What follows belongs to an exercise in optimizing a design on an open flow for small area; a production flow would make more cautious choices.
At most, simulation tests tie the RTL to the original design; equivalence was not proved.
The series may have gaps, and a smaller design here may also do less where the tests do not look.
Function not checked in runs 1, 12 and 14: the RTL went through the layout flow alone.

### M1 wires, run 1

Scale bar: 100 um.
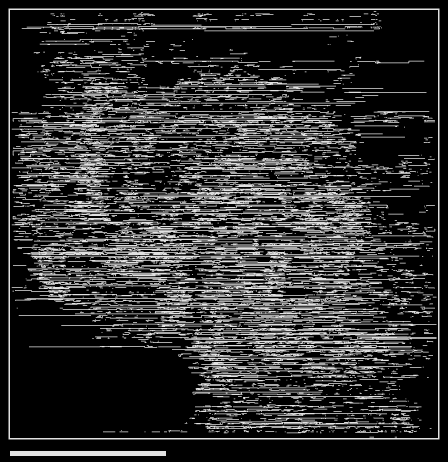
### Metal 2, run 1

Cells faint in the background.
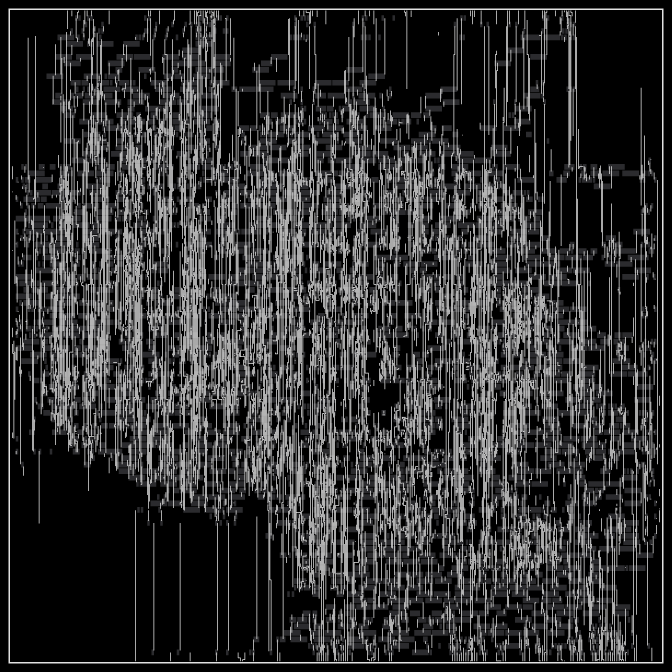
### Metal 3, run 1

Scale bar: 100 um.
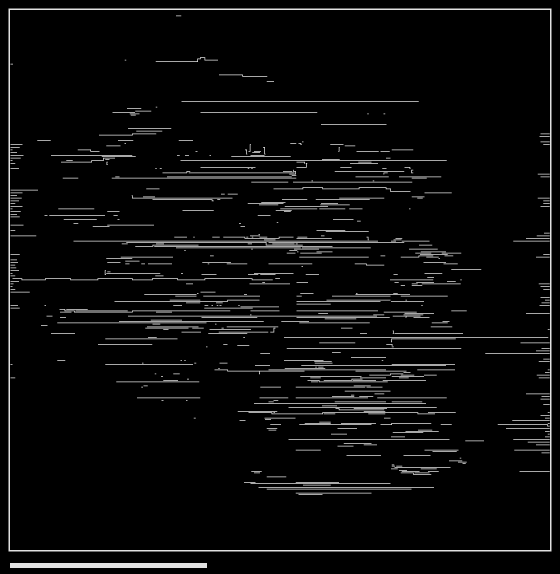
### M4 wires, run 1

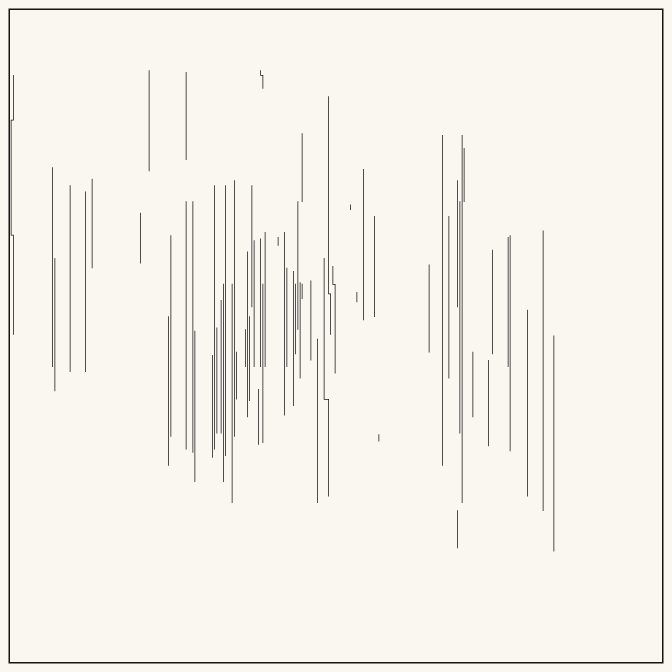
## flow/design.v in outline (module list and top-level ports)
// module multiplier: 4271 lines
// module fa_cell: 4 lines
// module inv_cell: 3 lines
// module ao22_cell: 3 lines
// module and2_cell: 3 lines
// module fa1_cell: 4 lines
// module ha_cell: 4 lines
// module mul_unit: 48 lines
module mul_unit (
    input wire clk,
    input wire A_flag,
    input wire U_flag,
    input wire LongMul,
    input wire [31:0] Rm_data,
    input wire [31:0] Rs_data,
    input wire [31:0] Rn_data,
    input wire [31:0] RdHi_data,
    input wire [31:0] RdLo_data,
    input wire [3:0] cpsr_flags,
    output wire [31:0] result_lo,
    output wire [31:0] result_hi,
    output wire [3:0] flags_out
);
  // ...
==> flow/flow/run.sh <==
#!/bin/bash
set -euo pipefail
bash standard.sh "BUFFER_PORTS_ARGS=-buffer_cell sky130_fd_sc_hd__buf_1" "CTS_ARGS=-sink_clustering_enable -repair_clock_nets -dont_use_dummy_load -buf_list sky130_fd_sc_hd__clkbuf_8" finish > standard_flow.log 2>&1
==> flow/standard.sh <==
#!/bin/bash
# synth_recipe.tcl (not shown) runs the flow's synth.tcl, then flattens the netlist and writes it again
# the make line also repeats each setting of config.mk as NAME=value (left out here)
make -C /OpenROAD-flow-scripts/flow DESIGN_CONFIG=/design/flow/config.mk WORK_HOME=/design/flow/orfs CLKGATE_MAP_FILE= SYNTH_SCRIPT=/design/flow/synth_recipe.tcl "${@:-finish}"
==> flow/config.mk <==
export PLATFORM = sky130hd
export DESIGN_NAME = mul_unit
export DESIGN_NICKNAME = mul_unit
export VERILOG_FILES = /design/flow/design.v
export SDC_FILE = /design/flow/constraint.sdc
export NUM_CORES = 4
export LEC_CHECK = 0
export ABC_AREA = 1
export CAP_MARGIN = 20
export CORE_MARGIN = 2
export CORE_UTILIZATION = 40
export SLEW_MARGIN = 20
export SYNTH_HIERARCHICAL = 1
export SYNTH_MINIMUM_KEEP_SIZE = 0
==> flow/constraint.sdc <==
create_clock -name core_clock -period 14.0 [get_ports {clk}]
set_input_delay 2.8000 -clock core_clock [delete_from_list [all_inputs] [get_ports {clk}]]
set_output_delay 2.8000 -clock core_clock [all_outputs]
set_load 0.01 [all_outputs]
==> out/metrics.yaml, run 1 <==
stdcell_count: 4150
synth_compound_area_frac: 0.116
clk_latency_ps: 540
critPathBufInv: 10
vias_per_cell: 5.29
synth_seq_cells: 134
synthAdderAreaFrac: 0.441
num-fill-cells: 7340
slew_headroom: 0.425
clockBufferDepth: 2
period_share: 0.915
syn_avg_cell_area_um2: 9.10
maxCapViolations: 0
drt_iter0_drc: 1745
cp.arrival_ps: 13230
firstDrtPassIters: 6
status: "finished clean"
stdcell_area_um2: 30400
setup_viol: 0
row_count: 99
start_kind: "input port"
gp_congestion: 0.980
final-hold-violation-count: 0
drc: 0
cts_sinks: 134
hold_path.class: "flop to flop"
crit_cells: 54
worst_pin_slew_ps: 862
yosys.area_share.simple: 0.0568
fin_nets: 4047
grt_pass1_vias: 22400
placedCellCount: 4131
core_area_um2: 72600
dieArea_um2: 75100
path_delay_family: "adder cells"
cp_data_required_time_ps: 14430
post_route_cells_drive_above_1_share: 0.0536
postCtsSetupRepairBufs: 0
worstPathMaxFanout: 8
synth_mux_area_frac: 0.000386
grt_pass1_wl_um: 141000
synth_top_family_by_area: "adder cells"
synthXorXnorAreaFrac: 0.174
yosysSeqAreaShare: 0.0920
ant_nets: 0
io-pin-count: 236
grt_usage: 0.256
crit_path_end_kind: "flop"
-- 'M1 wires' (at the start) --
3601 nets have wire on it. The longest straight run is 129 um. The layer holds 41% of the routed length. The wires run mostly horizontal.
Vias: 21900
WL final: 93400 um

-- 'Metal 2' (at the start) --
The layer holds 47% of the routed length. The longest straight run is 176 um.

-- 'Metal 3' (at the start) --
The longest straight run is 154 um. 418 nets have wire on it. The layer carries 7550 um of wire. The wires run mostly horizontal. The layer holds 8.1% of the routed length.

-- 'M4 wires' (at the start) --
60 nets have wire on it. The layer holds 4.3% of the routed length. The layer carries 3990 um of wire. The wires run mostly vertical. The longest straight run is 154 um.

==> run 1: cell families (layout without fill, tap and decap cells) <==
| family | count (synthesis) | after routing |
|---|---|---|
| muxes | 1 | 1 |
| and+or+nand+nor | 398 | 398 |
| xor gates and xnor gates | 579 | 579 |
| DFF | 134 | 134 |
| adders and majority gates | 688 | 688 |
| other | 1 | 18 |
| buffers and inverters | 860 | 831 |
| AOI/OAI and AO/OA | 542 | 542 |
==> run 1: Yosys cell counts <==
library cell,count,share of area
xnor2_1,10,0.0030
o21ai_2,1,0.00030
nor2_1,109,0.014
nand2_1,234,0.030
buf_2,24,0.0041
and3_4,1,0.00039
a21oi_1,26,0.0045
fa_1,566,0.39
inv_1,464,0.060
or2_2,1,0.00021
inv_2,66,0.0085
o21bai_2,1,0.00039
or2_1,1,0.00021
mux2_2,1,0.00039
nand4_1,5,0.0011
nor2_2,2,0.00043
o21ai_1,1,0.00017
buf_4,66,0.017
dfxtp_1,134,0.092
nor2_4,2,0.00077
and3_1,1,0.00021
clkinv_1,1,0.00013
xor2_1,569,0.17
nand2_2,16,0.0034
o22ai_1,512,0.11
nand3_2,8,0.0027
ha_1,122,0.052
nor3_1,2,0.00034
conb_1,1,0.00013
nand3_1,15,0.0026
clkbuf_1,239,0.031
a31o_4,1,0.00060
nor4_1,1,0.00021
==> run 1: per-stage QoR <==
step	hold slack, ps	setup slack [ps]	util
floorplan	310	1980	-
global placement	310	780	0.416
detailed placement	312	745	0.416
CTS	279	1300	0.419
global route	285	615	0.419
finish	283	1190	0.419
==> run 1: area by class of cell <==
| class | count | area share |
|---|---|---|
| Antenna cell | 2 | 0.000165 |
| Clock buffer | 17 | 0.00769 |
| Inverter | 531 | 0.0655 |
| Multi-Input combinational cell | 2224 | 0.758 |
| Sequential cell | 134 | 0.0882 |
| Tap cell | 959 | 0.0395 |
| Timing Repair Buffer | 283 | 0.0412 |
==> run 1: routing by layer <==
metal,track usage,up-vias,routed length (um),part of all wire
met5,0,-,13,0.00014
met4,0.103,2,3990,0.043
met3,0.0525,144,7550,0.081
met2,0.408,940,43400,0.46
met1,0.339,10900,38400,0.41
li1,-,9975,-,-
### Clock tree after CTS, run 1

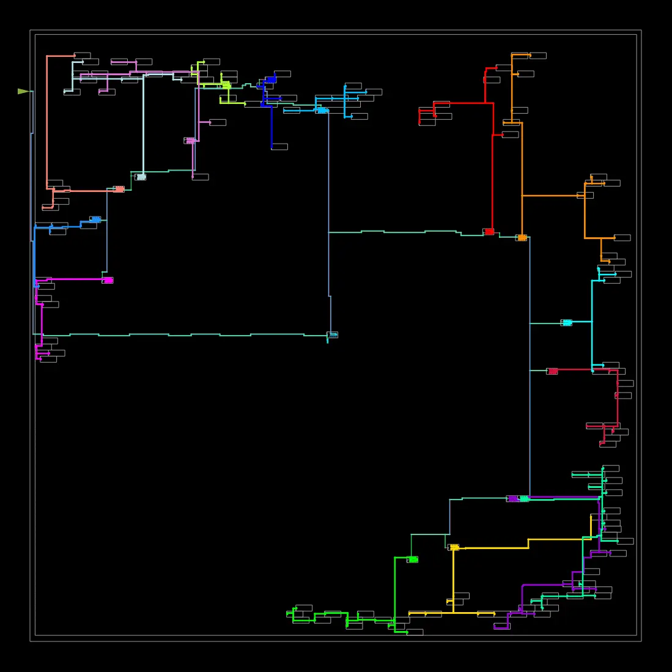

--- run 2: outline of the changes from run 1 ---
flow/design.v: 4340 -> 4938 lines; modules unchanged: 3
  multiplier: edited, 4271 -> 4882 lines
  removed: inv_cell, ao22_cell, and2_cell, fa1_cell
==> flow/run.sh (new file) <==
#!/bin/bash
# synth_recipe.tcl (not shown) runs the flow's synth.tcl, then flattens the netlist and writes it again
# the make line also repeats each setting of config.mk as NAME=value (left out here)
make -C /OpenROAD-flow-scripts/flow DESIGN_CONFIG=/design/flow/config.mk WORK_HOME=/design/flow/orfs CLKGATE_MAP_FILE= SYNTH_SCRIPT=/design/flow/synth_recipe.tcl finish
--- a/flow/config.mk
+++ b/flow/config.mk
@@ -9,5 +9,5 @@
 export CAP_MARGIN = 20
 export CORE_MARGIN = 2
-export CORE_UTILIZATION = 40
+export CORE_UTILIZATION = 75
 export SLEW_MARGIN = 20
 export SYNTH_HIERARCHICAL = 1
removed: flow/flow/run.sh
removed: flow/standard.sh
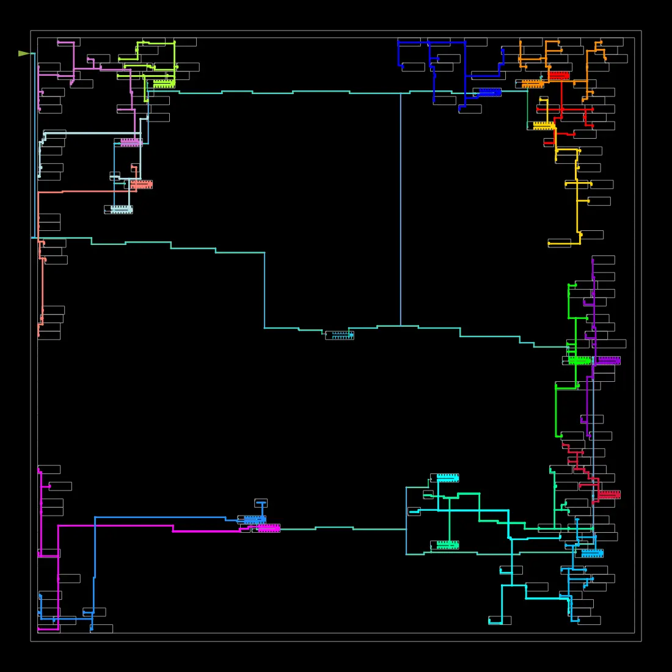
*Clock tree after CTS, run 2*
clk root buf: clkbuf_16
sequential cells: 134

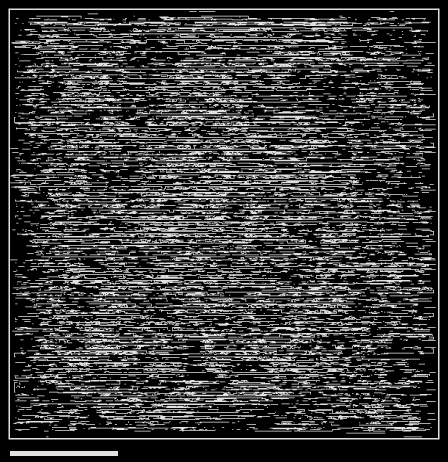
*M1 wires, run 2*
Scale bar: 50 um.
Vias: 25500
WL final: 98900 um
met1 usage: 0.570

==> run 2 against run 1 <==
Critical endpoint is now res_q[63]. Wire length grew 5.8%. Still clean on timing, DRC and antenna. Design area is 2.7% higher. Register-to-register slack about the same. Sequential share of layout area down 0.23 points. Non-clock buffer count increased by 65.
==> out/metrics.yaml, run 2 <==
status: "finished clean"  # unchanged
clk_latency_ps: 490  # was 540 ps
setup_viol: 0  # unchanged
grt_usage: 0.518  # was 0.256
worst_pin_slew_ps: 1060  # was 862 ps
maxCapViolations: 0  # unchanged
grt_pass1_wl_um: 150000  # was 141000 um
gp_congestion: 1.00  # was 0.980
drt_iter0_drc: 3836  # was 1745
fin_nets: 3863  # was 4047
yosys.cell_count.top_type: "xor2_1"  # unchanged
start_kind: "input port"  # unchanged
synth_edf_count: 0  # unchanged
syn_avg_cell_area_um2: 9.56  # was 9.10 um2
synth_seq_cells: 134  # unchanged
cp.arrival_ps: 13640  # was 13230 ps
synth_area_leaders: "fa_1 (36%), xor2_1 (17%), o22ai_1 (11%), dfxtp_1 (9.5%), ha_1 (8.8%)"  # was fa_1 (39%), xor2_1 (17%), o22ai_1 (11%), dfxtp_1 (9.2%), inv_1 (6.0%)
hold_path.class: "flop to flop"  # unchanged
slew_headroom: 0.294  # was 0.425
postCtsSetupRepairBufs: 0  # unchanged
synth_area_leader_cell: "fa_1"  # unchanged
core_area_um2: 37400  # was 72600 um2
period_share: 0.945  # was 0.915
final-hold-violation-count: 0  # unchanged
synth_common_cells: "xor2_1 (543), fa_1 (514), o22ai_1 (511)"  # was xor2_1 (569), fa_1 (566), o22ai_1 (512)
io-pin-count: 236  # unchanged
synthFlopType: "dfxtp_1"  # unchanged
placedCellCount: 3473  # was 4131
yosysSeqAreaShare: 0.0949  # was 0.0920
async_reset_ff_frac: 0  # unchanged
row_count: 71  # was 99
stdcell_count: 3507  # was 4150
post_route_cells_drive_above_1_share: 0.0788  # was 0.0536
crit_cells: 56  # was 54
crit_path_end_kind: "flop"  # unchanged
yosys.area.top_type_share: 0.364  # was 0.389
ant_nets: 0  # unchanged
-- run 2: cell types whose count changed after synthesis, moves of 43 or more --
cell / previous run / this run
fa_1: 566 / 514
nand2_1: 234 / 141
ha_1: 122 / 200
clkbuf_1: 239 / 196
inv_2: 66 / 0
buf_1: 0 / 83
inv_1: 464 / 173
nand3_1: 15 / 66
-- run 2: final cells by class --
type | instances | area (um2)
well taps | 511 | 639
multi-input cells | 2305 | 23500
fillers | 2192 | 6160
diodes | 2 | 5.00
clock buffers | 17 | 425
inverters | 175 | 657
repair buffers | 348 | 3160
clock inverters | 15 | 215
flip-flops and latches | 134 | 2680
-- run 2: kinds of logic after synthesis --
kind of cell / after synthesis / synth area share
flops: 134 / 0.0949
simple gates: 414 / 0.0632
buf+inv: 520 / 0.0778
xor+xnor: 587 / 0.182
mux: 15 / 0.00531
fa+ha+maj: 714 / 0.452
compound gates: 575 / 0.125
-- run 2: per-stage QoR --
stage           util  hold slack (ps)  cell area (um2)  worst slack, ps
2_1_floorplan      -              310            28300             2360
3_3_place_gp   0.818              310            30600              810
3_5_place_dp   0.818              312            30600              628
4_1_cts        0.835              325            31200             1070
5_1_grt        0.835              332            31200              322
6_report       0.835              325            31200              765
-- run 2: layer usage --
| layer | vias up | track usage | part of all wire |
|---|---|---|---|
| li1 | 9834 | - | - |
| met1 | 12000 | 0.570 | 0.31 |
| met2 | 2628 | 0.789 | 0.44 |
| met3 | 1003 | 0.215 | 0.15 |
| met4 | 2 | 0.421 | 0.10 |
| met5 | - | 0.0102 | 0.00056 |
==> inputs of run 3 (changes only) <==
--- a/flow/config.mk
+++ b/flow/config.mk
@@ -9,5 +9,5 @@
 export CAP_MARGIN = 20
 export CORE_MARGIN = 2
-export CORE_UTILIZATION = 75
+export CORE_UTILIZATION = 40
 export SLEW_MARGIN = 20
 export SYNTH_HIERARCHICAL = 1
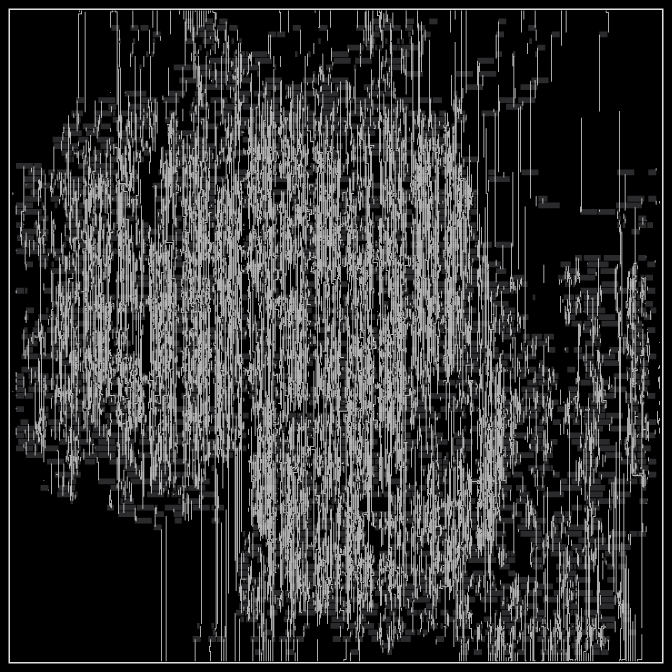
*Metal 2, run 3*
Cells faint in the background.
The longest straight run is 112 um. The layer carries 46.0 mm of wire. The wires run mostly vertical.
Vias: 23400
grt met2 use: 0.434

==> run 3 against run 2 <==
Worst setup slack better by 560 ps. Sequential cell count unchanged. First-iteration DRC count down 29%. Global-route usage down 25 points. Via count down 7.9%. Highest routed layer unchanged.
==> out/metrics.yaml, run 3 <==
status: "finished clean"  # unchanged
ant_nets: 0  # unchanged
gp_congestion: 0.968  # was 1.00
start_kind: "input port"  # unchanged
drt_iter0_drc: 2716  # was 3836
cts-root-buf: "clkbuf_16"  # unchanged
cp_data_required_time_ps: 14420  # was 14400 ps
io-pin-count: 236  # unchanged
synth_area_leaders: "fa_1 (36%), xor2_1 (17%), o22ai_1 (11%), dfxtp_1 (9.5%), ha_1 (8.8%)"  # unchanged
async_reset_ff_frac: 0  # unchanged
stdcell_count: 3942  # was 3507
dieArea_um2: 72800  # was 39300 um2
period_share: 0.905  # was 0.945
crit_path_end_kind: "flop"  # unchanged
grt_pass1_wl_um: 151000  # was 150000 um
cts_sinks: 134  # unchanged
fin_nets: 3870  # was 3863
vias_per_cell: 5.95  # was 7.26
synthFlopType: "dfxtp_1"  # unchanged
hold_path.class: "flop to flop"  # unchanged
slew_headroom: 0.397  # was 0.294
post-route-util: 0.454  # was 0.835
post_route_cells_drive_above_1_share: 0.0810  # was 0.0788
synth_edf_count: 0  # unchanged
maxCapViolations: 0  # unchanged
grt_usage: 0.271  # was 0.518
setup_viol: 0  # unchanged
yosysSeqAreaShare: 0.0949  # unchanged
synth_common_cells: "xor2_1 (543), fa_1 (514), o22ai_1 (511)"  # unchanged
syn_avg_cell_area_um2: 9.56  # unchanged
worst_pin_slew_ps: 887  # was 1060 ps
grt_pass1_vias: 25200  # was 27600
placedCellCount: 3908  # was 3473
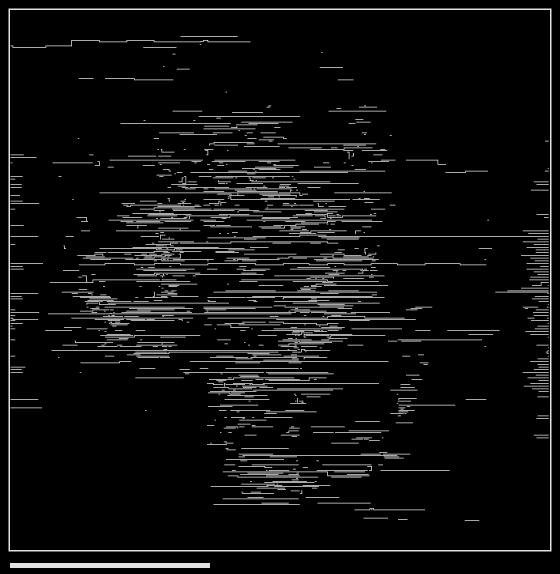
*Metal 3, run 3*
Scale bar: 100 um.
WL final: 99000 um
global-route track usage on met3: 0.0770

==> run 3: changes by cell type in the layout (fill, tap and decap cells not counted), sizes merged <==
| cell | before | now |
|---|---|---|
| buf | 133 | 140 |
| inv | 180 | 184 |
| bufinv | 4 | 2 |
| clkinvlp | 2 | 0 |
| diode | 2 | 1 |
==> run 3: routing by layer <==
metal,part of all wire,track usage
met1,0.37,0.332
met2,0.46,0.434
met3,0.11,0.0770
met4,0.055,0.142
met5,0.00013,0
==> run 3: critical path, delay by kind of cell <==
family	cells	cell delay (ps)
compound gates	5	860
simple gates	38	2930
fa+ha+maj	13	4790
buf+inv	3	1130
xor+xnor	3	530
==> run 3: kinds of logic (layout without fill, tap and decap cells) <==
| kind of cell | Yosys count | after routing | synth area share |
|---|---|---|---|
| fa+ha+maj | 714 | 714 | 0.452 |
| xor+xnor | 587 | 587 | 0.182 |
| compound gates | 575 | 575 | 0.125 |
| buf+inv | 520 | 562 | 0.0778 |
| simple gates | 414 | 414 | 0.0632 |
| flops | 134 | 134 | 0.0949 |
| mux | 15 | 15 | 0.00531 |
| other cells | 0 | 1 | 0 |
==> run 3: through the flow <==
stage / setup slack (ps) / hold WS [ps]
5_1_grt: 657 / 325
2_1_floorplan: 2360 / 310
3_5_place_dp: 767 / 312
6_report: 1330 / 321
4_1_cts: 1290 / 321
3_3_place_gp: 852 / 310
==> run 3: final cells by class <==
type	count	share of cell area
clock buffer	17	0.0134
inverter	175	0.0207
antenna	1	0.0000787
timing repair buffer	355	0.101
sequential	134	0.0844
clock inverter	15	0.00626
tap	940	0.0370
multi-input combinational	2305	0.738
## Run 4: large edit since run 3, in outline
flow/design.v: 4938 -> 4734 lines; modules unchanged: 3
  multiplier: edited, 4882 -> 4674 lines
  fa1_cell: new, 4 lines
==> module fa1_cell as of run 4 <==
module fa1_cell (input wire a, input wire b, output wire s, output wire co);
assign s = ~(a ^ b);
assign co = a | b;
endmodule
==> flow/flow/run.sh (new file) <==
#!/bin/bash
# Standard layout, except that the port buffers are the smallest buffer cell.
set -euo pipefail
bash standard.sh "BUFFER_PORTS_ARGS=-buffer_cell sky130_fd_sc_hd__buf_1" finish > standard_flow.log 2>&1
==> flow/standard.sh (new file) <==
#!/bin/bash
# synth_recipe.tcl (not shown) runs the flow's synth.tcl, then flattens the netlist and writes it again
# the make line also repeats each setting of config.mk as NAME=value (left out here)
make -C /OpenROAD-flow-scripts/flow DESIGN_CONFIG=/design/flow/config.mk WORK_HOME=/design/flow/orfs CLKGATE_MAP_FILE= SYNTH_SCRIPT=/design/flow/synth_recipe.tcl "${@:-finish}"
--- a/flow/config.mk
+++ b/flow/config.mk
@@ -10,4 +10,5 @@
 export CORE_MARGIN = 2
 export CORE_UTILIZATION = 40
+export CTS_BUF_LIST = sky130_fd_sc_hd__clkbuf_8
 export SLEW_MARGIN = 20
 export SYNTH_HIERARCHICAL = 1
removed: flow/run.sh
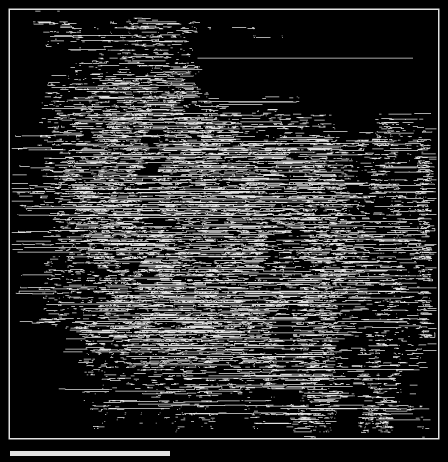
*M1 wires, run 4*
Scale bar: 100 um.
Vias: 23000
WL final: 95800 um

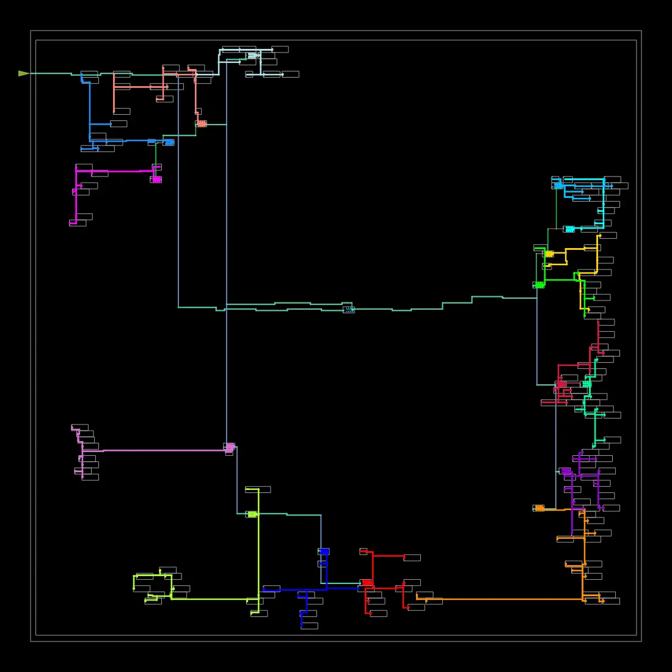
*Clock tree after CTS, run 4*
Num CTS Buffers: 17
H-tree Lvls: 4
CTS Sinks: 134
clk root buf: clkbuf_8

==> run 4 against run 3 <==
The layout now fails its checks (setup timing). Sequential share of layout area grew 0.12 points. Area after synthesis shrank 1.4%. Critical endpoint unchanged. Design area shrank 1.4%. Global-route usage is essentially flat.
==> out/metrics.yaml, run 4 <==
status: "finished with violations"  # was finished clean
so_faults: "setup timing"
syn_avg_cell_area_um2: 9.85  # was 9.56 um2
clk_latency_ps: 580  # was 490 ps
worst_pin_slew_ps: 966  # was 887 ps
synth_area_leader_cell: "fa_1"  # unchanged
critPathBufInv: 3  # unchanged
syn_area_um2: 27900  # was 28300 um2
worstPathMaxFanout: 4  # was 17
placedCellCount: 3901  # was 3908
yosys.cell_count.top_type: "xor2_1"  # unchanged
final-hold-violation-count: 0  # unchanged
core_area_um2: 68800  # was 70000 um2
drt_iter0_drc: 2216  # was 2716
period_share: 1.23  # was 0.905
fin_nets: 3856  # was 3870
cp.arrival_ps: 17660  # was 13090 ps
yosys.area.top_type_share: 0.401  # was 0.364
crit_cells: 73  # was 62
clockBufferDepth: 2  # unchanged
post-place-ws_ps: -4180  # was 767 ps
dieArea_um2: 71800  # was 72800 um2
gp_congestion: 0.982  # was 0.968
io-pin-count: 236  # unchanged
stdcell_count: 3948  # was 3942
hold_slack_ps: 300  # was 321 ps
yosysSeqAreaShare: 0.0962  # was 0.0949
grt_pass1_vias: 24900  # was 25200
path_delay_family: "adder cells"  # unchanged
die_h_um: 268  # was 270 um
crit_path_frequent_cell: "fa_2"  # was nand2_1
cp_data_required_time_ps: 14450  # was 14420 ps
ant_nets: 0  # unchanged
slew_headroom: 0.355  # was 0.397
setup_viol: 35  # was 0
hold_path.class: "flop to flop"  # unchanged
vias_per_cell: 5.81  # was 5.95
grt_pass1_wl_um: 147000  # was 151000 um
syn-instance-count: 2832  # was 2959
layout_setup_ws_ps: -3220  # was 1330 ps
path_clk_slew_ps: 120  # was 60 ps
post_route_cells_drive_above_1_share: 0.150  # was 0.0810
firstDrtPassIters: 6  # unchanged
synthFlopType: "dfxtp_1"  # unchanged
synth_area_leaders: "fa_1 (40%), xor2_1 (18%), o22ai_1 (11%), dfxtp_1 (9.6%), ha_1 (5.7%)"  # was fa_1 (36%), xor2_1 (17%), o22ai_1 (11%), dfxtp_1 (9.5%), ha_1 (8.8%)
synth_seq_cells: 134  # unchanged
async_reset_ff_frac: 0  # unchanged
maxCapViolations: 0  # unchanged
drc: 0  # unchanged
grt_usage: 0.272  # was 0.271
crit_path_end_kind: "flop"  # unchanged
-- run 4: cell types whose count changed in the layout (fill, tap and decap cells not counted), sizes merged, moves of 30 or more --
cell           before  now
ha                200  126
fa                514  559
clkdlybuf4s50     215    0
a21oi              61   31
nand2             193  152
buf               140  464
-- run 4: cell type report --
type	count	area, um2
fill	6517	37500
multi-input combinational	2207	23600
timing repair buffer	482	2840
sequential	134	2680
tap	931	1160
inverter	161	609
clock buffer	18	248
clock inverter	14	181
antenna	1	2.50
-- run 4: what timing repair did --
action                                  in CTS  in global routing
endpoints found under the setup margin      36                 36
endpoints found under the hold margin        0                  0
setup buffers                                9                 11
resized for setup                           50                 24
pin swaps                                   11                 16
-- run 4: per-layer routing --
layer | vias to the layer above | GRT usage | wire, um
met3 | 286 | 0.0704 | 10000
met5 | - | 0 | 0
met2 | 1493 | 0.441 | 44900
met4 | 0 | 0.120 | 3950
met1 | 11500 | 0.341 | 36900
li1 | 9666 | - | -
-- run 4: kinds of logic after synthesis --
logic type	after synthesis	synth area share
adders and majority gates	685	0.458
xor gates and xnor gates	587	0.184
AOI/OAI and AO/OA	544	0.121
buffers and inverters	506	0.0770
and+or+nand+nor	360	0.0586
DFF	134	0.0962
muxes	15	0.00538
other	1	0.000134
-- run 4: through the flow --
step | cell area [um2] | TNS, ps
5_1_grt | 31300 | -93980
4_1_cts | 31200 | -80250
3_3_place_gp | 30500 | -108090
6_report | 31300 | -79450
2_1_floorplan | 28200 | -84160
3_5_place_dp | 30500 | -107870
==> inputs of run 5 (changes only) <==
--- a/flow/config.mk
+++ b/flow/config.mk
@@ -10,5 +10,4 @@
 export CORE_MARGIN = 2
 export CORE_UTILIZATION = 40
-export CTS_BUF_LIST = sky130_fd_sc_hd__clkbuf_8
 export SLEW_MARGIN = 20
 export SYNTH_HIERARCHICAL = 1
==> run 5 against run 4 <==
The layout still fails its checks (setup timing). Count of clock-buffer cells in the layout stayed put. Sequential share of layout area is 0.051 points lower. Worst setup slack worse by 90 ps. First-iteration DRC count is 5.6% higher. Via count is 1.0% higher. Core utilization is 0.27 points higher. Cell count hardly changed. Worst hold slack better by 9.1 ps. Critical path depth stayed put. Sequential cell count stayed put. Area after synthesis stayed put.
==> out/metrics.yaml, run 5 <==
syn_avg_cell_area_um2: 9.85  # unchanged
fin_setup_tns_ps: -82620  # was -79450 ps
layout_setup_ws_ps: -3310  # was -3220 ps
yosys.cell_count.top_type: "xor2_1"  # unchanged
start_kind: "input port"  # unchanged
synthFlopType: "dfxtp_1"  # unchanged
path_clk_slew_ps: 80  # was 120 ps
syn_area_um2: 27900  # unchanged
vias_per_cell: 5.87  # was 5.81
fin_nets: 3856  # unchanged
synth_seq_cells: 134  # unchanged
drc: 0  # unchanged
cp_data_required_time_ps: 14370  # was 14450 ps
ant_nets: 0  # unchanged
io-pin-count: 236  # unchanged
firstDrtPassIters: 8  # was 6
setup_viol: 36  # was 35
synth_common_cells: "xor2_1 (572), fa_1 (559), o22ai_1 (511)"  # unchanged
die_h_um: 268  # unchanged
final-hold-violation-count: 0  # unchanged
clockBufferDepth: 2  # unchanged
area_delta_synth_final_pct: 13.1  # was 12.4%
hold_path.class: "flop to flop"  # unchanged
crit_path_frequent_cell: "fa_2"  # unchanged
cts-root-buf: "clkbuf_16"  # was clkbuf_8
cts_buffers: 17  # unchanged
worstPathMaxFanout: 4  # unchanged
wl_met1_um: 37000  # was 36900 um
worst_pin_slew_ps: 975  # was 966 ps
grt_usage: 0.271  # was 0.272
so_faults: "setup timing"  # unchanged
row_count: 96  # unchanged
yosys.area.top_type_share: 0.401  # unchanged
routed-wl-met3_um: 10000  # about the same
post_route_cells_drive_above_1_share: 0.150  # unchanged
yosysSeqAreaShare: 0.0962  # unchanged
async_reset_ff_frac: 0  # unchanged
syn-instance-count: 2832  # unchanged
period_share: 1.24  # was 1.23
maxCapViolations: 0  # unchanged
gp_congestion: 0.982  # unchanged
top_layer_used: "met4"  # unchanged
placed_cell_area_um2: 30500  # unchanged
slew_headroom: 0.349  # was 0.355
reg2reg_depth: 0  # unchanged
core_area_um2: 68800  # unchanged
post-place-ws_ps: -4180  # unchanged
fin_crit_ps: 17310  # was 17220 ps
cp.arrival_ps: 17680  # was 17660 ps
drt_iter0_drc: 2340  # was 2216
num_vias: 23200  # was 23000
stdcell_area_um2: 31500  # was 31300 um2
synth_area_leader_cell: "fa_1"  # unchanged
post-route-util: 0.458  # was 0.455
status: "finished with violations"  # unchanged
grt_pass1_wl_um: 147000  # about the same
==> run 5: changes by cell type in the layout (fill, tap and decap cells not counted) <==
cell and change:
clkbuf_16 +17, clkbuf_8 -17, diode_2 -1
==> run 5: layout make-up <==
| class | instances | area (um2) |
|---|---|---|
| clock inverter | 14 | 181 |
| timing repair buffer | 482 | 2840 |
| fill | 6490 | 37300 |
| multi-input combinational | 2207 | 23600 |
| inverter | 161 | 609 |
| clock buffer | 18 | 439 |
| tap | 931 | 1160 |
| sequential | 134 | 2680 |
==> run 5: cell families (layout without fill, tap and decap cells) <==
| group | Yosys count | in the layout | share of synthesized area |
|---|---|---|---|
| and+or+nand+nor | 360 | 360 | 0.0586 |
| DFF | 134 | 134 | 0.0962 |
| buffers and inverters | 506 | 675 | 0.0770 |
| xor gates and xnor gates | 587 | 587 | 0.184 |
| other | 1 | 16 | 0.000134 |
| adders and majority gates | 685 | 685 | 0.458 |
| muxes | 15 | 15 | 0.00538 |
| AOI/OAI and AO/OA | 544 | 544 | 0.121 |
==> run 5: per-layer routing <==
layer,global-route usage,up-vias
met5,0,-
met4,0.118,0
met3,0.0682,279
met2,0.440,1523
met1,0.343,11700
li1,-,9664
==> run 5: timing repair <==
| action | in CTS | in global routing |
|---|---|---|
| setup endpoints to repair | 36 | 37 |
| gates resized for setup | 50 | 24 |
| setup buffers | 9 | 11 |
| pin swaps | 11 | 14 |
==> run 5: stage by stage <==
step,hold slack (ps),instances
3_3_place_gp,311,3901
5_1_grt,329,3947
4_1_cts,315,3941
6_report,309,3947
3_5_place_dp,312,3901
2_1_floorplan,310,2847
==> run 5: critical path: cells and delay by family <==
family / cells / cell delay (ps)
adder cells (fa/ha/maj): 35 / 12210
XOR/XNOR: 3 / 450
buffers and inverters: 3 / 190
AND/OR/NAND/NOR: 32 / 2010
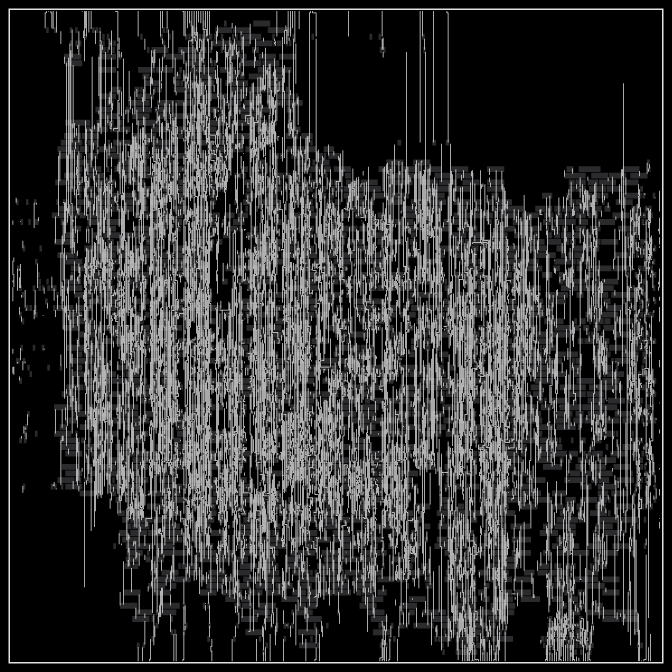
*Metal 2, run 5*
Cells faint in the background.
The wires run mostly vertical. The longest straight run is 99.4 um. The layer holds 47% of the routed length. The layer carries 45.2 mm of wire.

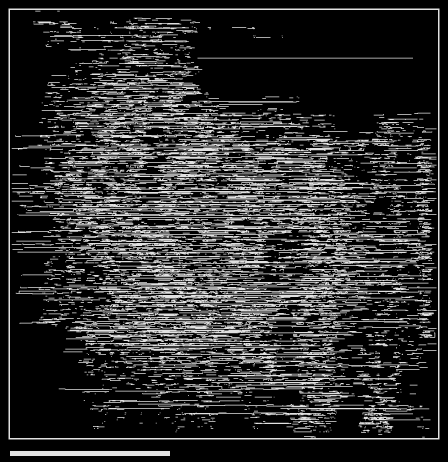
*M1 wires, run 5*
Scale bar: 100 um.
3453 nets have wire on it. The longest straight run is 135 um.

### M4 wires, run 5

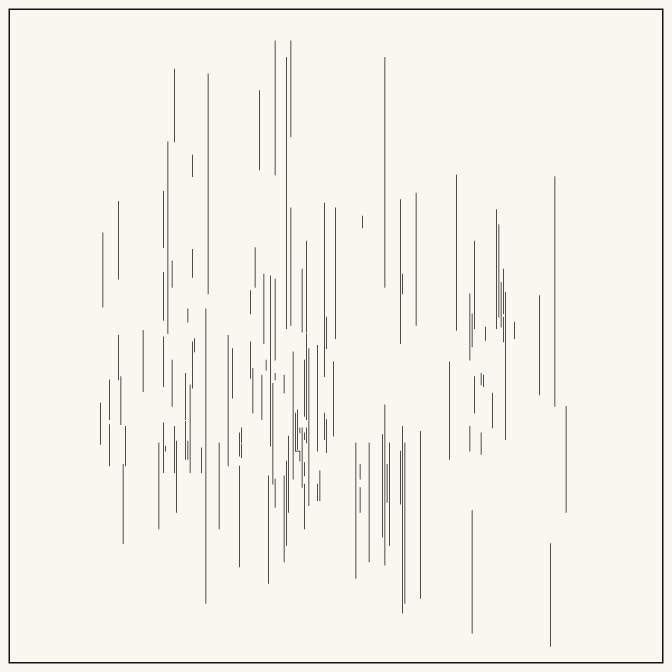

==> run 6: too many edits to list; what changed since run 5 <==
flow/design.v: 4734 -> 4796 lines; modules unchanged: 4
  multiplier: edited, 4674 -> 4736 lines
==> flow/flow/run.sh (replaced) <==
#!/bin/bash
set -euo pipefail
bash standard.sh "BUFFER_PORTS_ARGS=-buffer_cell sky130_fd_sc_hd__buf_1" "CTS_ARGS=-sink_clustering_enable -repair_clock_nets -dont_use_dummy_load -buf_list sky130_fd_sc_hd__clkbuf_8 -sink_clustering_size 30" finish > standard_flow.log 2>&1
--- a/flow/config.mk
+++ b/flow/config.mk
@@ -7,8 +7,8 @@
 export LEC_CHECK = 0
 export ABC_AREA = 1
-export CAP_MARGIN = 20
+export CAP_MARGIN = 0
 export CORE_MARGIN = 2
 export CORE_UTILIZATION = 40
-export SLEW_MARGIN = 20
+export SLEW_MARGIN = 0
 export SYNTH_HIERARCHICAL = 1
 export SYNTH_MINIMUM_KEEP_SIZE = 0
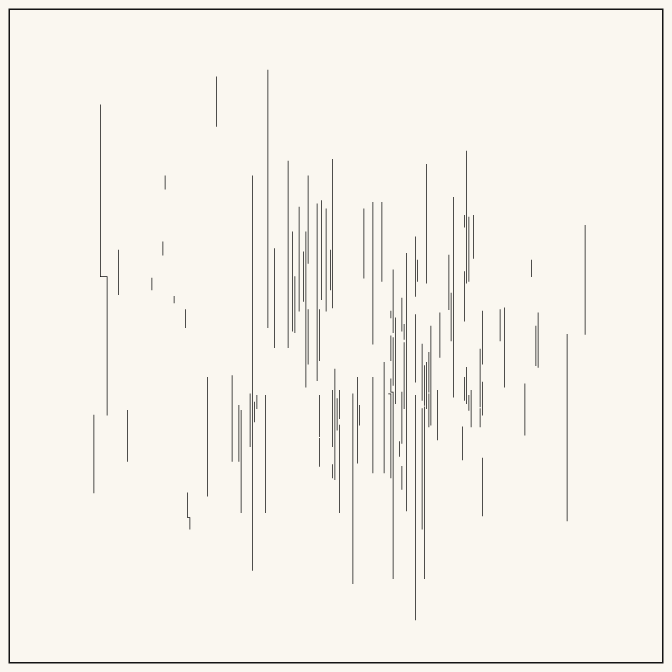
*M4 wires, run 6*
WL final: 93200 um
Vias: 22200

==> run 6 against run 5 <==
The run now finishes clean. Register-to-register slack gained 40 ps. Design area down 5.9%. Sequential share of layout area is 0.54 points higher. Count of clock-buffer cells in the layout shrank 1. Clock skew grew 1.3 ps.
==> out/metrics.yaml, run 6 <==
clk_latency_ps: 550  # was 490 ps
vias_per_cell: 5.82  # was 5.87
maxCapViolations: 0  # unchanged
start_kind: "input port"  # unchanged
synth_mux_area_frac: 0.00536  # was 0.00538
placed_cell_area_um2: 29400  # was 30500 um2
core_area_um2: 69700  # was 68800 um2
fin_crit_ps: 12590  # was 17310 ps
synthFlopType: "dfxtp_1"  # unchanged
crit_path_frequent_cell: "nand2_1"  # was fa_2
stdcell_count: 3819  # was 3947
post_route_cells_drive_above_1_share: 0.0698  # was 0.150
grt_pass1_wl_um: 141000  # was 147000 um
cts_sinks: 134  # unchanged
synth_edf_count: 0  # unchanged
status: "finished clean"  # was finished with violations
drc: 0  # unchanged
hold_path.class: "flop to flop"  # unchanged
synth_area_leader_cell: "fa_1"  # unchanged
clockBufferDepth: 2  # unchanged
cts-root-buf: "clkbuf_8"  # was clkbuf_16
post-place-ws_ps: 939  # was -4180 ps
postCtsSetupRepairBufs: 0  # was 9
synth_top_family_by_area: "adder cells"  # unchanged
die_h_um: 269  # was 268 um
synth_common_cells: "xor2_1 (571), fa_1 (555), o22ai_1 (511)"  # was xor2_1 (572), fa_1 (559), o22ai_1 (511)
synthXorXnorAreaFrac: 0.184  # about the same
synthAdderAreaFrac: 0.457  # was 0.458
dieArea_um2: 72100  # was 71800 um2
cp_data_required_time_ps: 14410  # was 14370 ps
period_share: 0.899  # was 1.24
final-hold-violation-count: 0  # unchanged
grt_pass1_vias: 22700  # was 24900
cp.arrival_ps: 13000  # was 17680 ps
layout_setup_ws_ps: 1410  # was -3310 ps
synth_seq_cells: 134  # unchanged
ant_nets: 0  # unchanged
async_reset_ff_frac: 0  # unchanged
firstDrtPassIters: 6  # was 8
syn_avg_cell_area_um2: 9.81  # was 9.85 um2
syn-instance-count: 2855  # was 2832
fin_nets: 3737  # was 3856
stdcell_area_um2: 29700  # was 31500 um2
cts_buffers: 17  # unchanged
reg2reg_depth: 0  # unchanged
placedCellCount: 3801  # was 3901
yosys.area_share.simple: 0.0584  # was 0.0586
worstPathMaxFanout: 19  # was 4
drt_iter0_drc: 2287  # was 2340
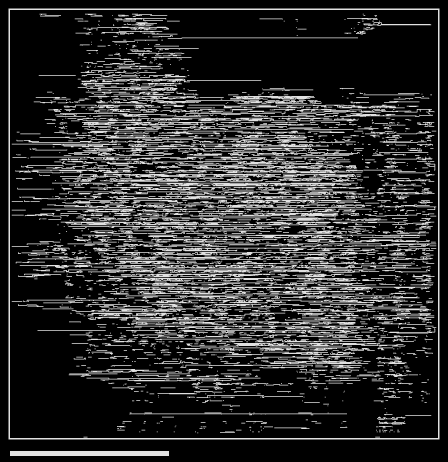
*M1 wires, run 6*
Scale bar: 100 um.
The longest straight run is 136 um. The wires run mostly horizontal.
met1 usage: 0.339

==> run 6: changes by cell type in the layout (fill, tap and decap cells not counted), sizes merged, moves of 3 or more <==
cell / delta
buf: -146
inv: -13
ha: +8
nor2: +7
a21oi: +6
o21bai: +6
fa: -4
and3: -3
==> run 6: through the flow <==
stage / utilization / hold WS (ps)
global route: 0.426 / 306
global placement: 0.422 / 310
CTS: 0.426 / 307
floorplan: - / 310
detailed placement: 0.422 / 312
finish: 0.426 / 304
==> run 6: cells by family (layout without fill, tap and decap cells) <==
| group | after synthesis | after routing |
|---|---|---|
| fa+ha+maj | 689 | 689 |
| xor+xnor | 587 | 587 |
| simple gates | 367 | 367 |
| mux | 15 | 15 |
| flops | 134 | 134 |
| other cells | 1 | 17 |
| buf+inv | 503 | 511 |
| compound gates | 559 | 559 |
==> run 6: layout make-up <==
class / count / area, um2 / share of cell area
well taps: 940 / 1180 / 0.0397
multi-input cells: 2233 / 23300 / 0.785
repair buffers: 336 / 1670 / 0.0564
inverters: 158 / 593 / 0.0200
flip-flops and latches: 134 / 2680 / 0.0904
diodes: 1 / 2.50 / 0.0000844
clock buffers: 17 / 234 / 0.00789
==> run 6: routing by layer <==
metal,GRT usage,vias to the layer above,wire [um]
li1,-,9451,-
met2,0.411,1477,42500
met4,0.102,4,3400
met3,0.0786,238,11000
met1,0.339,11000,36200
met5,0,-,22
==> run 6: critical path, delay by kind of cell <==
kind	cells	cell delay, ps
xor gates and xnor gates	3	490
AOI/OAI and AO/OA	2	330
adders and majority gates	16	6240
buffers and inverters	5	1280
and+or+nand+nor	24	1830
==> inputs of run 7 (changes only) <==
==> flow/run.sh (new file) <==
#!/bin/bash
# synth_recipe.tcl (not shown) runs the flow's synth.tcl, then flattens the netlist and writes it again
# the make line also repeats each setting of config.mk as NAME=value (left out here)
make -C /OpenROAD-flow-scripts/flow DESIGN_CONFIG=/design/flow/config.mk WORK_HOME=/design/flow/orfs CLKGATE_MAP_FILE= SYNTH_SCRIPT=/design/flow/synth_recipe.tcl finish
--- a/flow/config.mk
+++ b/flow/config.mk
@@ -7,8 +7,8 @@
 export LEC_CHECK = 0
 export ABC_AREA = 1
-export CAP_MARGIN = 0
+export CAP_MARGIN = 20
 export CORE_MARGIN = 2
 export CORE_UTILIZATION = 40
-export SLEW_MARGIN = 0
+export SLEW_MARGIN = 20
 export SYNTH_HIERARCHICAL = 1
 export SYNTH_MINIMUM_KEEP_SIZE = 0
removed: flow/flow/run.sh
removed: flow/standard.sh
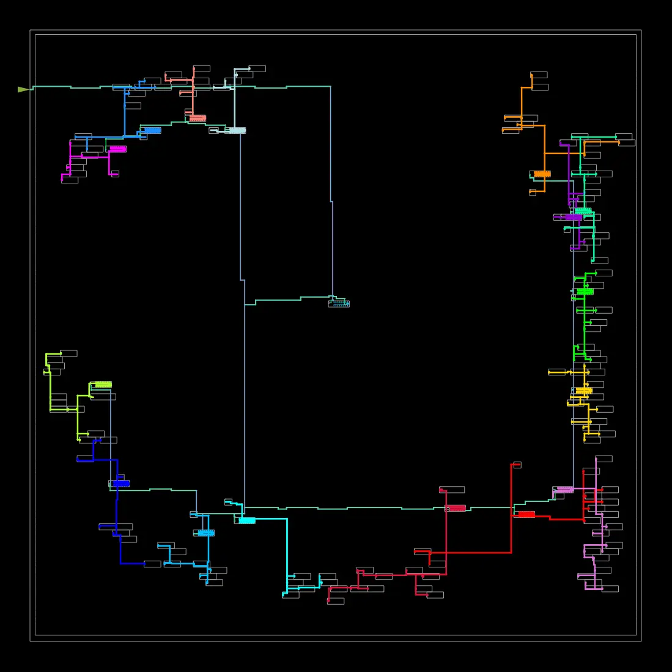
*Clock tree after CTS, run 7*
clk root buf: clkbuf_16

==> run 7 against run 6 <==
Synthesized cell count is the same. Register-to-register slack is essentially flat. Sequential cell count did not move. First-iteration DRC count is 7.8% higher. Clock skew decreased by 11 ps. Die area unchanged. Critical endpoint unchanged. Count of clock-buffer cells in the layout grew 1. Critical path depth unchanged. Still clean. Cell count increased by 0.58%. Via count up 3.6%. Sequential share of layout area fell by 0.51 points.
==> out/metrics.yaml, run 7 <==
status: "finished clean"  # unchanged
synth_common_cells: "xor2_1 (571), fa_1 (555), o22ai_1 (511)"  # unchanged
gp_congestion: 0.957  # was 0.961
ant_nets: 0  # unchanged
path_clk_slew_ps: 70  # was 80 ps
synth_seq_cells: 134  # unchanged
cts_resized: 0  # unchanged
area_delta_synth_final_pct: 12.2  # was 5.92%
yosys.area.top_type_share: 0.397  # unchanged
io-pin-count: 236  # unchanged
syn_area_um2: 28000  # unchanged
cts_buffers: 17  # unchanged
die_h_um: 269  # unchanged
fmax_mhz: 78.4  # was 79.5 MHz
firstDrtPassIters: 7  # was 6
worstPathMaxFanout: 14  # was 19
met2_usage: 0.441  # was 0.411
dieArea_um2: 72100  # unchanged
vias_per_cell: 5.99  # was 5.82
top_usage_layer: "met2"  # unchanged
clockBufferDepth: 2  # unchanged
cp.arrival_ps: 13130  # was 13000 ps
drc: 0  # unchanged
hold_path.class: "flop to flop"  # unchanged
cp_data_required_time_ps: 14380  # was 14410 ps
diodes: 0  # was 1
worst_pin_slew_ps: 1100  # was 1240 ps
synthXorXnorAreaFrac: 0.184  # unchanged
start_kind: "input port"  # unchanged
clk_latency_ps: 500  # was 550 ps
setup_viol: 0  # unchanged
synth_mux_area_frac: 0.00536  # unchanged
synth_edf_count: 0  # unchanged
slew_headroom: 0.256  # was 0.173
postCtsSetupRepairBufs: 0  # unchanged
synth_top_family_by_area: "adder cells"  # unchanged
wirelength_um: 97800  # was 93200 um
grt_pass1_vias: 24600  # was 22700
synthAdderAreaFrac: 0.457  # unchanged
num_vias: 23000  # was 22200
syn-instance-count: 2855  # unchanged
drt_iter0_drc: 2466  # was 2287
crit_path_frequent_cell: "nand2_1"  # unchanged
cts_max_level: 4  # unchanged
row_count: 97  # unchanged
stdcell_area_um2: 31400  # was 29700 um2
maxCapViolations: 0  # unchanged
cts_sinks: 134  # unchanged
synth_area_leaders: "fa_1 (40%), xor2_1 (18%), o22ai_1 (11%), dfxtp_1 (9.6%), ha_1 (6.0%)"  # unchanged
post_route_cells_drive_above_1_share: 0.0758  # was 0.0698
use_met3: 0.0731  # was 0.0786
reg2reg_depth: 0  # unchanged
crit_path_end_kind: "flop"  # unchanged
synthFlopType: "dfxtp_1"  # unchanged
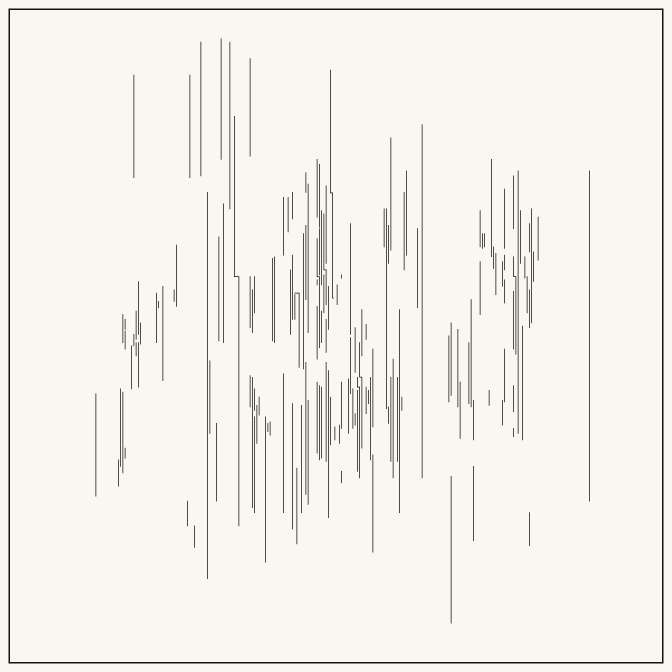
*M4 wires, run 7*
The layer holds 4.9% of the routed length. 124 nets have wire on it. The longest straight run is 159 um.

[run 7: layout make-up]
type / instances / area [um2]
Clock buffer: 18 / 439
Clock inverter: 14 / 161
Fill cell: 6606 / 38200
Inverter: 158 / 593
Multi-Input combinational cell: 2233 / 23300
Sequential cell: 134 / 2680
Tap cell: 940 / 1180
Timing Repair Buffer: 344 / 3080
[run 7: cells by family (layout without fill, tap and decap cells)]
logic type	count (synthesis)	in the layout
compound gates	559	559
xor+xnor	587	587
fa+ha+maj	689	689
buf+inv	503	534
flops	134	134
mux	15	15
other cells	1	16
simple gates	367	367
[run 7: critical path, delay by kind of cell]
| family | cells | cell delay, ps |
|---|---|---|
| AO/OA/AOI/OAI | 2 | 320 |
| XOR/XNOR | 3 | 490 |
| adder cells (fa/ha/maj) | 16 | 6110 |
| buffers and inverters | 4 | 950 |
| multiplexers | 1 | 540 |
| AND/OR/NAND/NOR | 24 | 1910 |
[run 7: routing by layer]
layer / vias to the layer above / routed length, um
met5: - / 0
met4: 0 / 4760
met2: 1681 / 45200
met1: 11500 / 37100
li1: 9461 / -
met3: 354 / 10800
[run 7: stage by stage]
step	setup slack, ps	util	hold WS, ps	std cells
after floorplan	1860	-	310	2870
after global routing	675	0.451	329	3841
final	1250	0.451	322	3841
after CTS	1270	0.451	325	3841
after detailed placement	731	0.442	312	3809
after global placement	764	0.442	310	3809
==> inputs of run 8 (changes only) <==
==> flow/flow/run.sh (new file) <==
#!/bin/bash
# Standard layout, except that the port buffers are the smallest buffer cell.
set -euo pipefail
bash standard.sh "BUFFER_PORTS_ARGS=-buffer_cell sky130_fd_sc_hd__buf_1" finish > standard_flow.log 2>&1
==> flow/standard.sh (new file) <==
#!/bin/bash
# synth_recipe.tcl (not shown) runs the flow's synth.tcl, then flattens the netlist and writes it again
# the make line also repeats each setting of config.mk as NAME=value (left out here)
make -C /OpenROAD-flow-scripts/flow DESIGN_CONFIG=/design/flow/config.mk WORK_HOME=/design/flow/orfs CLKGATE_MAP_FILE= SYNTH_SCRIPT=/design/flow/synth_recipe.tcl "${@:-finish}"
removed: flow/run.sh
==> run 8 against run 7 <==
Still clean on timing, DRC and antenna. Sequential cell count stayed put. Wire length fell by 5.0%. Worst setup slack improved by 190 ps. Fmax increased by 1.5%. Worst hold slack gained 2.2 ps. Via count shrank 3.0%. Clock skew down 2.0 ps. Non-clock buffer count is 7 lower. Sequential share of layout area grew 0.39 points. First-iteration DRC count fell by 0.73%. Largest cell class unchanged. Highest routed layer is now met5.
==> out/metrics.yaml, run 8 <==
core_area_um2: 69700  # unchanged
grt_usage: 0.261  # was 0.274
gp_congestion: 0.961  # was 0.957
worstPathMaxFanout: 19  # was 14
synthFlopType: "dfxtp_1"  # unchanged
dieArea_um2: 72100  # unchanged
hold_path.class: "flop to flop"  # unchanged
yosysSeqAreaShare: 0.0958  # unchanged
row_count: 97  # unchanged
met2_usage: 0.413  # was 0.441
cts_sinks: 134  # unchanged
synth_edf_count: 0  # unchanged
cts_resized: 0  # unchanged
cts_buffers: 17  # unchanged
io-pin-count: 236  # unchanged
synth_seq_cells: 134  # unchanged
num-fill-cells: 6799  # was 6606
fin_nets: 3738  # was 3745
postCtsSetupRepairBufs: 0  # unchanged
area_delta_synth_final_pct: 7.31  # was 12.2%
fin_crit_ps: 12560  # was 12750 ps
clockBufferDepth: 2  # unchanged
synth_common_cells: "xor2_1 (571), fa_1 (555), o22ai_1 (511)"  # unchanged
start_kind: "input port"  # unchanged
maxCapViolations: 0  # unchanged
reg2reg_depth: 0  # unchanged
use_met1: 0.338  # was 0.343
grt_pass1_wl_um: 141000  # was 148000 um
worst_pin_slew_ps: 922  # was 1100 ps
async_reset_ff_frac: 0  # unchanged
synth_area_leader_cell: "fa_1"  # unchanged
fmax_mhz: 79.6  # was 78.4 MHz
ant_nets: 0  # unchanged
yosys.area.top_type_share: 0.397  # unchanged
wirelength_um: 92900  # was 97800 um
vias_per_cell: 5.82  # was 5.99
status: "finished clean"  # unchanged
-- run 8: cell counts after synthesis --
Identical to the previous run, type by type.
-- run 8: critical path, delay by kind of cell --
family	cells	cell delay, ps
fa+ha+maj	16	6220
simple gates	24	1840
buf+inv	5	1250
xor+xnor	3	490
compound gates	2	320
-- run 8: cell type report --
type                            instances  area, um2  share of cell area
Clock buffer                           17        425              0.0142
Clock inverter                         15        183             0.00608
Multi-Input combinational cell       2233      23300               0.775
Sequential cell                       134       2680              0.0893
Timing Repair Buffer                  337       1690              0.0563
Inverter                              158        593              0.0197
Tap cell                              940       1180              0.0391
-- run 8: kinds of logic after synthesis --
logic type | synth area share
AOI/OAI and AO/OA | 0.124
and+or+nand+nor | 0.0584
other | 0.000134
DFF | 0.0958
xor gates and xnor gates | 0.184
adders and majority gates | 0.457
buffers and inverters | 0.0763
muxes | 0.00536
-- run 8: per-stage QoR --
step           utilization  setup slack [ps]  cell area, um2  hold WS [ps]
6_report             0.431              1440           30000           324
5_1_grt              0.431               829           30000           328
4_1_cts              0.431              1470           30000           324
3_5_place_dp         0.422               948           29400           312
3_3_place_gp         0.422              1020           29400           310
2_1_floorplan            -              1860           28100           310
-- run 8: metal layers --
| layer | share of wire | vias to the layer above |
|---|---|---|
| met2 | 0.46 | 1476 |
| met5 | 0.00043 | - |
| met4 | 0.038 | 6 |
| met3 | 0.12 | 262 |
| met1 | 0.39 | 11100 |
| li1 | - | 9458 |
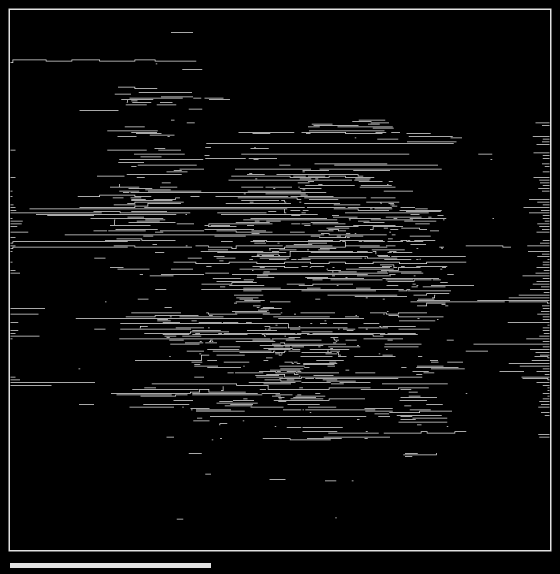
*Metal 3, run 8*
Scale bar: 100 um.
global-route track usage on met3: 0.0769
Vias: 22300

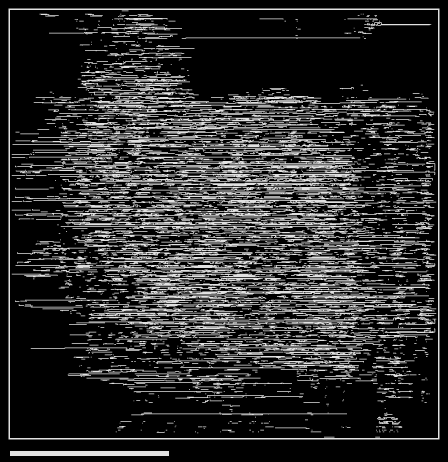
*M1 wires, run 8*
Scale bar: 100 um.
3269 nets have wire on it. The layer holds 39% of the routed length. The wires run mostly horizontal. The longest straight run is 129 um. The layer carries 36.0 mm of wire.

==> inputs of run 9 (changes only) <==
==> flow/flow/run.sh (replaced) <==
#!/bin/bash
set -euo pipefail
bash standard.sh "BUFFER_PORTS_ARGS=-buffer_cell sky130_fd_sc_hd__buf_1" "CTS_ARGS=-sink_clustering_enable -repair_clock_nets -dont_use_dummy_load -buf_list sky130_fd_sc_hd__clkbuf_8" finish > standard_flow.log 2>&1
--- a/flow/config.mk
+++ b/flow/config.mk
@@ -10,4 +10,5 @@
 export CORE_MARGIN = 2
 export CORE_UTILIZATION = 40
+export GPL_TIMING_DRIVEN = 0
 export SLEW_MARGIN = 20
 export SYNTH_HIERARCHICAL = 1
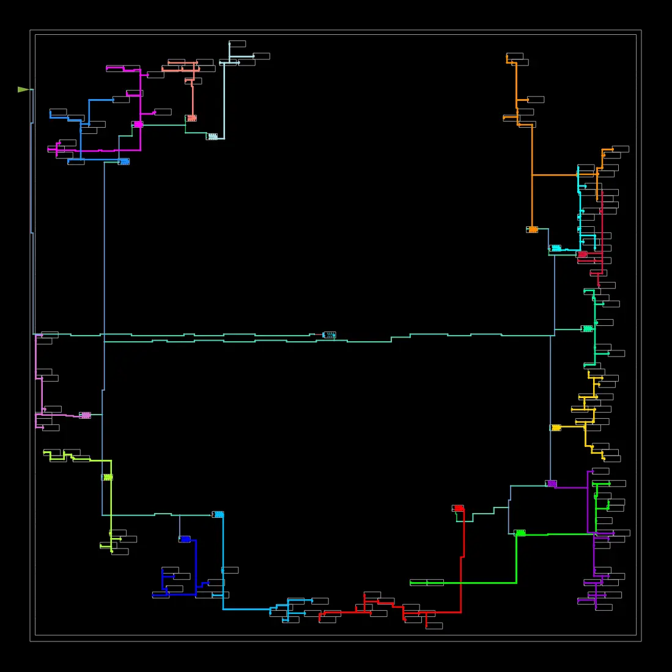
*Clock tree after CTS, run 9*
clk root buf: clkbuf_8

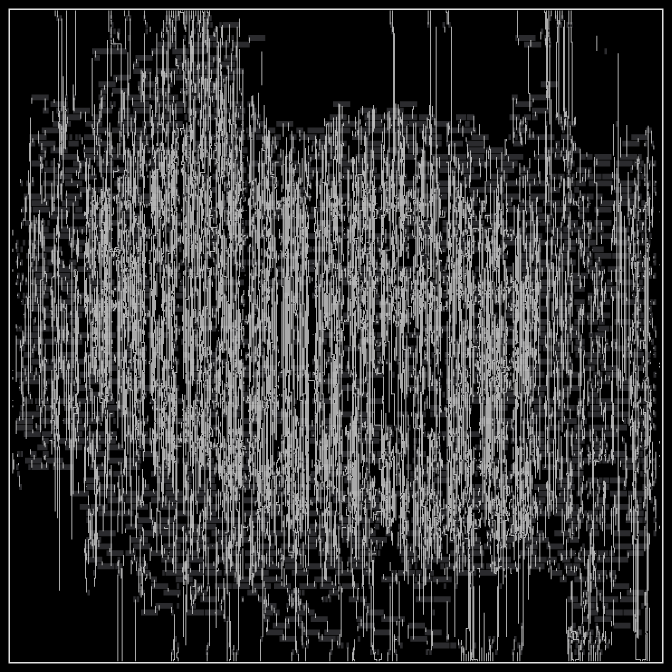
*Metal 2, run 9*
Cells faint in the background.
The wires run mostly vertical. The longest straight run is 106 um. 3386 nets have wire on it. The layer holds 44% of the routed length.

==> run 9 against run 8 <==
Fmax fell by 7.5%. Design area is 1.2% higher. Critical endpoint unchanged. Core utilization up 0.51 points. Wire length is 22% higher.
==> out/metrics.yaml, run 9 <==
status: "finished clean"  # unchanged
met2_usage: 0.491  # was 0.413
synthFlopType: "dfxtp_1"  # unchanged
critPathBufInv: 6  # was 5
use_met1: 0.394  # was 0.338
yosysSeqAreaShare: 0.0958  # unchanged
path_clk_slew_ps: 80  # was 60 ps
crit_cells: 43  # was 50
fin_nets: 3975  # was 3738
top_usage_layer: "met2"  # unchanged
fin_crit_ps: 13590  # was 12560 ps
slew_headroom: 0.210  # was 0.385
wirelength_um: 113000  # was 92900 um
yosys.area.top_type_share: 0.397  # unchanged
post_route_cells_drive_above_1_share: 0.0475  # was 0.0750
cp_data_required_time_ps: 14440  # was 14380 ps
synth_area_leaders: "fa_1 (40%), xor2_1 (18%), o22ai_1 (11%), dfxtp_1 (9.6%), ha_1 (6.0%)"  # unchanged
hold_path.class: "flop to flop"  # unchanged
placedCellCount: 4041  # was 3801
synth_seq_cells: 134  # unchanged
num_vias: 23800  # was 22300
cts_buffers: 17  # unchanged
ant_nets: 0  # unchanged
die_h_um: 269  # unchanged
clk_latency_ps: 560  # was 490 ps
async_reset_ff_frac: 0  # unchanged
crit_path_frequent_cell: "nand2_1"  # unchanged
vias_per_cell: 5.87  # was 5.82
maxCapViolations: 0  # unchanged
reg2reg_depth: 0  # unchanged
use_met3: 0.0901  # was 0.0769
synth_area_leader_cell: "fa_1"  # unchanged
start_kind: "input port"  # unchanged
grt_usage: 0.318  # was 0.261
final-hold-violation-count: 0  # unchanged
yosys.cell_count.top_type: "xor2_1"  # unchanged
cts_sinks: 134  # unchanged
period_share: 0.970  # was 0.897
post-place-ws_ps: -578  # was 948 ps
io-pin-count: 236  # unchanged
## run 9: cell counts after synthesis
Identical to the previous run, type by type.
## run 9: logic make-up (layout without fill, tap and decap cells)
family | after synthesis | in the layout | share of synthesized area
AO/OA/AOI/OAI | 559 | 559 | 0.124
XOR/XNOR | 587 | 587 | 0.184
adder cells (fa/ha/maj) | 689 | 689 | 0.457
buffers and inverters | 503 | 749 | 0.0763
flip-flops | 134 | 134 | 0.0958
multiplexers | 15 | 15 | 0.00536
other | 1 | 17 | 0.000134
AND/OR/NAND/NOR | 367 | 367 | 0.0584
## run 9: layout make-up
cell class	count	area [um2]
Antenna cell	1	2.50
Buffer	343	1550
Clock buffer	17	234
Fill cell	7081	39300
Inverter	158	593
Multi-Input combinational cell	2233	23300
Sequential cell	134	2680
Tap cell	940	1180
Timing Repair Buffer	231	867
## run 9: per-layer routing
layer  up-vias  wire length, um
li1       9932                -
met1     11800            42100
met2      1666            50200
met3       389            13000
met4         8             7920
met5         -               49
## run 9: timing repair
action | 4_1_cts | 5_1_grt
setup endpoints to repair | 1 | 8
hold buffers | 0 | 0
resized for setup | 1 | 35
gates cloned | 0 | 0
pin swaps | 0 | 0
## run 9: metrics by stage
step | hold WS, ps | area (um2) | TNS [ps]
2_1_floorplan | 310 | 28100 | 0
3_3_place_gp | 310 | 30100 | -2370
3_5_place_dp | 312 | 30100 | -3340
4_1_cts | 300 | 30300 | 0
5_1_grt | 306 | 30400 | 0
6_report | 306 | 30400 | 0
==> inputs of run 10 (changes only) <==
--- a/flow/config.mk
+++ b/flow/config.mk
@@ -10,5 +10,4 @@
 export CORE_MARGIN = 2
 export CORE_UTILIZATION = 40
-export GPL_TIMING_DRIVEN = 0
 export SLEW_MARGIN = 20
 export SYNTH_HIERARCHICAL = 1
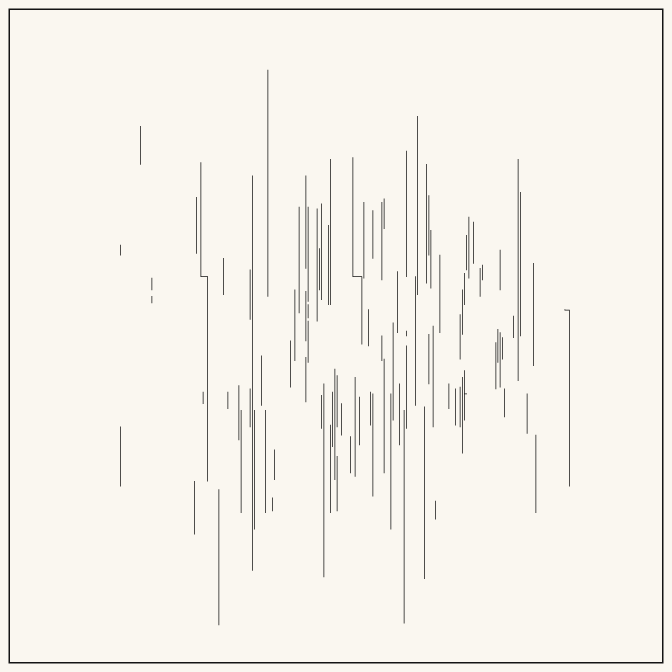
*M4 wires, run 10*
WL final: 92900 um
Vias: 22200

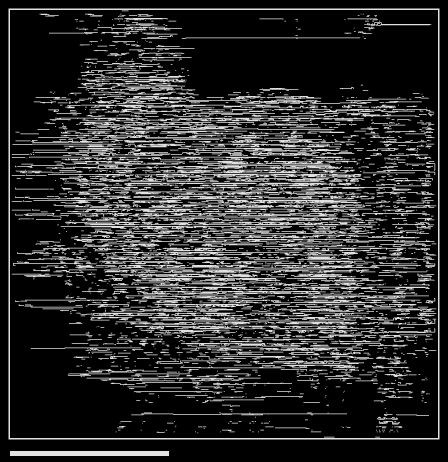
*M1 wires, run 10*
Scale bar: 100 um.
3274 nets have wire on it. The wires run mostly horizontal. The layer holds 39% of the routed length.
met1 usage: 0.339

==> run 10 against run 9 <==
Largest cell class unchanged. Sequential cell count unchanged. Still clean on timing, DRC and antenna. Fmax up 8.5%. Highest routed layer unchanged. Count of clock-buffer cells in the layout unchanged. Non-clock buffer count down 237.
==> out/metrics.yaml, run 10 <==
hold_path.class: "flop to flop"  # unchanged
fin_nets: 3738  # was 3975
yosys.cell_count.top_type: "xor2_1"  # unchanged
postCtsSetupRepairBufs: 0  # unchanged
setup_viol: 0  # unchanged
critPathBufInv: 5  # was 6
synthFlopType: "dfxtp_1"  # unchanged
yosysSeqAreaShare: 0.0958  # unchanged
firstDrtPassIters: 5  # was 6
vias_per_cell: 5.80  # was 5.87
cp.arrival_ps: 12940  # was 14020 ps
cts_buffers: 17  # unchanged
reg2reg_depth: 0  # unchanged
row_count: 97  # unchanged
path_delay_family: "adder cells"  # unchanged
status: "finished clean"  # unchanged
io-pin-count: 236  # unchanged
grt_pass1_vias: 22700  # was 24500
worstPathMaxFanout: 19  # was 10
grt_usage: 0.262  # was 0.318
cp_data_required_time_ps: 14420  # was 14440 ps
area_delta_synth_final_pct: 5.97  # was 8.57%
synth_area_leaders: "fa_1 (40%), xor2_1 (18%), o22ai_1 (11%), dfxtp_1 (9.6%), ha_1 (6.0%)"  # unchanged
drc: 0  # unchanged
diodes: 0  # was 1
async_reset_ff_frac: 0  # unchanged
period_share: 0.895  # was 0.970
dieArea_um2: 72100  # unchanged
post-place-ws_ps: 948  # was -578 ps
==> run 10: cell counts after synthesis <==
No cell type changed its count.
==> run 10: layer usage <==
| layer | part of all wire | global-route usage | vias to the layer above |
|---|---|---|---|
| met2 | 0.46 | 0.413 | 1477 |
| met3 | 0.12 | 0.0786 | 221 |
| li1 | - | - | 9442 |
| met1 | 0.39 | 0.339 | 11000 |
| met5 | 0.00058 | 0 | - |
| met4 | 0.035 | 0.0971 | 6 |
==> run 10: cell type report <==
class                           count  area, um2
Tap cell                          940       1180
Sequential cell                   134       2680
Timing Repair Buffer              337       1690
Inverter                          158        593
Clock buffer                       17        234
Fill cell                        6838      40000
Multi-Input combinational cell   2233      23300
==> run 10: per-stage QoR <==
| step | hold slack (ps) | utilization | instance area (um2) | std cells |
|---|---|---|---|---|
| CTS | 303 | 0.426 | 29700 | 3818 |
| floorplan | 310 | - | 28100 | 2870 |
| global route | 295 | 0.426 | 29700 | 3819 |
| finish | 300 | 0.426 | 29700 | 3819 |
| detailed placement | 312 | 0.422 | 29400 | 3801 |
| global placement | 310 | 0.422 | 29400 | 3801 |
==> run 10: cells by family after synthesis <==
group,share of synthesized area
simple gates,0.0584
buf+inv,0.0763
fa+ha+maj,0.457
xor+xnor,0.184
flops,0.0958
compound gates,0.124
mux,0.00536
other cells,0.000134
==> inputs of run 11 (changes only) <==
--- a/flow/config.mk
+++ b/flow/config.mk
@@ -7,8 +7,10 @@
 export LEC_CHECK = 0
 export ABC_AREA = 1
-export CAP_MARGIN = 20
+export CAP_MARGIN = 0
 export CORE_MARGIN = 2
 export CORE_UTILIZATION = 40
-export SLEW_MARGIN = 20
+export GPL_ROUTABILITY_DRIVEN = 0
+export GPL_TIMING_DRIVEN = 0
+export SLEW_MARGIN = 0
 export SYNTH_HIERARCHICAL = 1
 export SYNTH_MINIMUM_KEEP_SIZE = 0
==> run 11 against run 10 <==
Wire length increased by 15%. Synthesized cell count is the same. Non-clock buffer count increased by 238. Design area grew 2.4%. Largest cell class unchanged. Worst setup slack lost 1100 ps. Via count rose by 8.8%. Highest routed layer unchanged. Still clean. Worst hold slack better by 9.3 ps.
==> out/metrics.yaml, run 11 <==
synthFlopType: "dfxtp_1"  # unchanged
reg2reg_depth: 0  # unchanged
cts_resized: 0  # unchanged
yosys.cell_count.top_type: "xor2_1"  # unchanged
start_kind: "input port"  # unchanged
post-place-ws_ps: -525  # was 948 ps
cts_max_level: 4  # unchanged
area_delta_synth_final_pct: 8.51  # was 5.97%
post_route_cells_drive_above_1_share: 0.0456  # was 0.0702
cts-root-buf: "clkbuf_8"  # unchanged
fin_nets: 3976  # was 3738
path_clk_slew_ps: 90  # was 80 ps
syn-instance-count: 2855  # unchanged
core_area_um2: 69700  # unchanged
postCtsSetupRepairBufs: 0  # unchanged
post-route-util: 0.436  # was 0.426
cp_data_required_time_ps: 14440  # was 14420 ps
fmax_mhz: 73.5  # was 79.8 MHz
cts_buffers: 17  # unchanged
stdcell_count: 4059  # was 3819
ant_nets: 0  # unchanged
synth_area_leaders: "fa_1 (40%), xor2_1 (18%), o22ai_1 (11%), dfxtp_1 (9.6%), ha_1 (6.0%)"  # unchanged
async_reset_ff_frac: 0  # unchanged
row_count: 97  # unchanged
synth_common_cells: "xor2_1 (571), fa_1 (555), o22ai_1 (511)"  # unchanged
status: "finished clean"  # unchanged
hold_path.class: "flop to flop"  # unchanged
crit_path_end_kind: "flop"  # unchanged
worstPathMaxFanout: 10  # was 19
maxCapViolations: 0  # unchanged
==> run 11: cell counts after synthesis <==
No cell type changed its count.
==> run 11: routing by layer <==
| metal | global-route usage | part of all wire | routed length, um |
|---|---|---|---|
| met1 | 0.376 | 0.37 | 39500 |
| met2 | 0.450 | 0.43 | 46100 |
| met3 | 0.102 | 0.13 | 13900 |
| met4 | 0.171 | 0.069 | 7400 |
| met5 | 0 | 0.00062 | 66 |
==> run 11: logic make-up after synthesis <==
| group | after synthesis | share of synthesized area |
|---|---|---|
| fa+ha+maj | 689 | 0.457 |
| xor+xnor | 587 | 0.184 |
| compound gates | 559 | 0.124 |
| buf+inv | 503 | 0.0763 |
| simple gates | 367 | 0.0584 |
| flops | 134 | 0.0958 |
| mux | 15 | 0.00536 |
| other cells | 1 | 0.000134 |
==> run 11: metrics by stage <==
| stage | setup TNS, ps | cell area [um2] |
|---|---|---|
| floorplan | 0 | 28100 |
| global placement | -2110 | 30100 |
| detailed placement | -3010 | 30100 |
| CTS | 0 | 30300 |
| global route | 0 | 30400 |
| finish | 0 | 30400 |
==> run 11: critical path: cells and delay by family <==
family / cells / cell delay [ps]
xor+xnor: 3 / 450
compound gates: 2 / 340
fa+ha+maj: 17 / 6330
buf+inv: 5 / 1700
mux: 1 / 660
simple gates: 20 / 1710
==> run 11: layout make-up <==
type / count / area [um2]
multi-input combinational: 2233 / 23300
timing repair buffer: 231 / 867
tap: 940 / 1180
buffer: 344 / 1550
clock buffer: 17 / 234
fill: 7021 / 39300
antenna: 2 / 5.00
sequential: 134 / 2680
inverter: 158 / 593
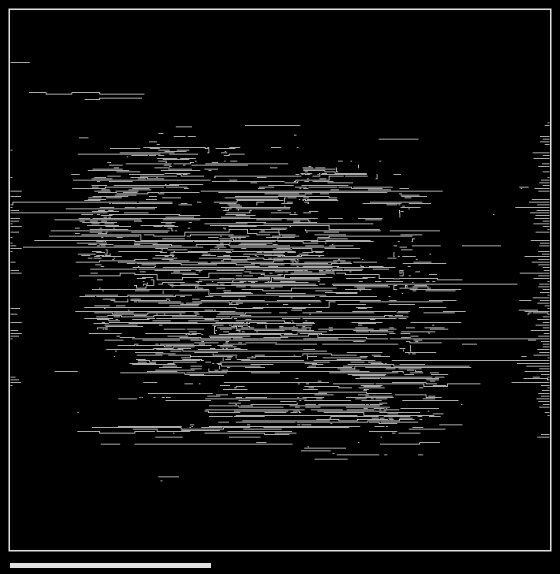
*Metal 3, run 11*
Scale bar: 100 um.
The layer carries 13900 um of wire. 660 nets have wire on it. The longest straight run is 120 um.

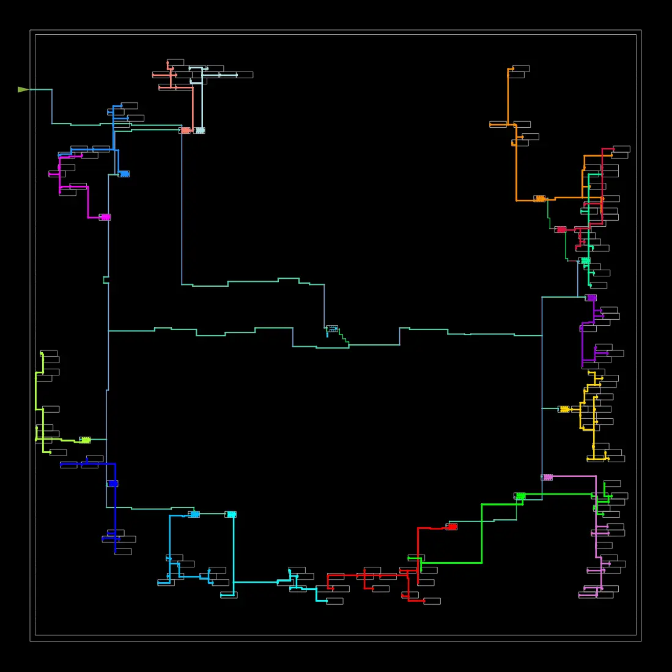
*Clock tree after CTS, run 11*

--- run 12: outline of the changes from run 11 ---
flow/design.v: 4796 -> 4724 lines; modules unchanged: 4
  multiplier: edited, 4736 -> 4664 lines
--- a/flow/config.mk
+++ b/flow/config.mk
@@ -7,10 +7,8 @@
 export LEC_CHECK = 0
 export ABC_AREA = 1
-export CAP_MARGIN = 0
+export CAP_MARGIN = 20
 export CORE_MARGIN = 2
 export CORE_UTILIZATION = 40
-export GPL_ROUTABILITY_DRIVEN = 0
-export GPL_TIMING_DRIVEN = 0
-export SLEW_MARGIN = 0
+export SLEW_MARGIN = 20
 export SYNTH_HIERARCHICAL = 1
 export SYNTH_MINIMUM_KEEP_SIZE = 0
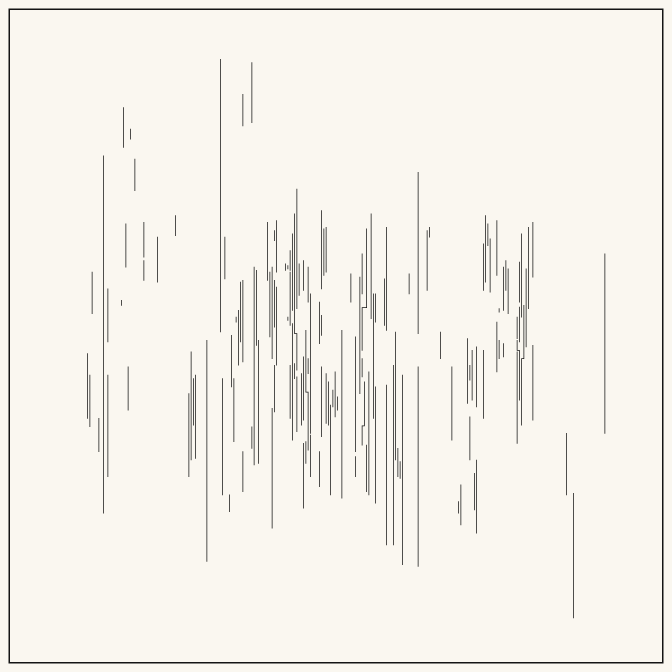
*M4 wires, run 12*
Vias: 22500
WL final: 94700 um

==> run 12 against run 11 <==
Still clean. First-iteration DRC count is 24% lower. Area after synthesis is 1.4% lower. Wire length is 12% lower. Sequential share of layout area is 0.25 points higher. Core utilization is 0.47 points lower.
==> out/metrics.yaml, run 12 <==
status: "finished clean"  # unchanged
io-pin-count: 236  # unchanged
cts_resized: 0  # unchanged
post_route_cells_drive_above_1_share: 0.0811  # was 0.0456
maxCapViolations: 0  # unchanged
final-hold-violation-count: 0  # unchanged
gp_congestion: 0.981
area_delta_synth_final_pct: 7.04  # was 8.51%
synth_area_leaders: "fa_1 (41%), xor2_1 (18%), o22ai_1 (12%), dfxtp_1 (9.7%), ha_1 (5.3%)"  # was fa_1 (40%), xor2_1 (18%), o22ai_1 (11%), dfxtp_1 (9.6%), ha_1 (6.0%)
fin_crit_ps: 13260  # was 13600 ps
row_count: 96  # was 97
postCtsSetupRepairBufs: 0  # unchanged
synth_common_cells: "fa_1 (569), xor2_1 (568), o22ai_1 (511)"  # was xor2_1 (571), fa_1 (555), o22ai_1 (511)
fin_nets: 3694  # was 3976
path_clk_slew_ps: 90  # about the same
grt_pass1_vias: 23900  # was 24100
worstPathMaxFanout: 17  # was 10
post-place-ws_ps: 107  # was -525 ps
num-fill-cells: 6606  # was 7021
multiInputGateArea_um2: 23000  # was 23300 um2
fin_setup_tns_ps: 0  # unchanged
path_delay_family: "adder cells"  # unchanged
reg2reg_depth: 0  # unchanged
crit_cells: 58  # was 48
firstDrtPassIters: 8  # was 7
stdcell_count: 3720  # was 4059
drc: 0  # unchanged
placedCellCount: 3702  # was 4041
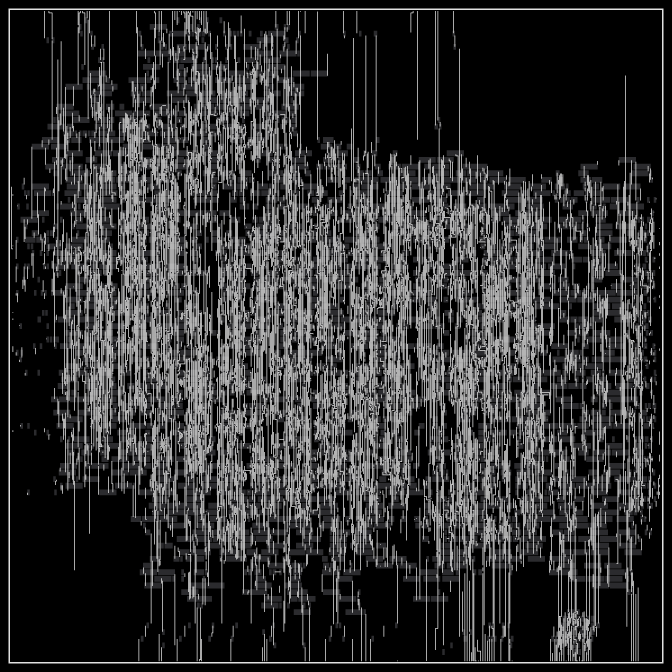
*Metal 2, run 12*
Cells faint in the background.
grt met2 use: 0.432

==> run 12: cells by family (layout without fill, tap and decap cells) <==
family	Yosys count	in the layout	synth area share
AOI/OAI and AO/OA	548	548	0.123
xor gates and xnor gates	576	576	0.183
adders and majority gates	687	687	0.466
buffers and inverters	491	545	0.0757
DFF	134	134	0.0972
muxes	15	15	0.00544
other	1	17	0.000136
and+or+nand+nor	316	316	0.0490
==> run 12: routing by layer <==
layer | wire [um] | up-vias
li1 | - | 9259
met1 | 36000 | 11300
met2 | 43900 | 1668
met3 | 10700 | 320
met4 | 4080 | 4
met5 | 26 | -
==> run 12: area by class of cell <==
| class | instances | share of cell area |
|---|---|---|
| multi-input cells | 2158 | 0.777 |
| flip-flops and latches | 134 | 0.0908 |
| repair buffers | 382 | 0.0684 |
| well taps | 882 | 0.0374 |
| inverters | 146 | 0.0185 |
| clock buffers | 17 | 0.00792 |
| diodes | 1 | 0.0000847 |
### Metal 3, run 12

Scale bar: 100 um.
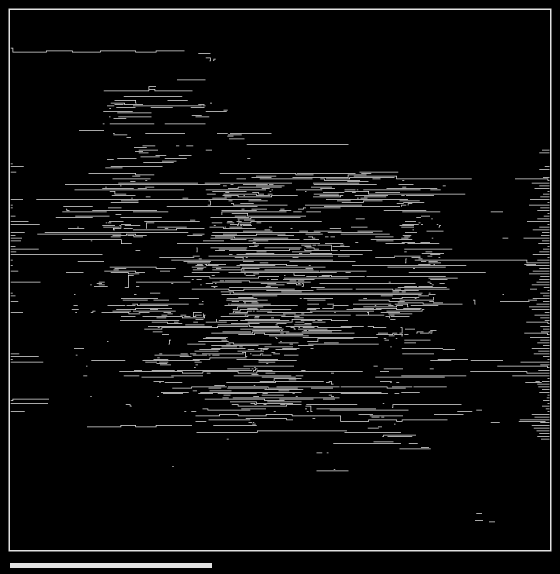

## Run 13: large edit since run 12, in outline
flow/design.v: 4724 -> 4739 lines; modules unchanged: 4
  multiplier: edited, 4664 -> 4679 lines
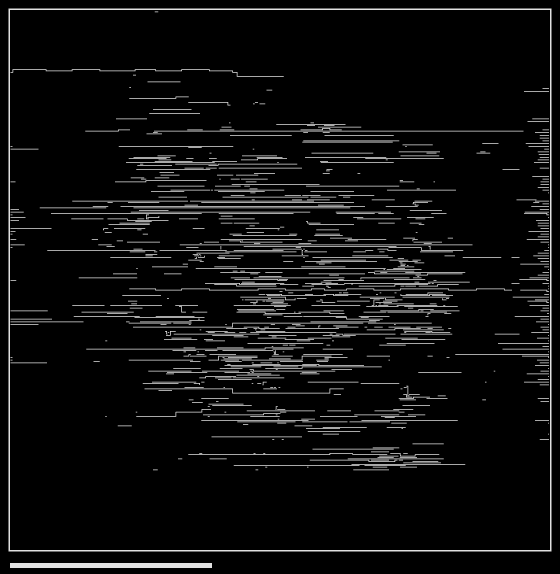
*Metal 3, run 13*
Scale bar: 100 um.
The layer carries 10300 um of wire. 454 nets have wire on it. The layer holds 11% of the routed length. The wires run mostly horizontal.

==> run 13 against run 12 <==
Register-to-register slack about the same. Clock skew down 2.0 ps. Cell count up 1.5%. Core utilization down 0.24 points. Synthesized cell count up 2.0%. Critical endpoint is now res_q[61]. Fmax up 6.0%. Critical path depth down 14. First-iteration DRC count down 14%. Sequential cell count unchanged.
==> out/metrics.yaml, run 13 <==
worst_pin_slew_ps: 1110  # was 892 ps
ant_nets: 0  # unchanged
cts_buffers: 17  # unchanged
syn_avg_cell_area_um2: 9.87  # was 9.97 um2
multiInputGateArea_um2: 23100  # was 23000 um2
cts-root-buf: "clkbuf_8"  # unchanged
slew_headroom: 0.246  # was 0.404
start_kind: "input port"  # unchanged
regArea_um2: 2680  # unchanged
synth_seq_cells: 134  # unchanged
synth_area_leaders: "fa_1 (41%), xor2_1 (18%), o22ai_1 (11%), dfxtp_1 (9.6%), ha_1 (5.5%)"  # was fa_1 (41%), xor2_1 (18%), o22ai_1 (12%), dfxtp_1 (9.7%), ha_1 (5.3%)
final-hold-violation-count: 0  # unchanged
worstPathMaxFanout: 13  # was 17
setup_viol: 0  # unchanged
io-pin-count: 236  # unchanged
path_clk_slew_ps: 80  # was 90 ps
drt_iter0_drc: 2281  # was 2658
fin_setup_tns_ps: 0  # unchanged
core_area_um2: 68700  # was 68500 um2
synthAdderAreaFrac: 0.462  # was 0.466
clk_latency_ps: 540  # was 550 ps
cp_data_required_time_ps: 14440  # was 14420 ps
die_h_um: 268  # was 267 um
cts_resized: 0  # unchanged
yosysSeqAreaShare: 0.0963  # was 0.0972
yosys.area_share.simple: 0.0553  # was 0.0490
grt_usage: 0.266  # was 0.268
fin_crit_ps: 12510  # was 13260 ps
hold_buffers: 0  # unchanged
row_count: 96  # unchanged
gp_congestion: 0.969  # was 0.981
synth_edf_count: 0  # unchanged
crit_path_end_kind: "flop"  # unchanged
cp.arrival_ps: 12950  # was 13680 ps
hold_path.class: "flop to flop"  # unchanged
cts_max_level: 4  # unchanged
post_route_cells_drive_above_1_share: 0.0640  # was 0.0811
synth_mux_area_frac: 0.00539  # was 0.00544
yosys.cell_count.top_type: "xor2_1"  # was fa_1
num-fill-cells: 6783  # was 6606
async_reset_ff_frac: 0  # unchanged
synth_common_cells: "xor2_1 (567), fa_1 (566), o22ai_1 (511)"  # was fa_1 (569), xor2_1 (568), o22ai_1 (511)
area_delta_synth_final_pct: 5.85  # was 7.04%
crit_path_frequent_cell: "fa_1"  # was nand2_2
grt_pass1_wl_um: 142000  # was 144000 um
yosys.area.top_type_share: 0.407  # was 0.413
maxCapViolations: 0  # unchanged
status: "finished clean"  # unchanged
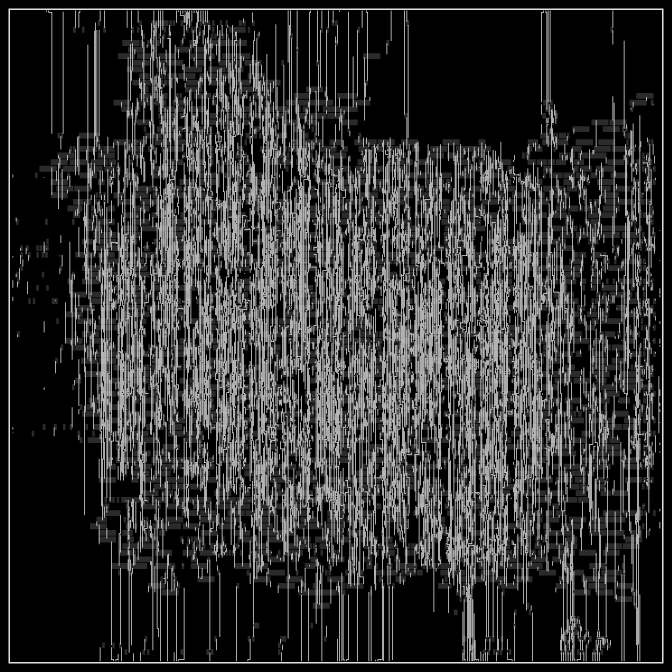
*Metal 2, run 13*
Cells faint in the background.
grt met2 use: 0.425
Vias: 22100
WL final: 94100 um

-- run 13: cell families (layout without fill, tap and decap cells) --
kind of cell | count (synthesis) | count (layout)
adders and majority gates | 688 | 688
AOI/OAI and AO/OA | 549 | 549
DFF | 134 | 134
other | 1 | 17
xor gates and xnor gates | 578 | 578
and+or+nand+nor | 355 | 355
buffers and inverters | 502 | 508
muxes | 15 | 15
-- run 13: routing by layer --
layer,global-route usage,share of wire,vias up
met3,0.0697,0.11,221
met4,0.113,0.040,4
met1,0.341,0.38,11200
li1,-,-,9315
met5,0,0.00024,-
met2,0.425,0.47,1372
-- run 13: layout make-up --
class	instances	area share
clock buffers	17	0.00794
diodes	1	0.0000849
flip-flops and latches	134	0.0910
inverters	157	0.0200
repair buffers	334	0.0563
well taps	931	0.0395
multi-input cells	2201	0.785
-- run 13: metrics by stage --
stage / hold WS, ps / setup slack (ps) / std cells / util / instance area [um2]
global route: 305 / 1030 / 3775 / 0.429 / 29500
floorplan: 310 / 1880 / 2837 / - / 27900
detailed placement: 312 / 976 / 3757 / 0.426 / 29200
finish: 305 / 1490 / 3775 / 0.429 / 29500
global placement: 310 / 1050 / 3757 / 0.426 / 29200
CTS: 309 / 1590 / 3774 / 0.429 / 29500
-- run 13: critical path, delay by kind of cell --
| kind | cells | cell delay [ps] |
|---|---|---|
| compound gates | 3 | 540 |
| xor+xnor | 3 | 480 |
| fa+ha+maj | 17 | 6580 |
| buf+inv | 4 | 1360 |
| simple gates | 17 | 1170 |
## Run 14: large edit since run 13, in outline
flow/design.v: 4739 -> 4806 lines; modules unchanged: 4
  multiplier: edited, 4679 -> 4740 lines
  ao22_cell: new, 3 lines
  and2_cell: new, 3 lines
==> module ao22_cell as of run 14 <==
module ao22_cell (input wire a, input wire b, input wire c, input wire d, output wire y);
assign y = (a & b) | (c & d);
endmodule
==> module and2_cell as of run 14 <==
module and2_cell (input wire a, input wire b, output wire y);
assign y = a & b;
endmodule
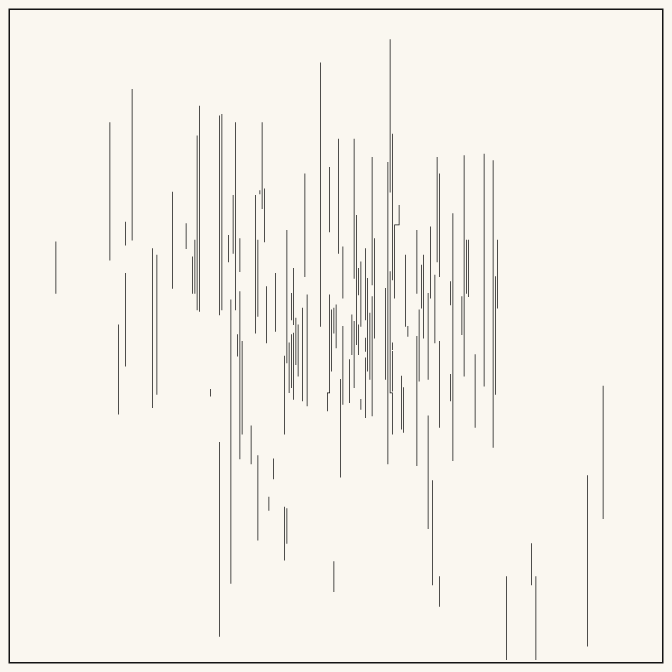
*M4 wires, run 14*
The layer holds 4.6% of the routed length. The longest straight run is 124 um. 96 nets have wire on it. The wires run mostly vertical.

==> run 14 against run 13 <==
Clock skew rose by 1.8 ps. Highest routed layer is now met4. Still clean. Sequential share of layout area barely moved. Die area fell by 0.25%. Critical endpoint is now res_q[51].
==> out/metrics.yaml, run 14 <==
grt_usage: 0.274  # was 0.266
fmax_mhz: 81.1  # was 79.9 MHz
gp_congestion: 0.970  # was 0.969
drc: 0  # unchanged
vias_per_cell: 5.88  # was 5.85
grt_pass1_vias: 23300  # was 22700
ant_nets: 0  # unchanged
hold_buffers: 0  # unchanged
area_delta_synth_final_pct: 6.23  # was 5.85%
die_h_um: 268  # about the same
cp_data_required_time_ps: 14420  # was 14440 ps
synth_area_leaders: "fa_1 (40%), xor2_1 (17%), o22ai_1 (12%), dfxtp_1 (9.7%), ha_1 (6.2%)"  # was fa_1 (41%), xor2_1 (18%), o22ai_1 (11%), dfxtp_1 (9.6%), ha_1 (5.5%)
firstDrtPassIters: 8  # was 5
worstPathMaxFanout: 17  # was 13
syn_area_um2: 27800  # was 27900 um2
stdcell_area_um2: 29500  # about the same
period_share: 0.881  # was 0.893
cts_sinks: 134  # unchanged
yosysSeqAreaShare: 0.0966  # was 0.0963
synth_seq_cells: 134  # unchanged
hold_path.class: "flop to flop"  # unchanged
fin_nets: 3720  # was 3701
yosys.area.top_type_share: 0.397  # was 0.407
syn-instance-count: 2827  # was 2822
crit_path_frequent_cell: "fa_1"  # unchanged
hold_slack_ps: 302  # was 305 ps
worst_pin_slew_ps: 894  # was 1110 ps
path_clk_slew_ps: 100  # was 80 ps
fin_setup_tns_ps: 0  # unchanged
slew_headroom: 0.403  # was 0.246
synth_area_leader_cell: "fa_1"  # unchanged
dieArea_um2: 71600  # was 71800 um2
synth_common_cells: "xor2_1 (552), fa_1 (551), o22ai_1 (511)"  # was xor2_1 (567), fa_1 (566), o22ai_1 (511)
cts_max_level: 4  # unchanged
syn_avg_cell_area_um2: 9.83  # was 9.87 um2
num-fill-cells: 6787  # was 6783
io-pin-count: 236  # unchanged
clk_latency_ps: 530  # was 540 ps
row_count: 96  # unchanged
placed_cell_area_um2: 29300  # was 29200 um2
status: "finished clean"  # unchanged
maxCapViolations: 0  # unchanged
yosys.cell_count.top_type: "xor2_1"  # unchanged
grt_pass1_wl_um: 145000  # was 142000 um
fin_crit_ps: 12330  # was 12510 ps
cts_buffers: 17  # unchanged
synth_edf_count: 0  # unchanged
cp.arrival_ps: 12740  # was 12950 ps
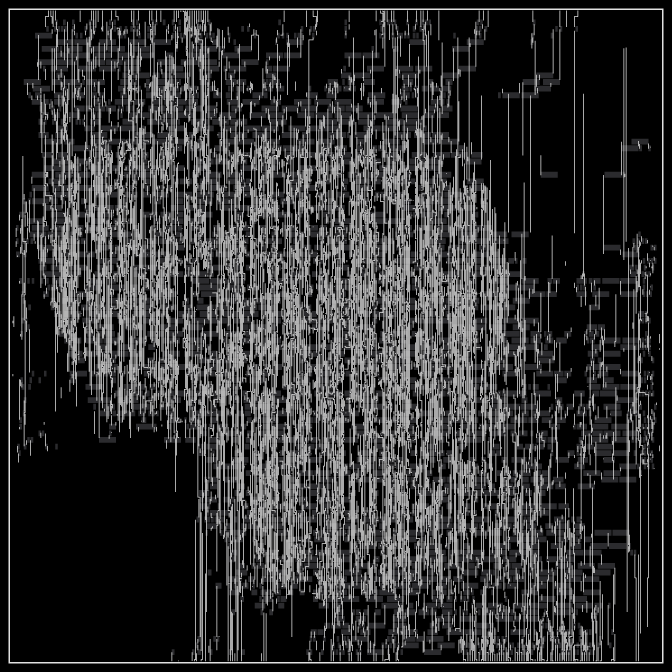
*Metal 2, run 14*
Cells faint in the background.
The longest straight run is 88.7 um. The wires run mostly vertical.
Vias: 22300
WL final: 96600 um
grt met2 use: 0.436

## run 14: area by class of cell
class                   count  area share
multi-input cells        2192       0.780
flip-flops and latches    134      0.0909
repair buffers            346      0.0592
well taps                 931      0.0395
inverters                 173      0.0220
clock buffers              17     0.00793
diodes                      2    0.000170
## run 14: layer usage
layer  vias up  global-route usage  routed length (um)
met5         -                   0                   0
met4         0               0.129                4480
met3       268              0.0749               10800
met2      1492               0.436               44700
met1     11200               0.347               36600
li1       9357                   -                   -
## run 14: cell families (layout without fill, tap and decap cells)
group | count (synthesis) | in the layout | share of synthesized area
AOI/OAI and AO/OA | 556 | 556 | 0.124
xor gates and xnor gates | 578 | 578 | 0.182
adders and majority gates | 688 | 688 | 0.459
buffers and inverters | 501 | 536 | 0.0766
DFF | 134 | 134 | 0.0966
muxes | 15 | 15 | 0.00540
other | 0 | 2 | 0
and+or+nand+nor | 355 | 355 | 0.0562
## run 14: worst max-delay path, delay by kind of cell
family,cells,cell delay [ps]
compound gates,2,350
xor+xnor,3,470
fa+ha+maj,17,5820
buf+inv,5,960
simple gates,19,2320
## run 14: stage by stage
stage	util	setup WS [ps]	instances
floorplan	-	2020	2827
global placement	0.426	1180	3776
detailed placement	0.426	1120	3776
CTS	0.429	1700	3793
global route	0.429	902	3794
finish	0.430	1670	3795
--- run 15: outline of the changes from run 14 ---
flow/design.v: 4806 -> 4791 lines; modules unchanged: 6
  multiplier: edited, 4740 -> 4725 lines
--- a/flow/config.mk
+++ b/flow/config.mk
@@ -10,4 +10,5 @@
 export CORE_MARGIN = 2
 export CORE_UTILIZATION = 40
+export PLACE_DENSITY = 0.45
 export SLEW_MARGIN = 20
 export SYNTH_HIERARCHICAL = 1
==> run 15 against run 14 <==
Sequential cell count unchanged. Sequential share of layout area up 0.061 points. Core utilization down 0.14 points. Highest routed layer unchanged. Via count down 0.65%.
==> out/metrics.yaml, run 15 <==
status: "finished clean"  # unchanged
firstDrtPassIters: 7  # was 8
gp_congestion: 0.921  # was 0.970
yosys.cell_count.top_type: "fa_1"  # was xor2_1
io-pin-count: 236  # unchanged
core_area_um2: 68500  # was 68700 um2
syn-instance-count: 2802  # was 2827
syn_avg_cell_area_um2: 9.86  # was 9.83 um2
fin_crit_ps: 12850  # was 12330 ps
cts_sinks: 134  # unchanged
synth_seq_cells: 134  # unchanged
hold_path.class: "flop to flop"  # unchanged
fin_setup_tns_ps: 0  # unchanged
synth_edf_count: 0  # unchanged
setup_viol: 0  # unchanged
worst_pin_slew_ps: 1060  # was 894 ps
cp_data_required_time_ps: 14440  # was 14420 ps
postCtsSetupRepairBufs: 0  # unchanged
synth_common_cells: "fa_1 (554), xor2_1 (552), o22ai_1 (511)"  # was xor2_1 (552), fa_1 (551), o22ai_1 (511)
crit_path_end_kind: "flop"  # unchanged
grt_pass1_vias: 23900  # was 23300
area_delta_synth_final_pct: 6.12  # was 6.23%
[run 15: critical path: cells and delay by family]
family / cells / cell delay, ps
AO/OA/AOI/OAI: 4 / 800
XOR/XNOR: 3 / 460
adder cells (fa/ha/maj): 17 / 6680
buffers and inverters: 6 / 1220
AND/OR/NAND/NOR: 15 / 1300
[run 15: routing by layer]
metal	vias to the layer above	wire, um	GRT usage
li1	9274	-	-
met1	11400	43100	0.396
met2	1219	50000	0.493
met3	251	8250	0.0539
met4	0	4460	0.127
met5	-	0	0
[run 15: cell families (layout without fill, tap and decap cells)]
group,Yosys count,after routing,share of synthesized area
AOI/OAI and AO/OA,554,554,0.124
xor gates and xnor gates,576,576,0.183
adders and majority gates,687,687,0.462
buffers and inverters,495,531,0.0762
DFF,134,134,0.0971
muxes,15,15,0.00544
other,0,1,0
and+or+nand+nor,341,341,0.0524
[run 15: final cells by class]
type | instances | area [um2]
antenna | 1 | 2.50
clock buffer | 17 | 234
tap | 882 | 1100
inverter | 167 | 627
fill | 6719 | 39200
sequential | 134 | 2680
timing repair buffer | 347 | 1770
multi-input combinational | 2173 | 22900
[run 15: per-stage QoR]
step / setup slack, ps / area, um2 / util / cells / hold slack (ps)
after floorplan: 1620 / 27600 / - / 2802 / 310
after global placement: 815 / 29100 / 0.425 / 3703 / 310
after detailed placement: 630 / 29100 / 0.425 / 3703 / 312
after CTS: 1210 / 29300 / 0.428 / 3720 / 308
after global routing: 715 / 29300 / 0.428 / 3721 / 309
final: 1150 / 29300 / 0.428 / 3721 / 311
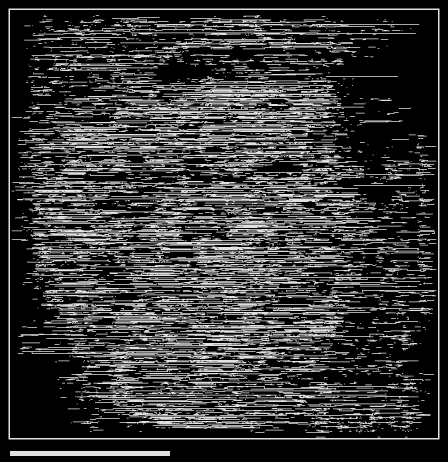
*M1 wires, run 15*
Scale bar: 100 um.
The wires run mostly horizontal. The layer carries 43.1 mm of wire. The longest straight run is 117 um. The layer holds 41% of the routed length.
met1 usage: 0.396
Vias: 22200
WL final: 106000 um

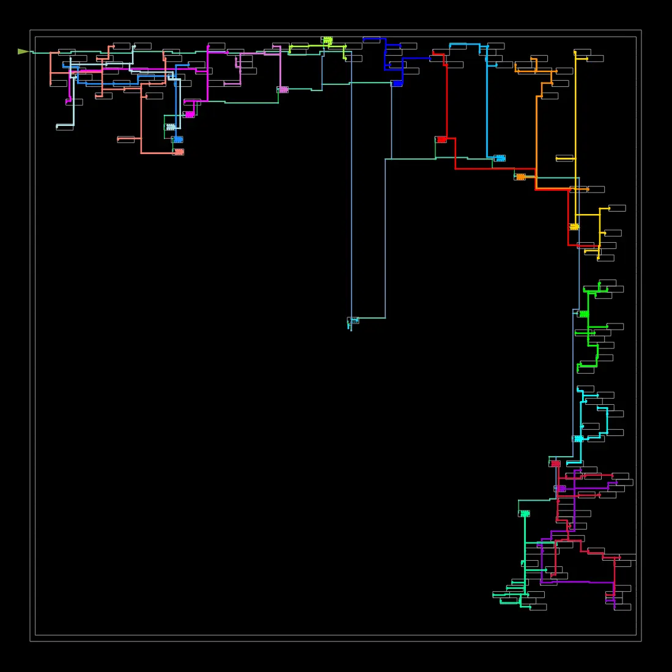
*Clock tree after CTS, run 15*

### M4 wires, run 15

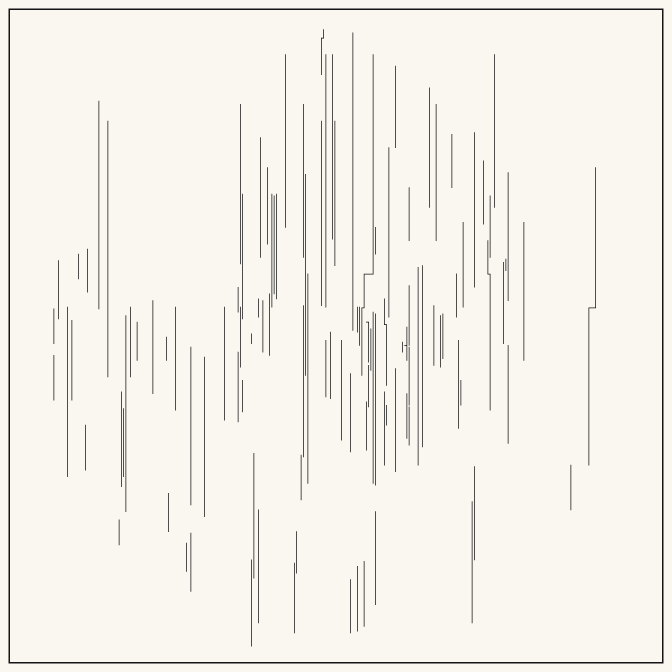

==> inputs of run 16 (changes only) <==
--- a/flow/config.mk
+++ b/flow/config.mk
@@ -10,5 +10,5 @@
 export CORE_MARGIN = 2
 export CORE_UTILIZATION = 40
-export PLACE_DENSITY = 0.45
+export PLACE_DENSITY = 0.7
 export SLEW_MARGIN = 20
 export SYNTH_HIERARCHICAL = 1
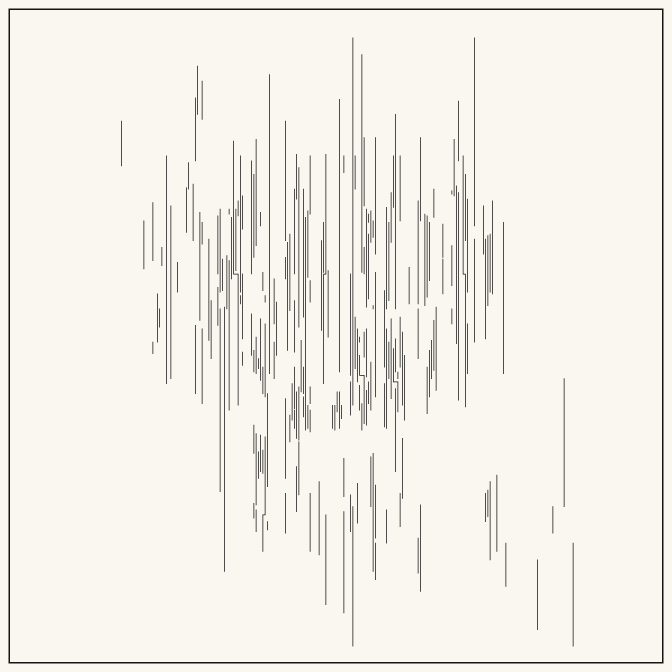
*M4 wires, run 16*
Vias: 22800
WL final: 94000 um

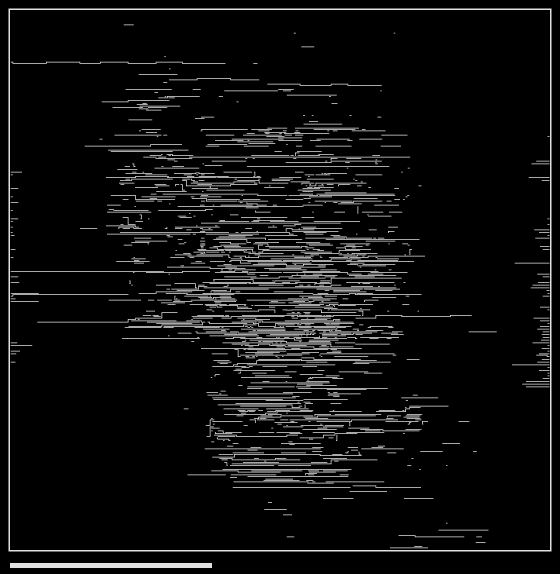
*Metal 3, run 16*
Scale bar: 100 um.
global-route track usage on met3: 0.0802

==> run 16 against run 15 <==
Global-route usage decreased by 3.5 points. Critical path depth decreased by 4. Still clean. Fmax up 2.0%.
==> out/metrics.yaml, run 16 <==
cp_data_required_time_ps: 14440  # about the same
synthFlopType: "dfxtp_1"  # unchanged
maxCapViolations: 0  # unchanged
worstPathMaxFanout: 31  # was 23
vias_per_cell: 6.14  # was 5.96
gp_congestion: 0.977  # was 0.921
area_delta_synth_final_pct: 5.74  # was 6.12%
synth_area_leader_cell: "fa_1"  # unchanged
core_area_um2: 68500  # unchanged
layout_setup_ws_ps: 1410  # was 1150 ps
synth_area_leaders: "fa_1 (40%), xor2_1 (18%), o22ai_1 (12%), dfxtp_1 (9.7%), ha_1 (6.0%)"  # unchanged
ant_nets: 0  # unchanged
start_kind: "input port"  # unchanged
cts_buffers: 17  # unchanged
clk_latency_ps: 530  # was 520 ps
crit_path_frequent_cell: "fa_1"  # unchanged
grt_usage: 0.268  # was 0.303
period_share: 0.900  # was 0.918
yosys.area.top_type_share: 0.402  # unchanged
syn-instance-count: 2802  # unchanged
cp.arrival_ps: 13040  # was 13280 ps
postCtsSetupRepairBufs: 0  # unchanged
cts_max_level: 4  # unchanged
yosysSeqAreaShare: 0.0971  # unchanged
layout_common_cells: "fa_1 (554), xor2_1 (552), o22ai_1 (511), buf_1 (216), nand2_1 (185)"  # unchanged
row_count: 96  # unchanged
fin_setup_tns_ps: 0  # unchanged
grt_pass1_vias: 23800  # was 23900
firstDrtPassIters: 7  # unchanged
cts_sinks: 134  # unchanged
die_h_um: 267  # unchanged
fmax_mhz: 79.4  # was 77.8 MHz
drt_iter0_drc: 2934  # was 2146
setup_viol: 0  # unchanged
slew_headroom: 0.360  # was 0.293
cts-root-buf: "clkbuf_8"  # unchanged
grt_pass1_wl_um: 143000  # was 157000 um
status: "finished clean"  # unchanged
hold_path.class: "flop to flop"  # unchanged
post_route_cells_drive_above_1_share: 0.0669  # was 0.0726
clockBufferDepth: 2  # unchanged
crit_path_end_kind: "flop"  # unchanged
fin_crit_ps: 12590  # was 12850 ps
cts_resized: 0  # unchanged
hold_buffers: 0  # unchanged
worst_pin_slew_ps: 957  # was 1060 ps
syn_avg_cell_area_um2: 9.86  # unchanged
num-fill-cells: 6582  # was 6719
synth_seq_cells: 134  # unchanged
==> run 16: cell counts after synthesis <==
No cell type changed its count.
==> run 16: through the flow <==
stage	instance area, um2	util	instances	hold slack [ps]
floorplan	27600	-	2802	310
global placement	29000	0.423	3691	310
detailed placement	29000	0.423	3691	312
CTS	29200	0.427	3708	309
global route	29200	0.427	3709	311
finish	29200	0.427	3709	307
==> run 16: metal layers <==
layer  part of all wire  routed length [um]  up-vias  track usage
met1               0.36               34200    11200        0.333
li1                   -                   -     9265            -
met4              0.062                5860        2        0.151
met2               0.45               42500     1841        0.416
met3               0.12               11500      463       0.0802
met5            0.00014                  13        -            0
==> run 16: final cells by class <==
type                            instances  area (um2)  share of cell area
Multi-Input combinational cell       2173       22900               0.784
Sequential cell                       134        2680              0.0918
Timing Repair Buffer                  335        1660              0.0570
Tap cell                              882        1100              0.0378
Inverter                              167         627              0.0215
Clock buffer                           17         234             0.00801
Antenna cell                            1        2.50           0.0000857
==> run 16: kinds of logic after synthesis <==
logic type                 synth area share
adders and majority gates             0.462
and+or+nand+nor                      0.0524
DFF                                  0.0971
muxes                               0.00544
xor gates and xnor gates              0.183
AOI/OAI and AO/OA                     0.124
buffers and inverters                0.0762
==> run 16: critical path, delay by kind of cell <==
kind	cells	cell delay, ps
adder cells (fa/ha/maj)	17	6350
AND/OR/NAND/NOR	9	1220
XOR/XNOR	3	500
AO/OA/AOI/OAI	6	990
buffers and inverters	5	920
multiplexers	1	210

## Gallery

M1 wires.
Scale bar: 100 um.
shot_01.png
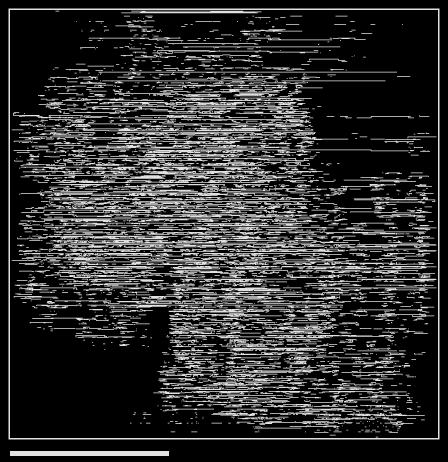
shot_02.png
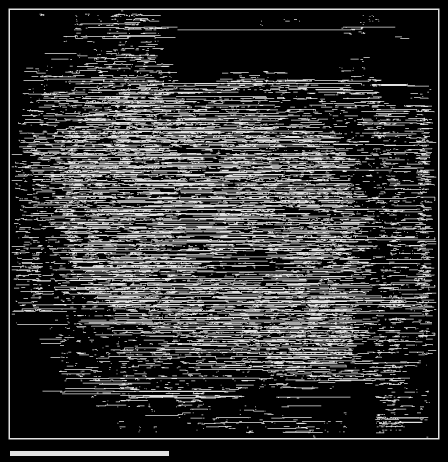
Run 3 is shot_01.png.
Run 9 is shot_02.png.

Key to shot_01.png:
The longest straight run is 188 um. The layer holds 37% of the routed length. The layer carries 36.8 mm of wire.


## Gallery

M1 wires.
Scale bar: 100 um.
image #1
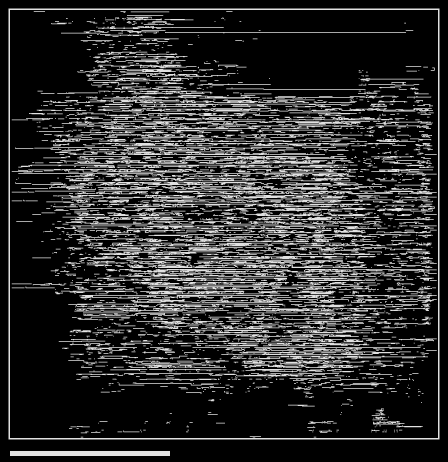
image #2
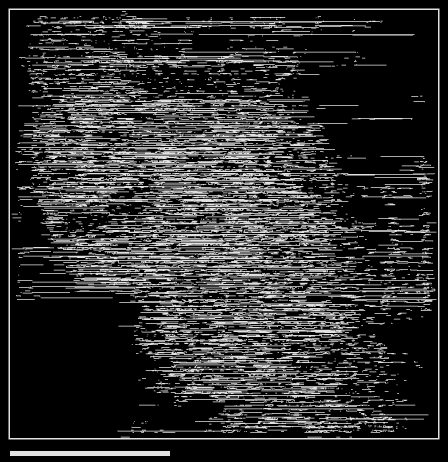
image #1 -> run 13
image #2 -> run 14

Key to image #2:
The layer carries 36.6 mm of wire. The layer holds 38% of the routed length. The longest straight run is 159 um.

==> what the ideal ports hide <==
No port has a modelled driver above. Below, the same layouts with a new extraction and two added sets of constraints. Step 1, drivers: a clkbuf_16 drives clk and a buf_2 each remaining input, both assumed. Step 2 adds t to the input delays and takes it off the output delays; t is the mean of the earliest and latest rising clock arrival at the registers after step 1. Input paths then give back, and output paths get back, about the clock's delay inside the block. a / b / c = no drivers / after step 1 / after step 2; a / b = the first two.
run	t, ns	slack for setup (ns)	clock arrival spread, ns	worst data-port slew with drivers (ns)	cell pins on the clock port's net
run 1	0.591	1.193 / 1.227 / 0.637	0.050 / 0.051	0.15	1
run 2	0.534	0.765 / 0.774 / 0.240	0.021 / 0.021	0.07	1
run 3	0.546	1.330 / 1.305 / 0.760	0.015 / 0.015	0.17	1
run 4	0.623	-3.216 / -3.210 / -3.833	0.035 / 0.035	0.06	1
run 5	0.546	-3.306 / -3.297 / -3.843	0.022 / 0.022	0.06	1
run 6	0.599	1.414 / 1.421 / 0.822	0.041 / 0.041	0.12	1
run 7	0.550	1.251 / 1.242 / 0.691	0.020 / 0.019	0.11	1
run 8	0.551	1.438 / 1.446 / 0.895	0.012 / 0.012	0.12	1
run 9	0.607	0.413 / 0.444 / -0.164	0.031 / 0.031	0.11	1
run 10	0.602	1.475 / 1.478 / 0.876	0.038 / 0.038	0.11	1
run 11	0.613	0.398 / 0.425 / -0.189	0.033 / 0.033	0.12	1
run 12	0.593	0.737 / 0.761 / 0.167	0.041 / 0.041	0.10	1
run 13	0.600	1.491 / 1.512 / 0.912	0.040 / 0.040	0.08	1
run 14	0.570	1.671 / 1.687 / 1.117	0.045 / 0.045	0.08	1
run 15	0.565	1.153 / 1.174 / 0.609	0.053 / 0.053	0.09	1
run 16	0.581	1.406 / 1.415 / 0.834	0.047 / 0.046	0.11	1
With both steps, setup timing fails in run 9 and run 11, where it was met with ideal ports. For run 4, which loses most, drivers alone change the setup slack by +0.006 ns; drivers and shift together by -0.617 ns.
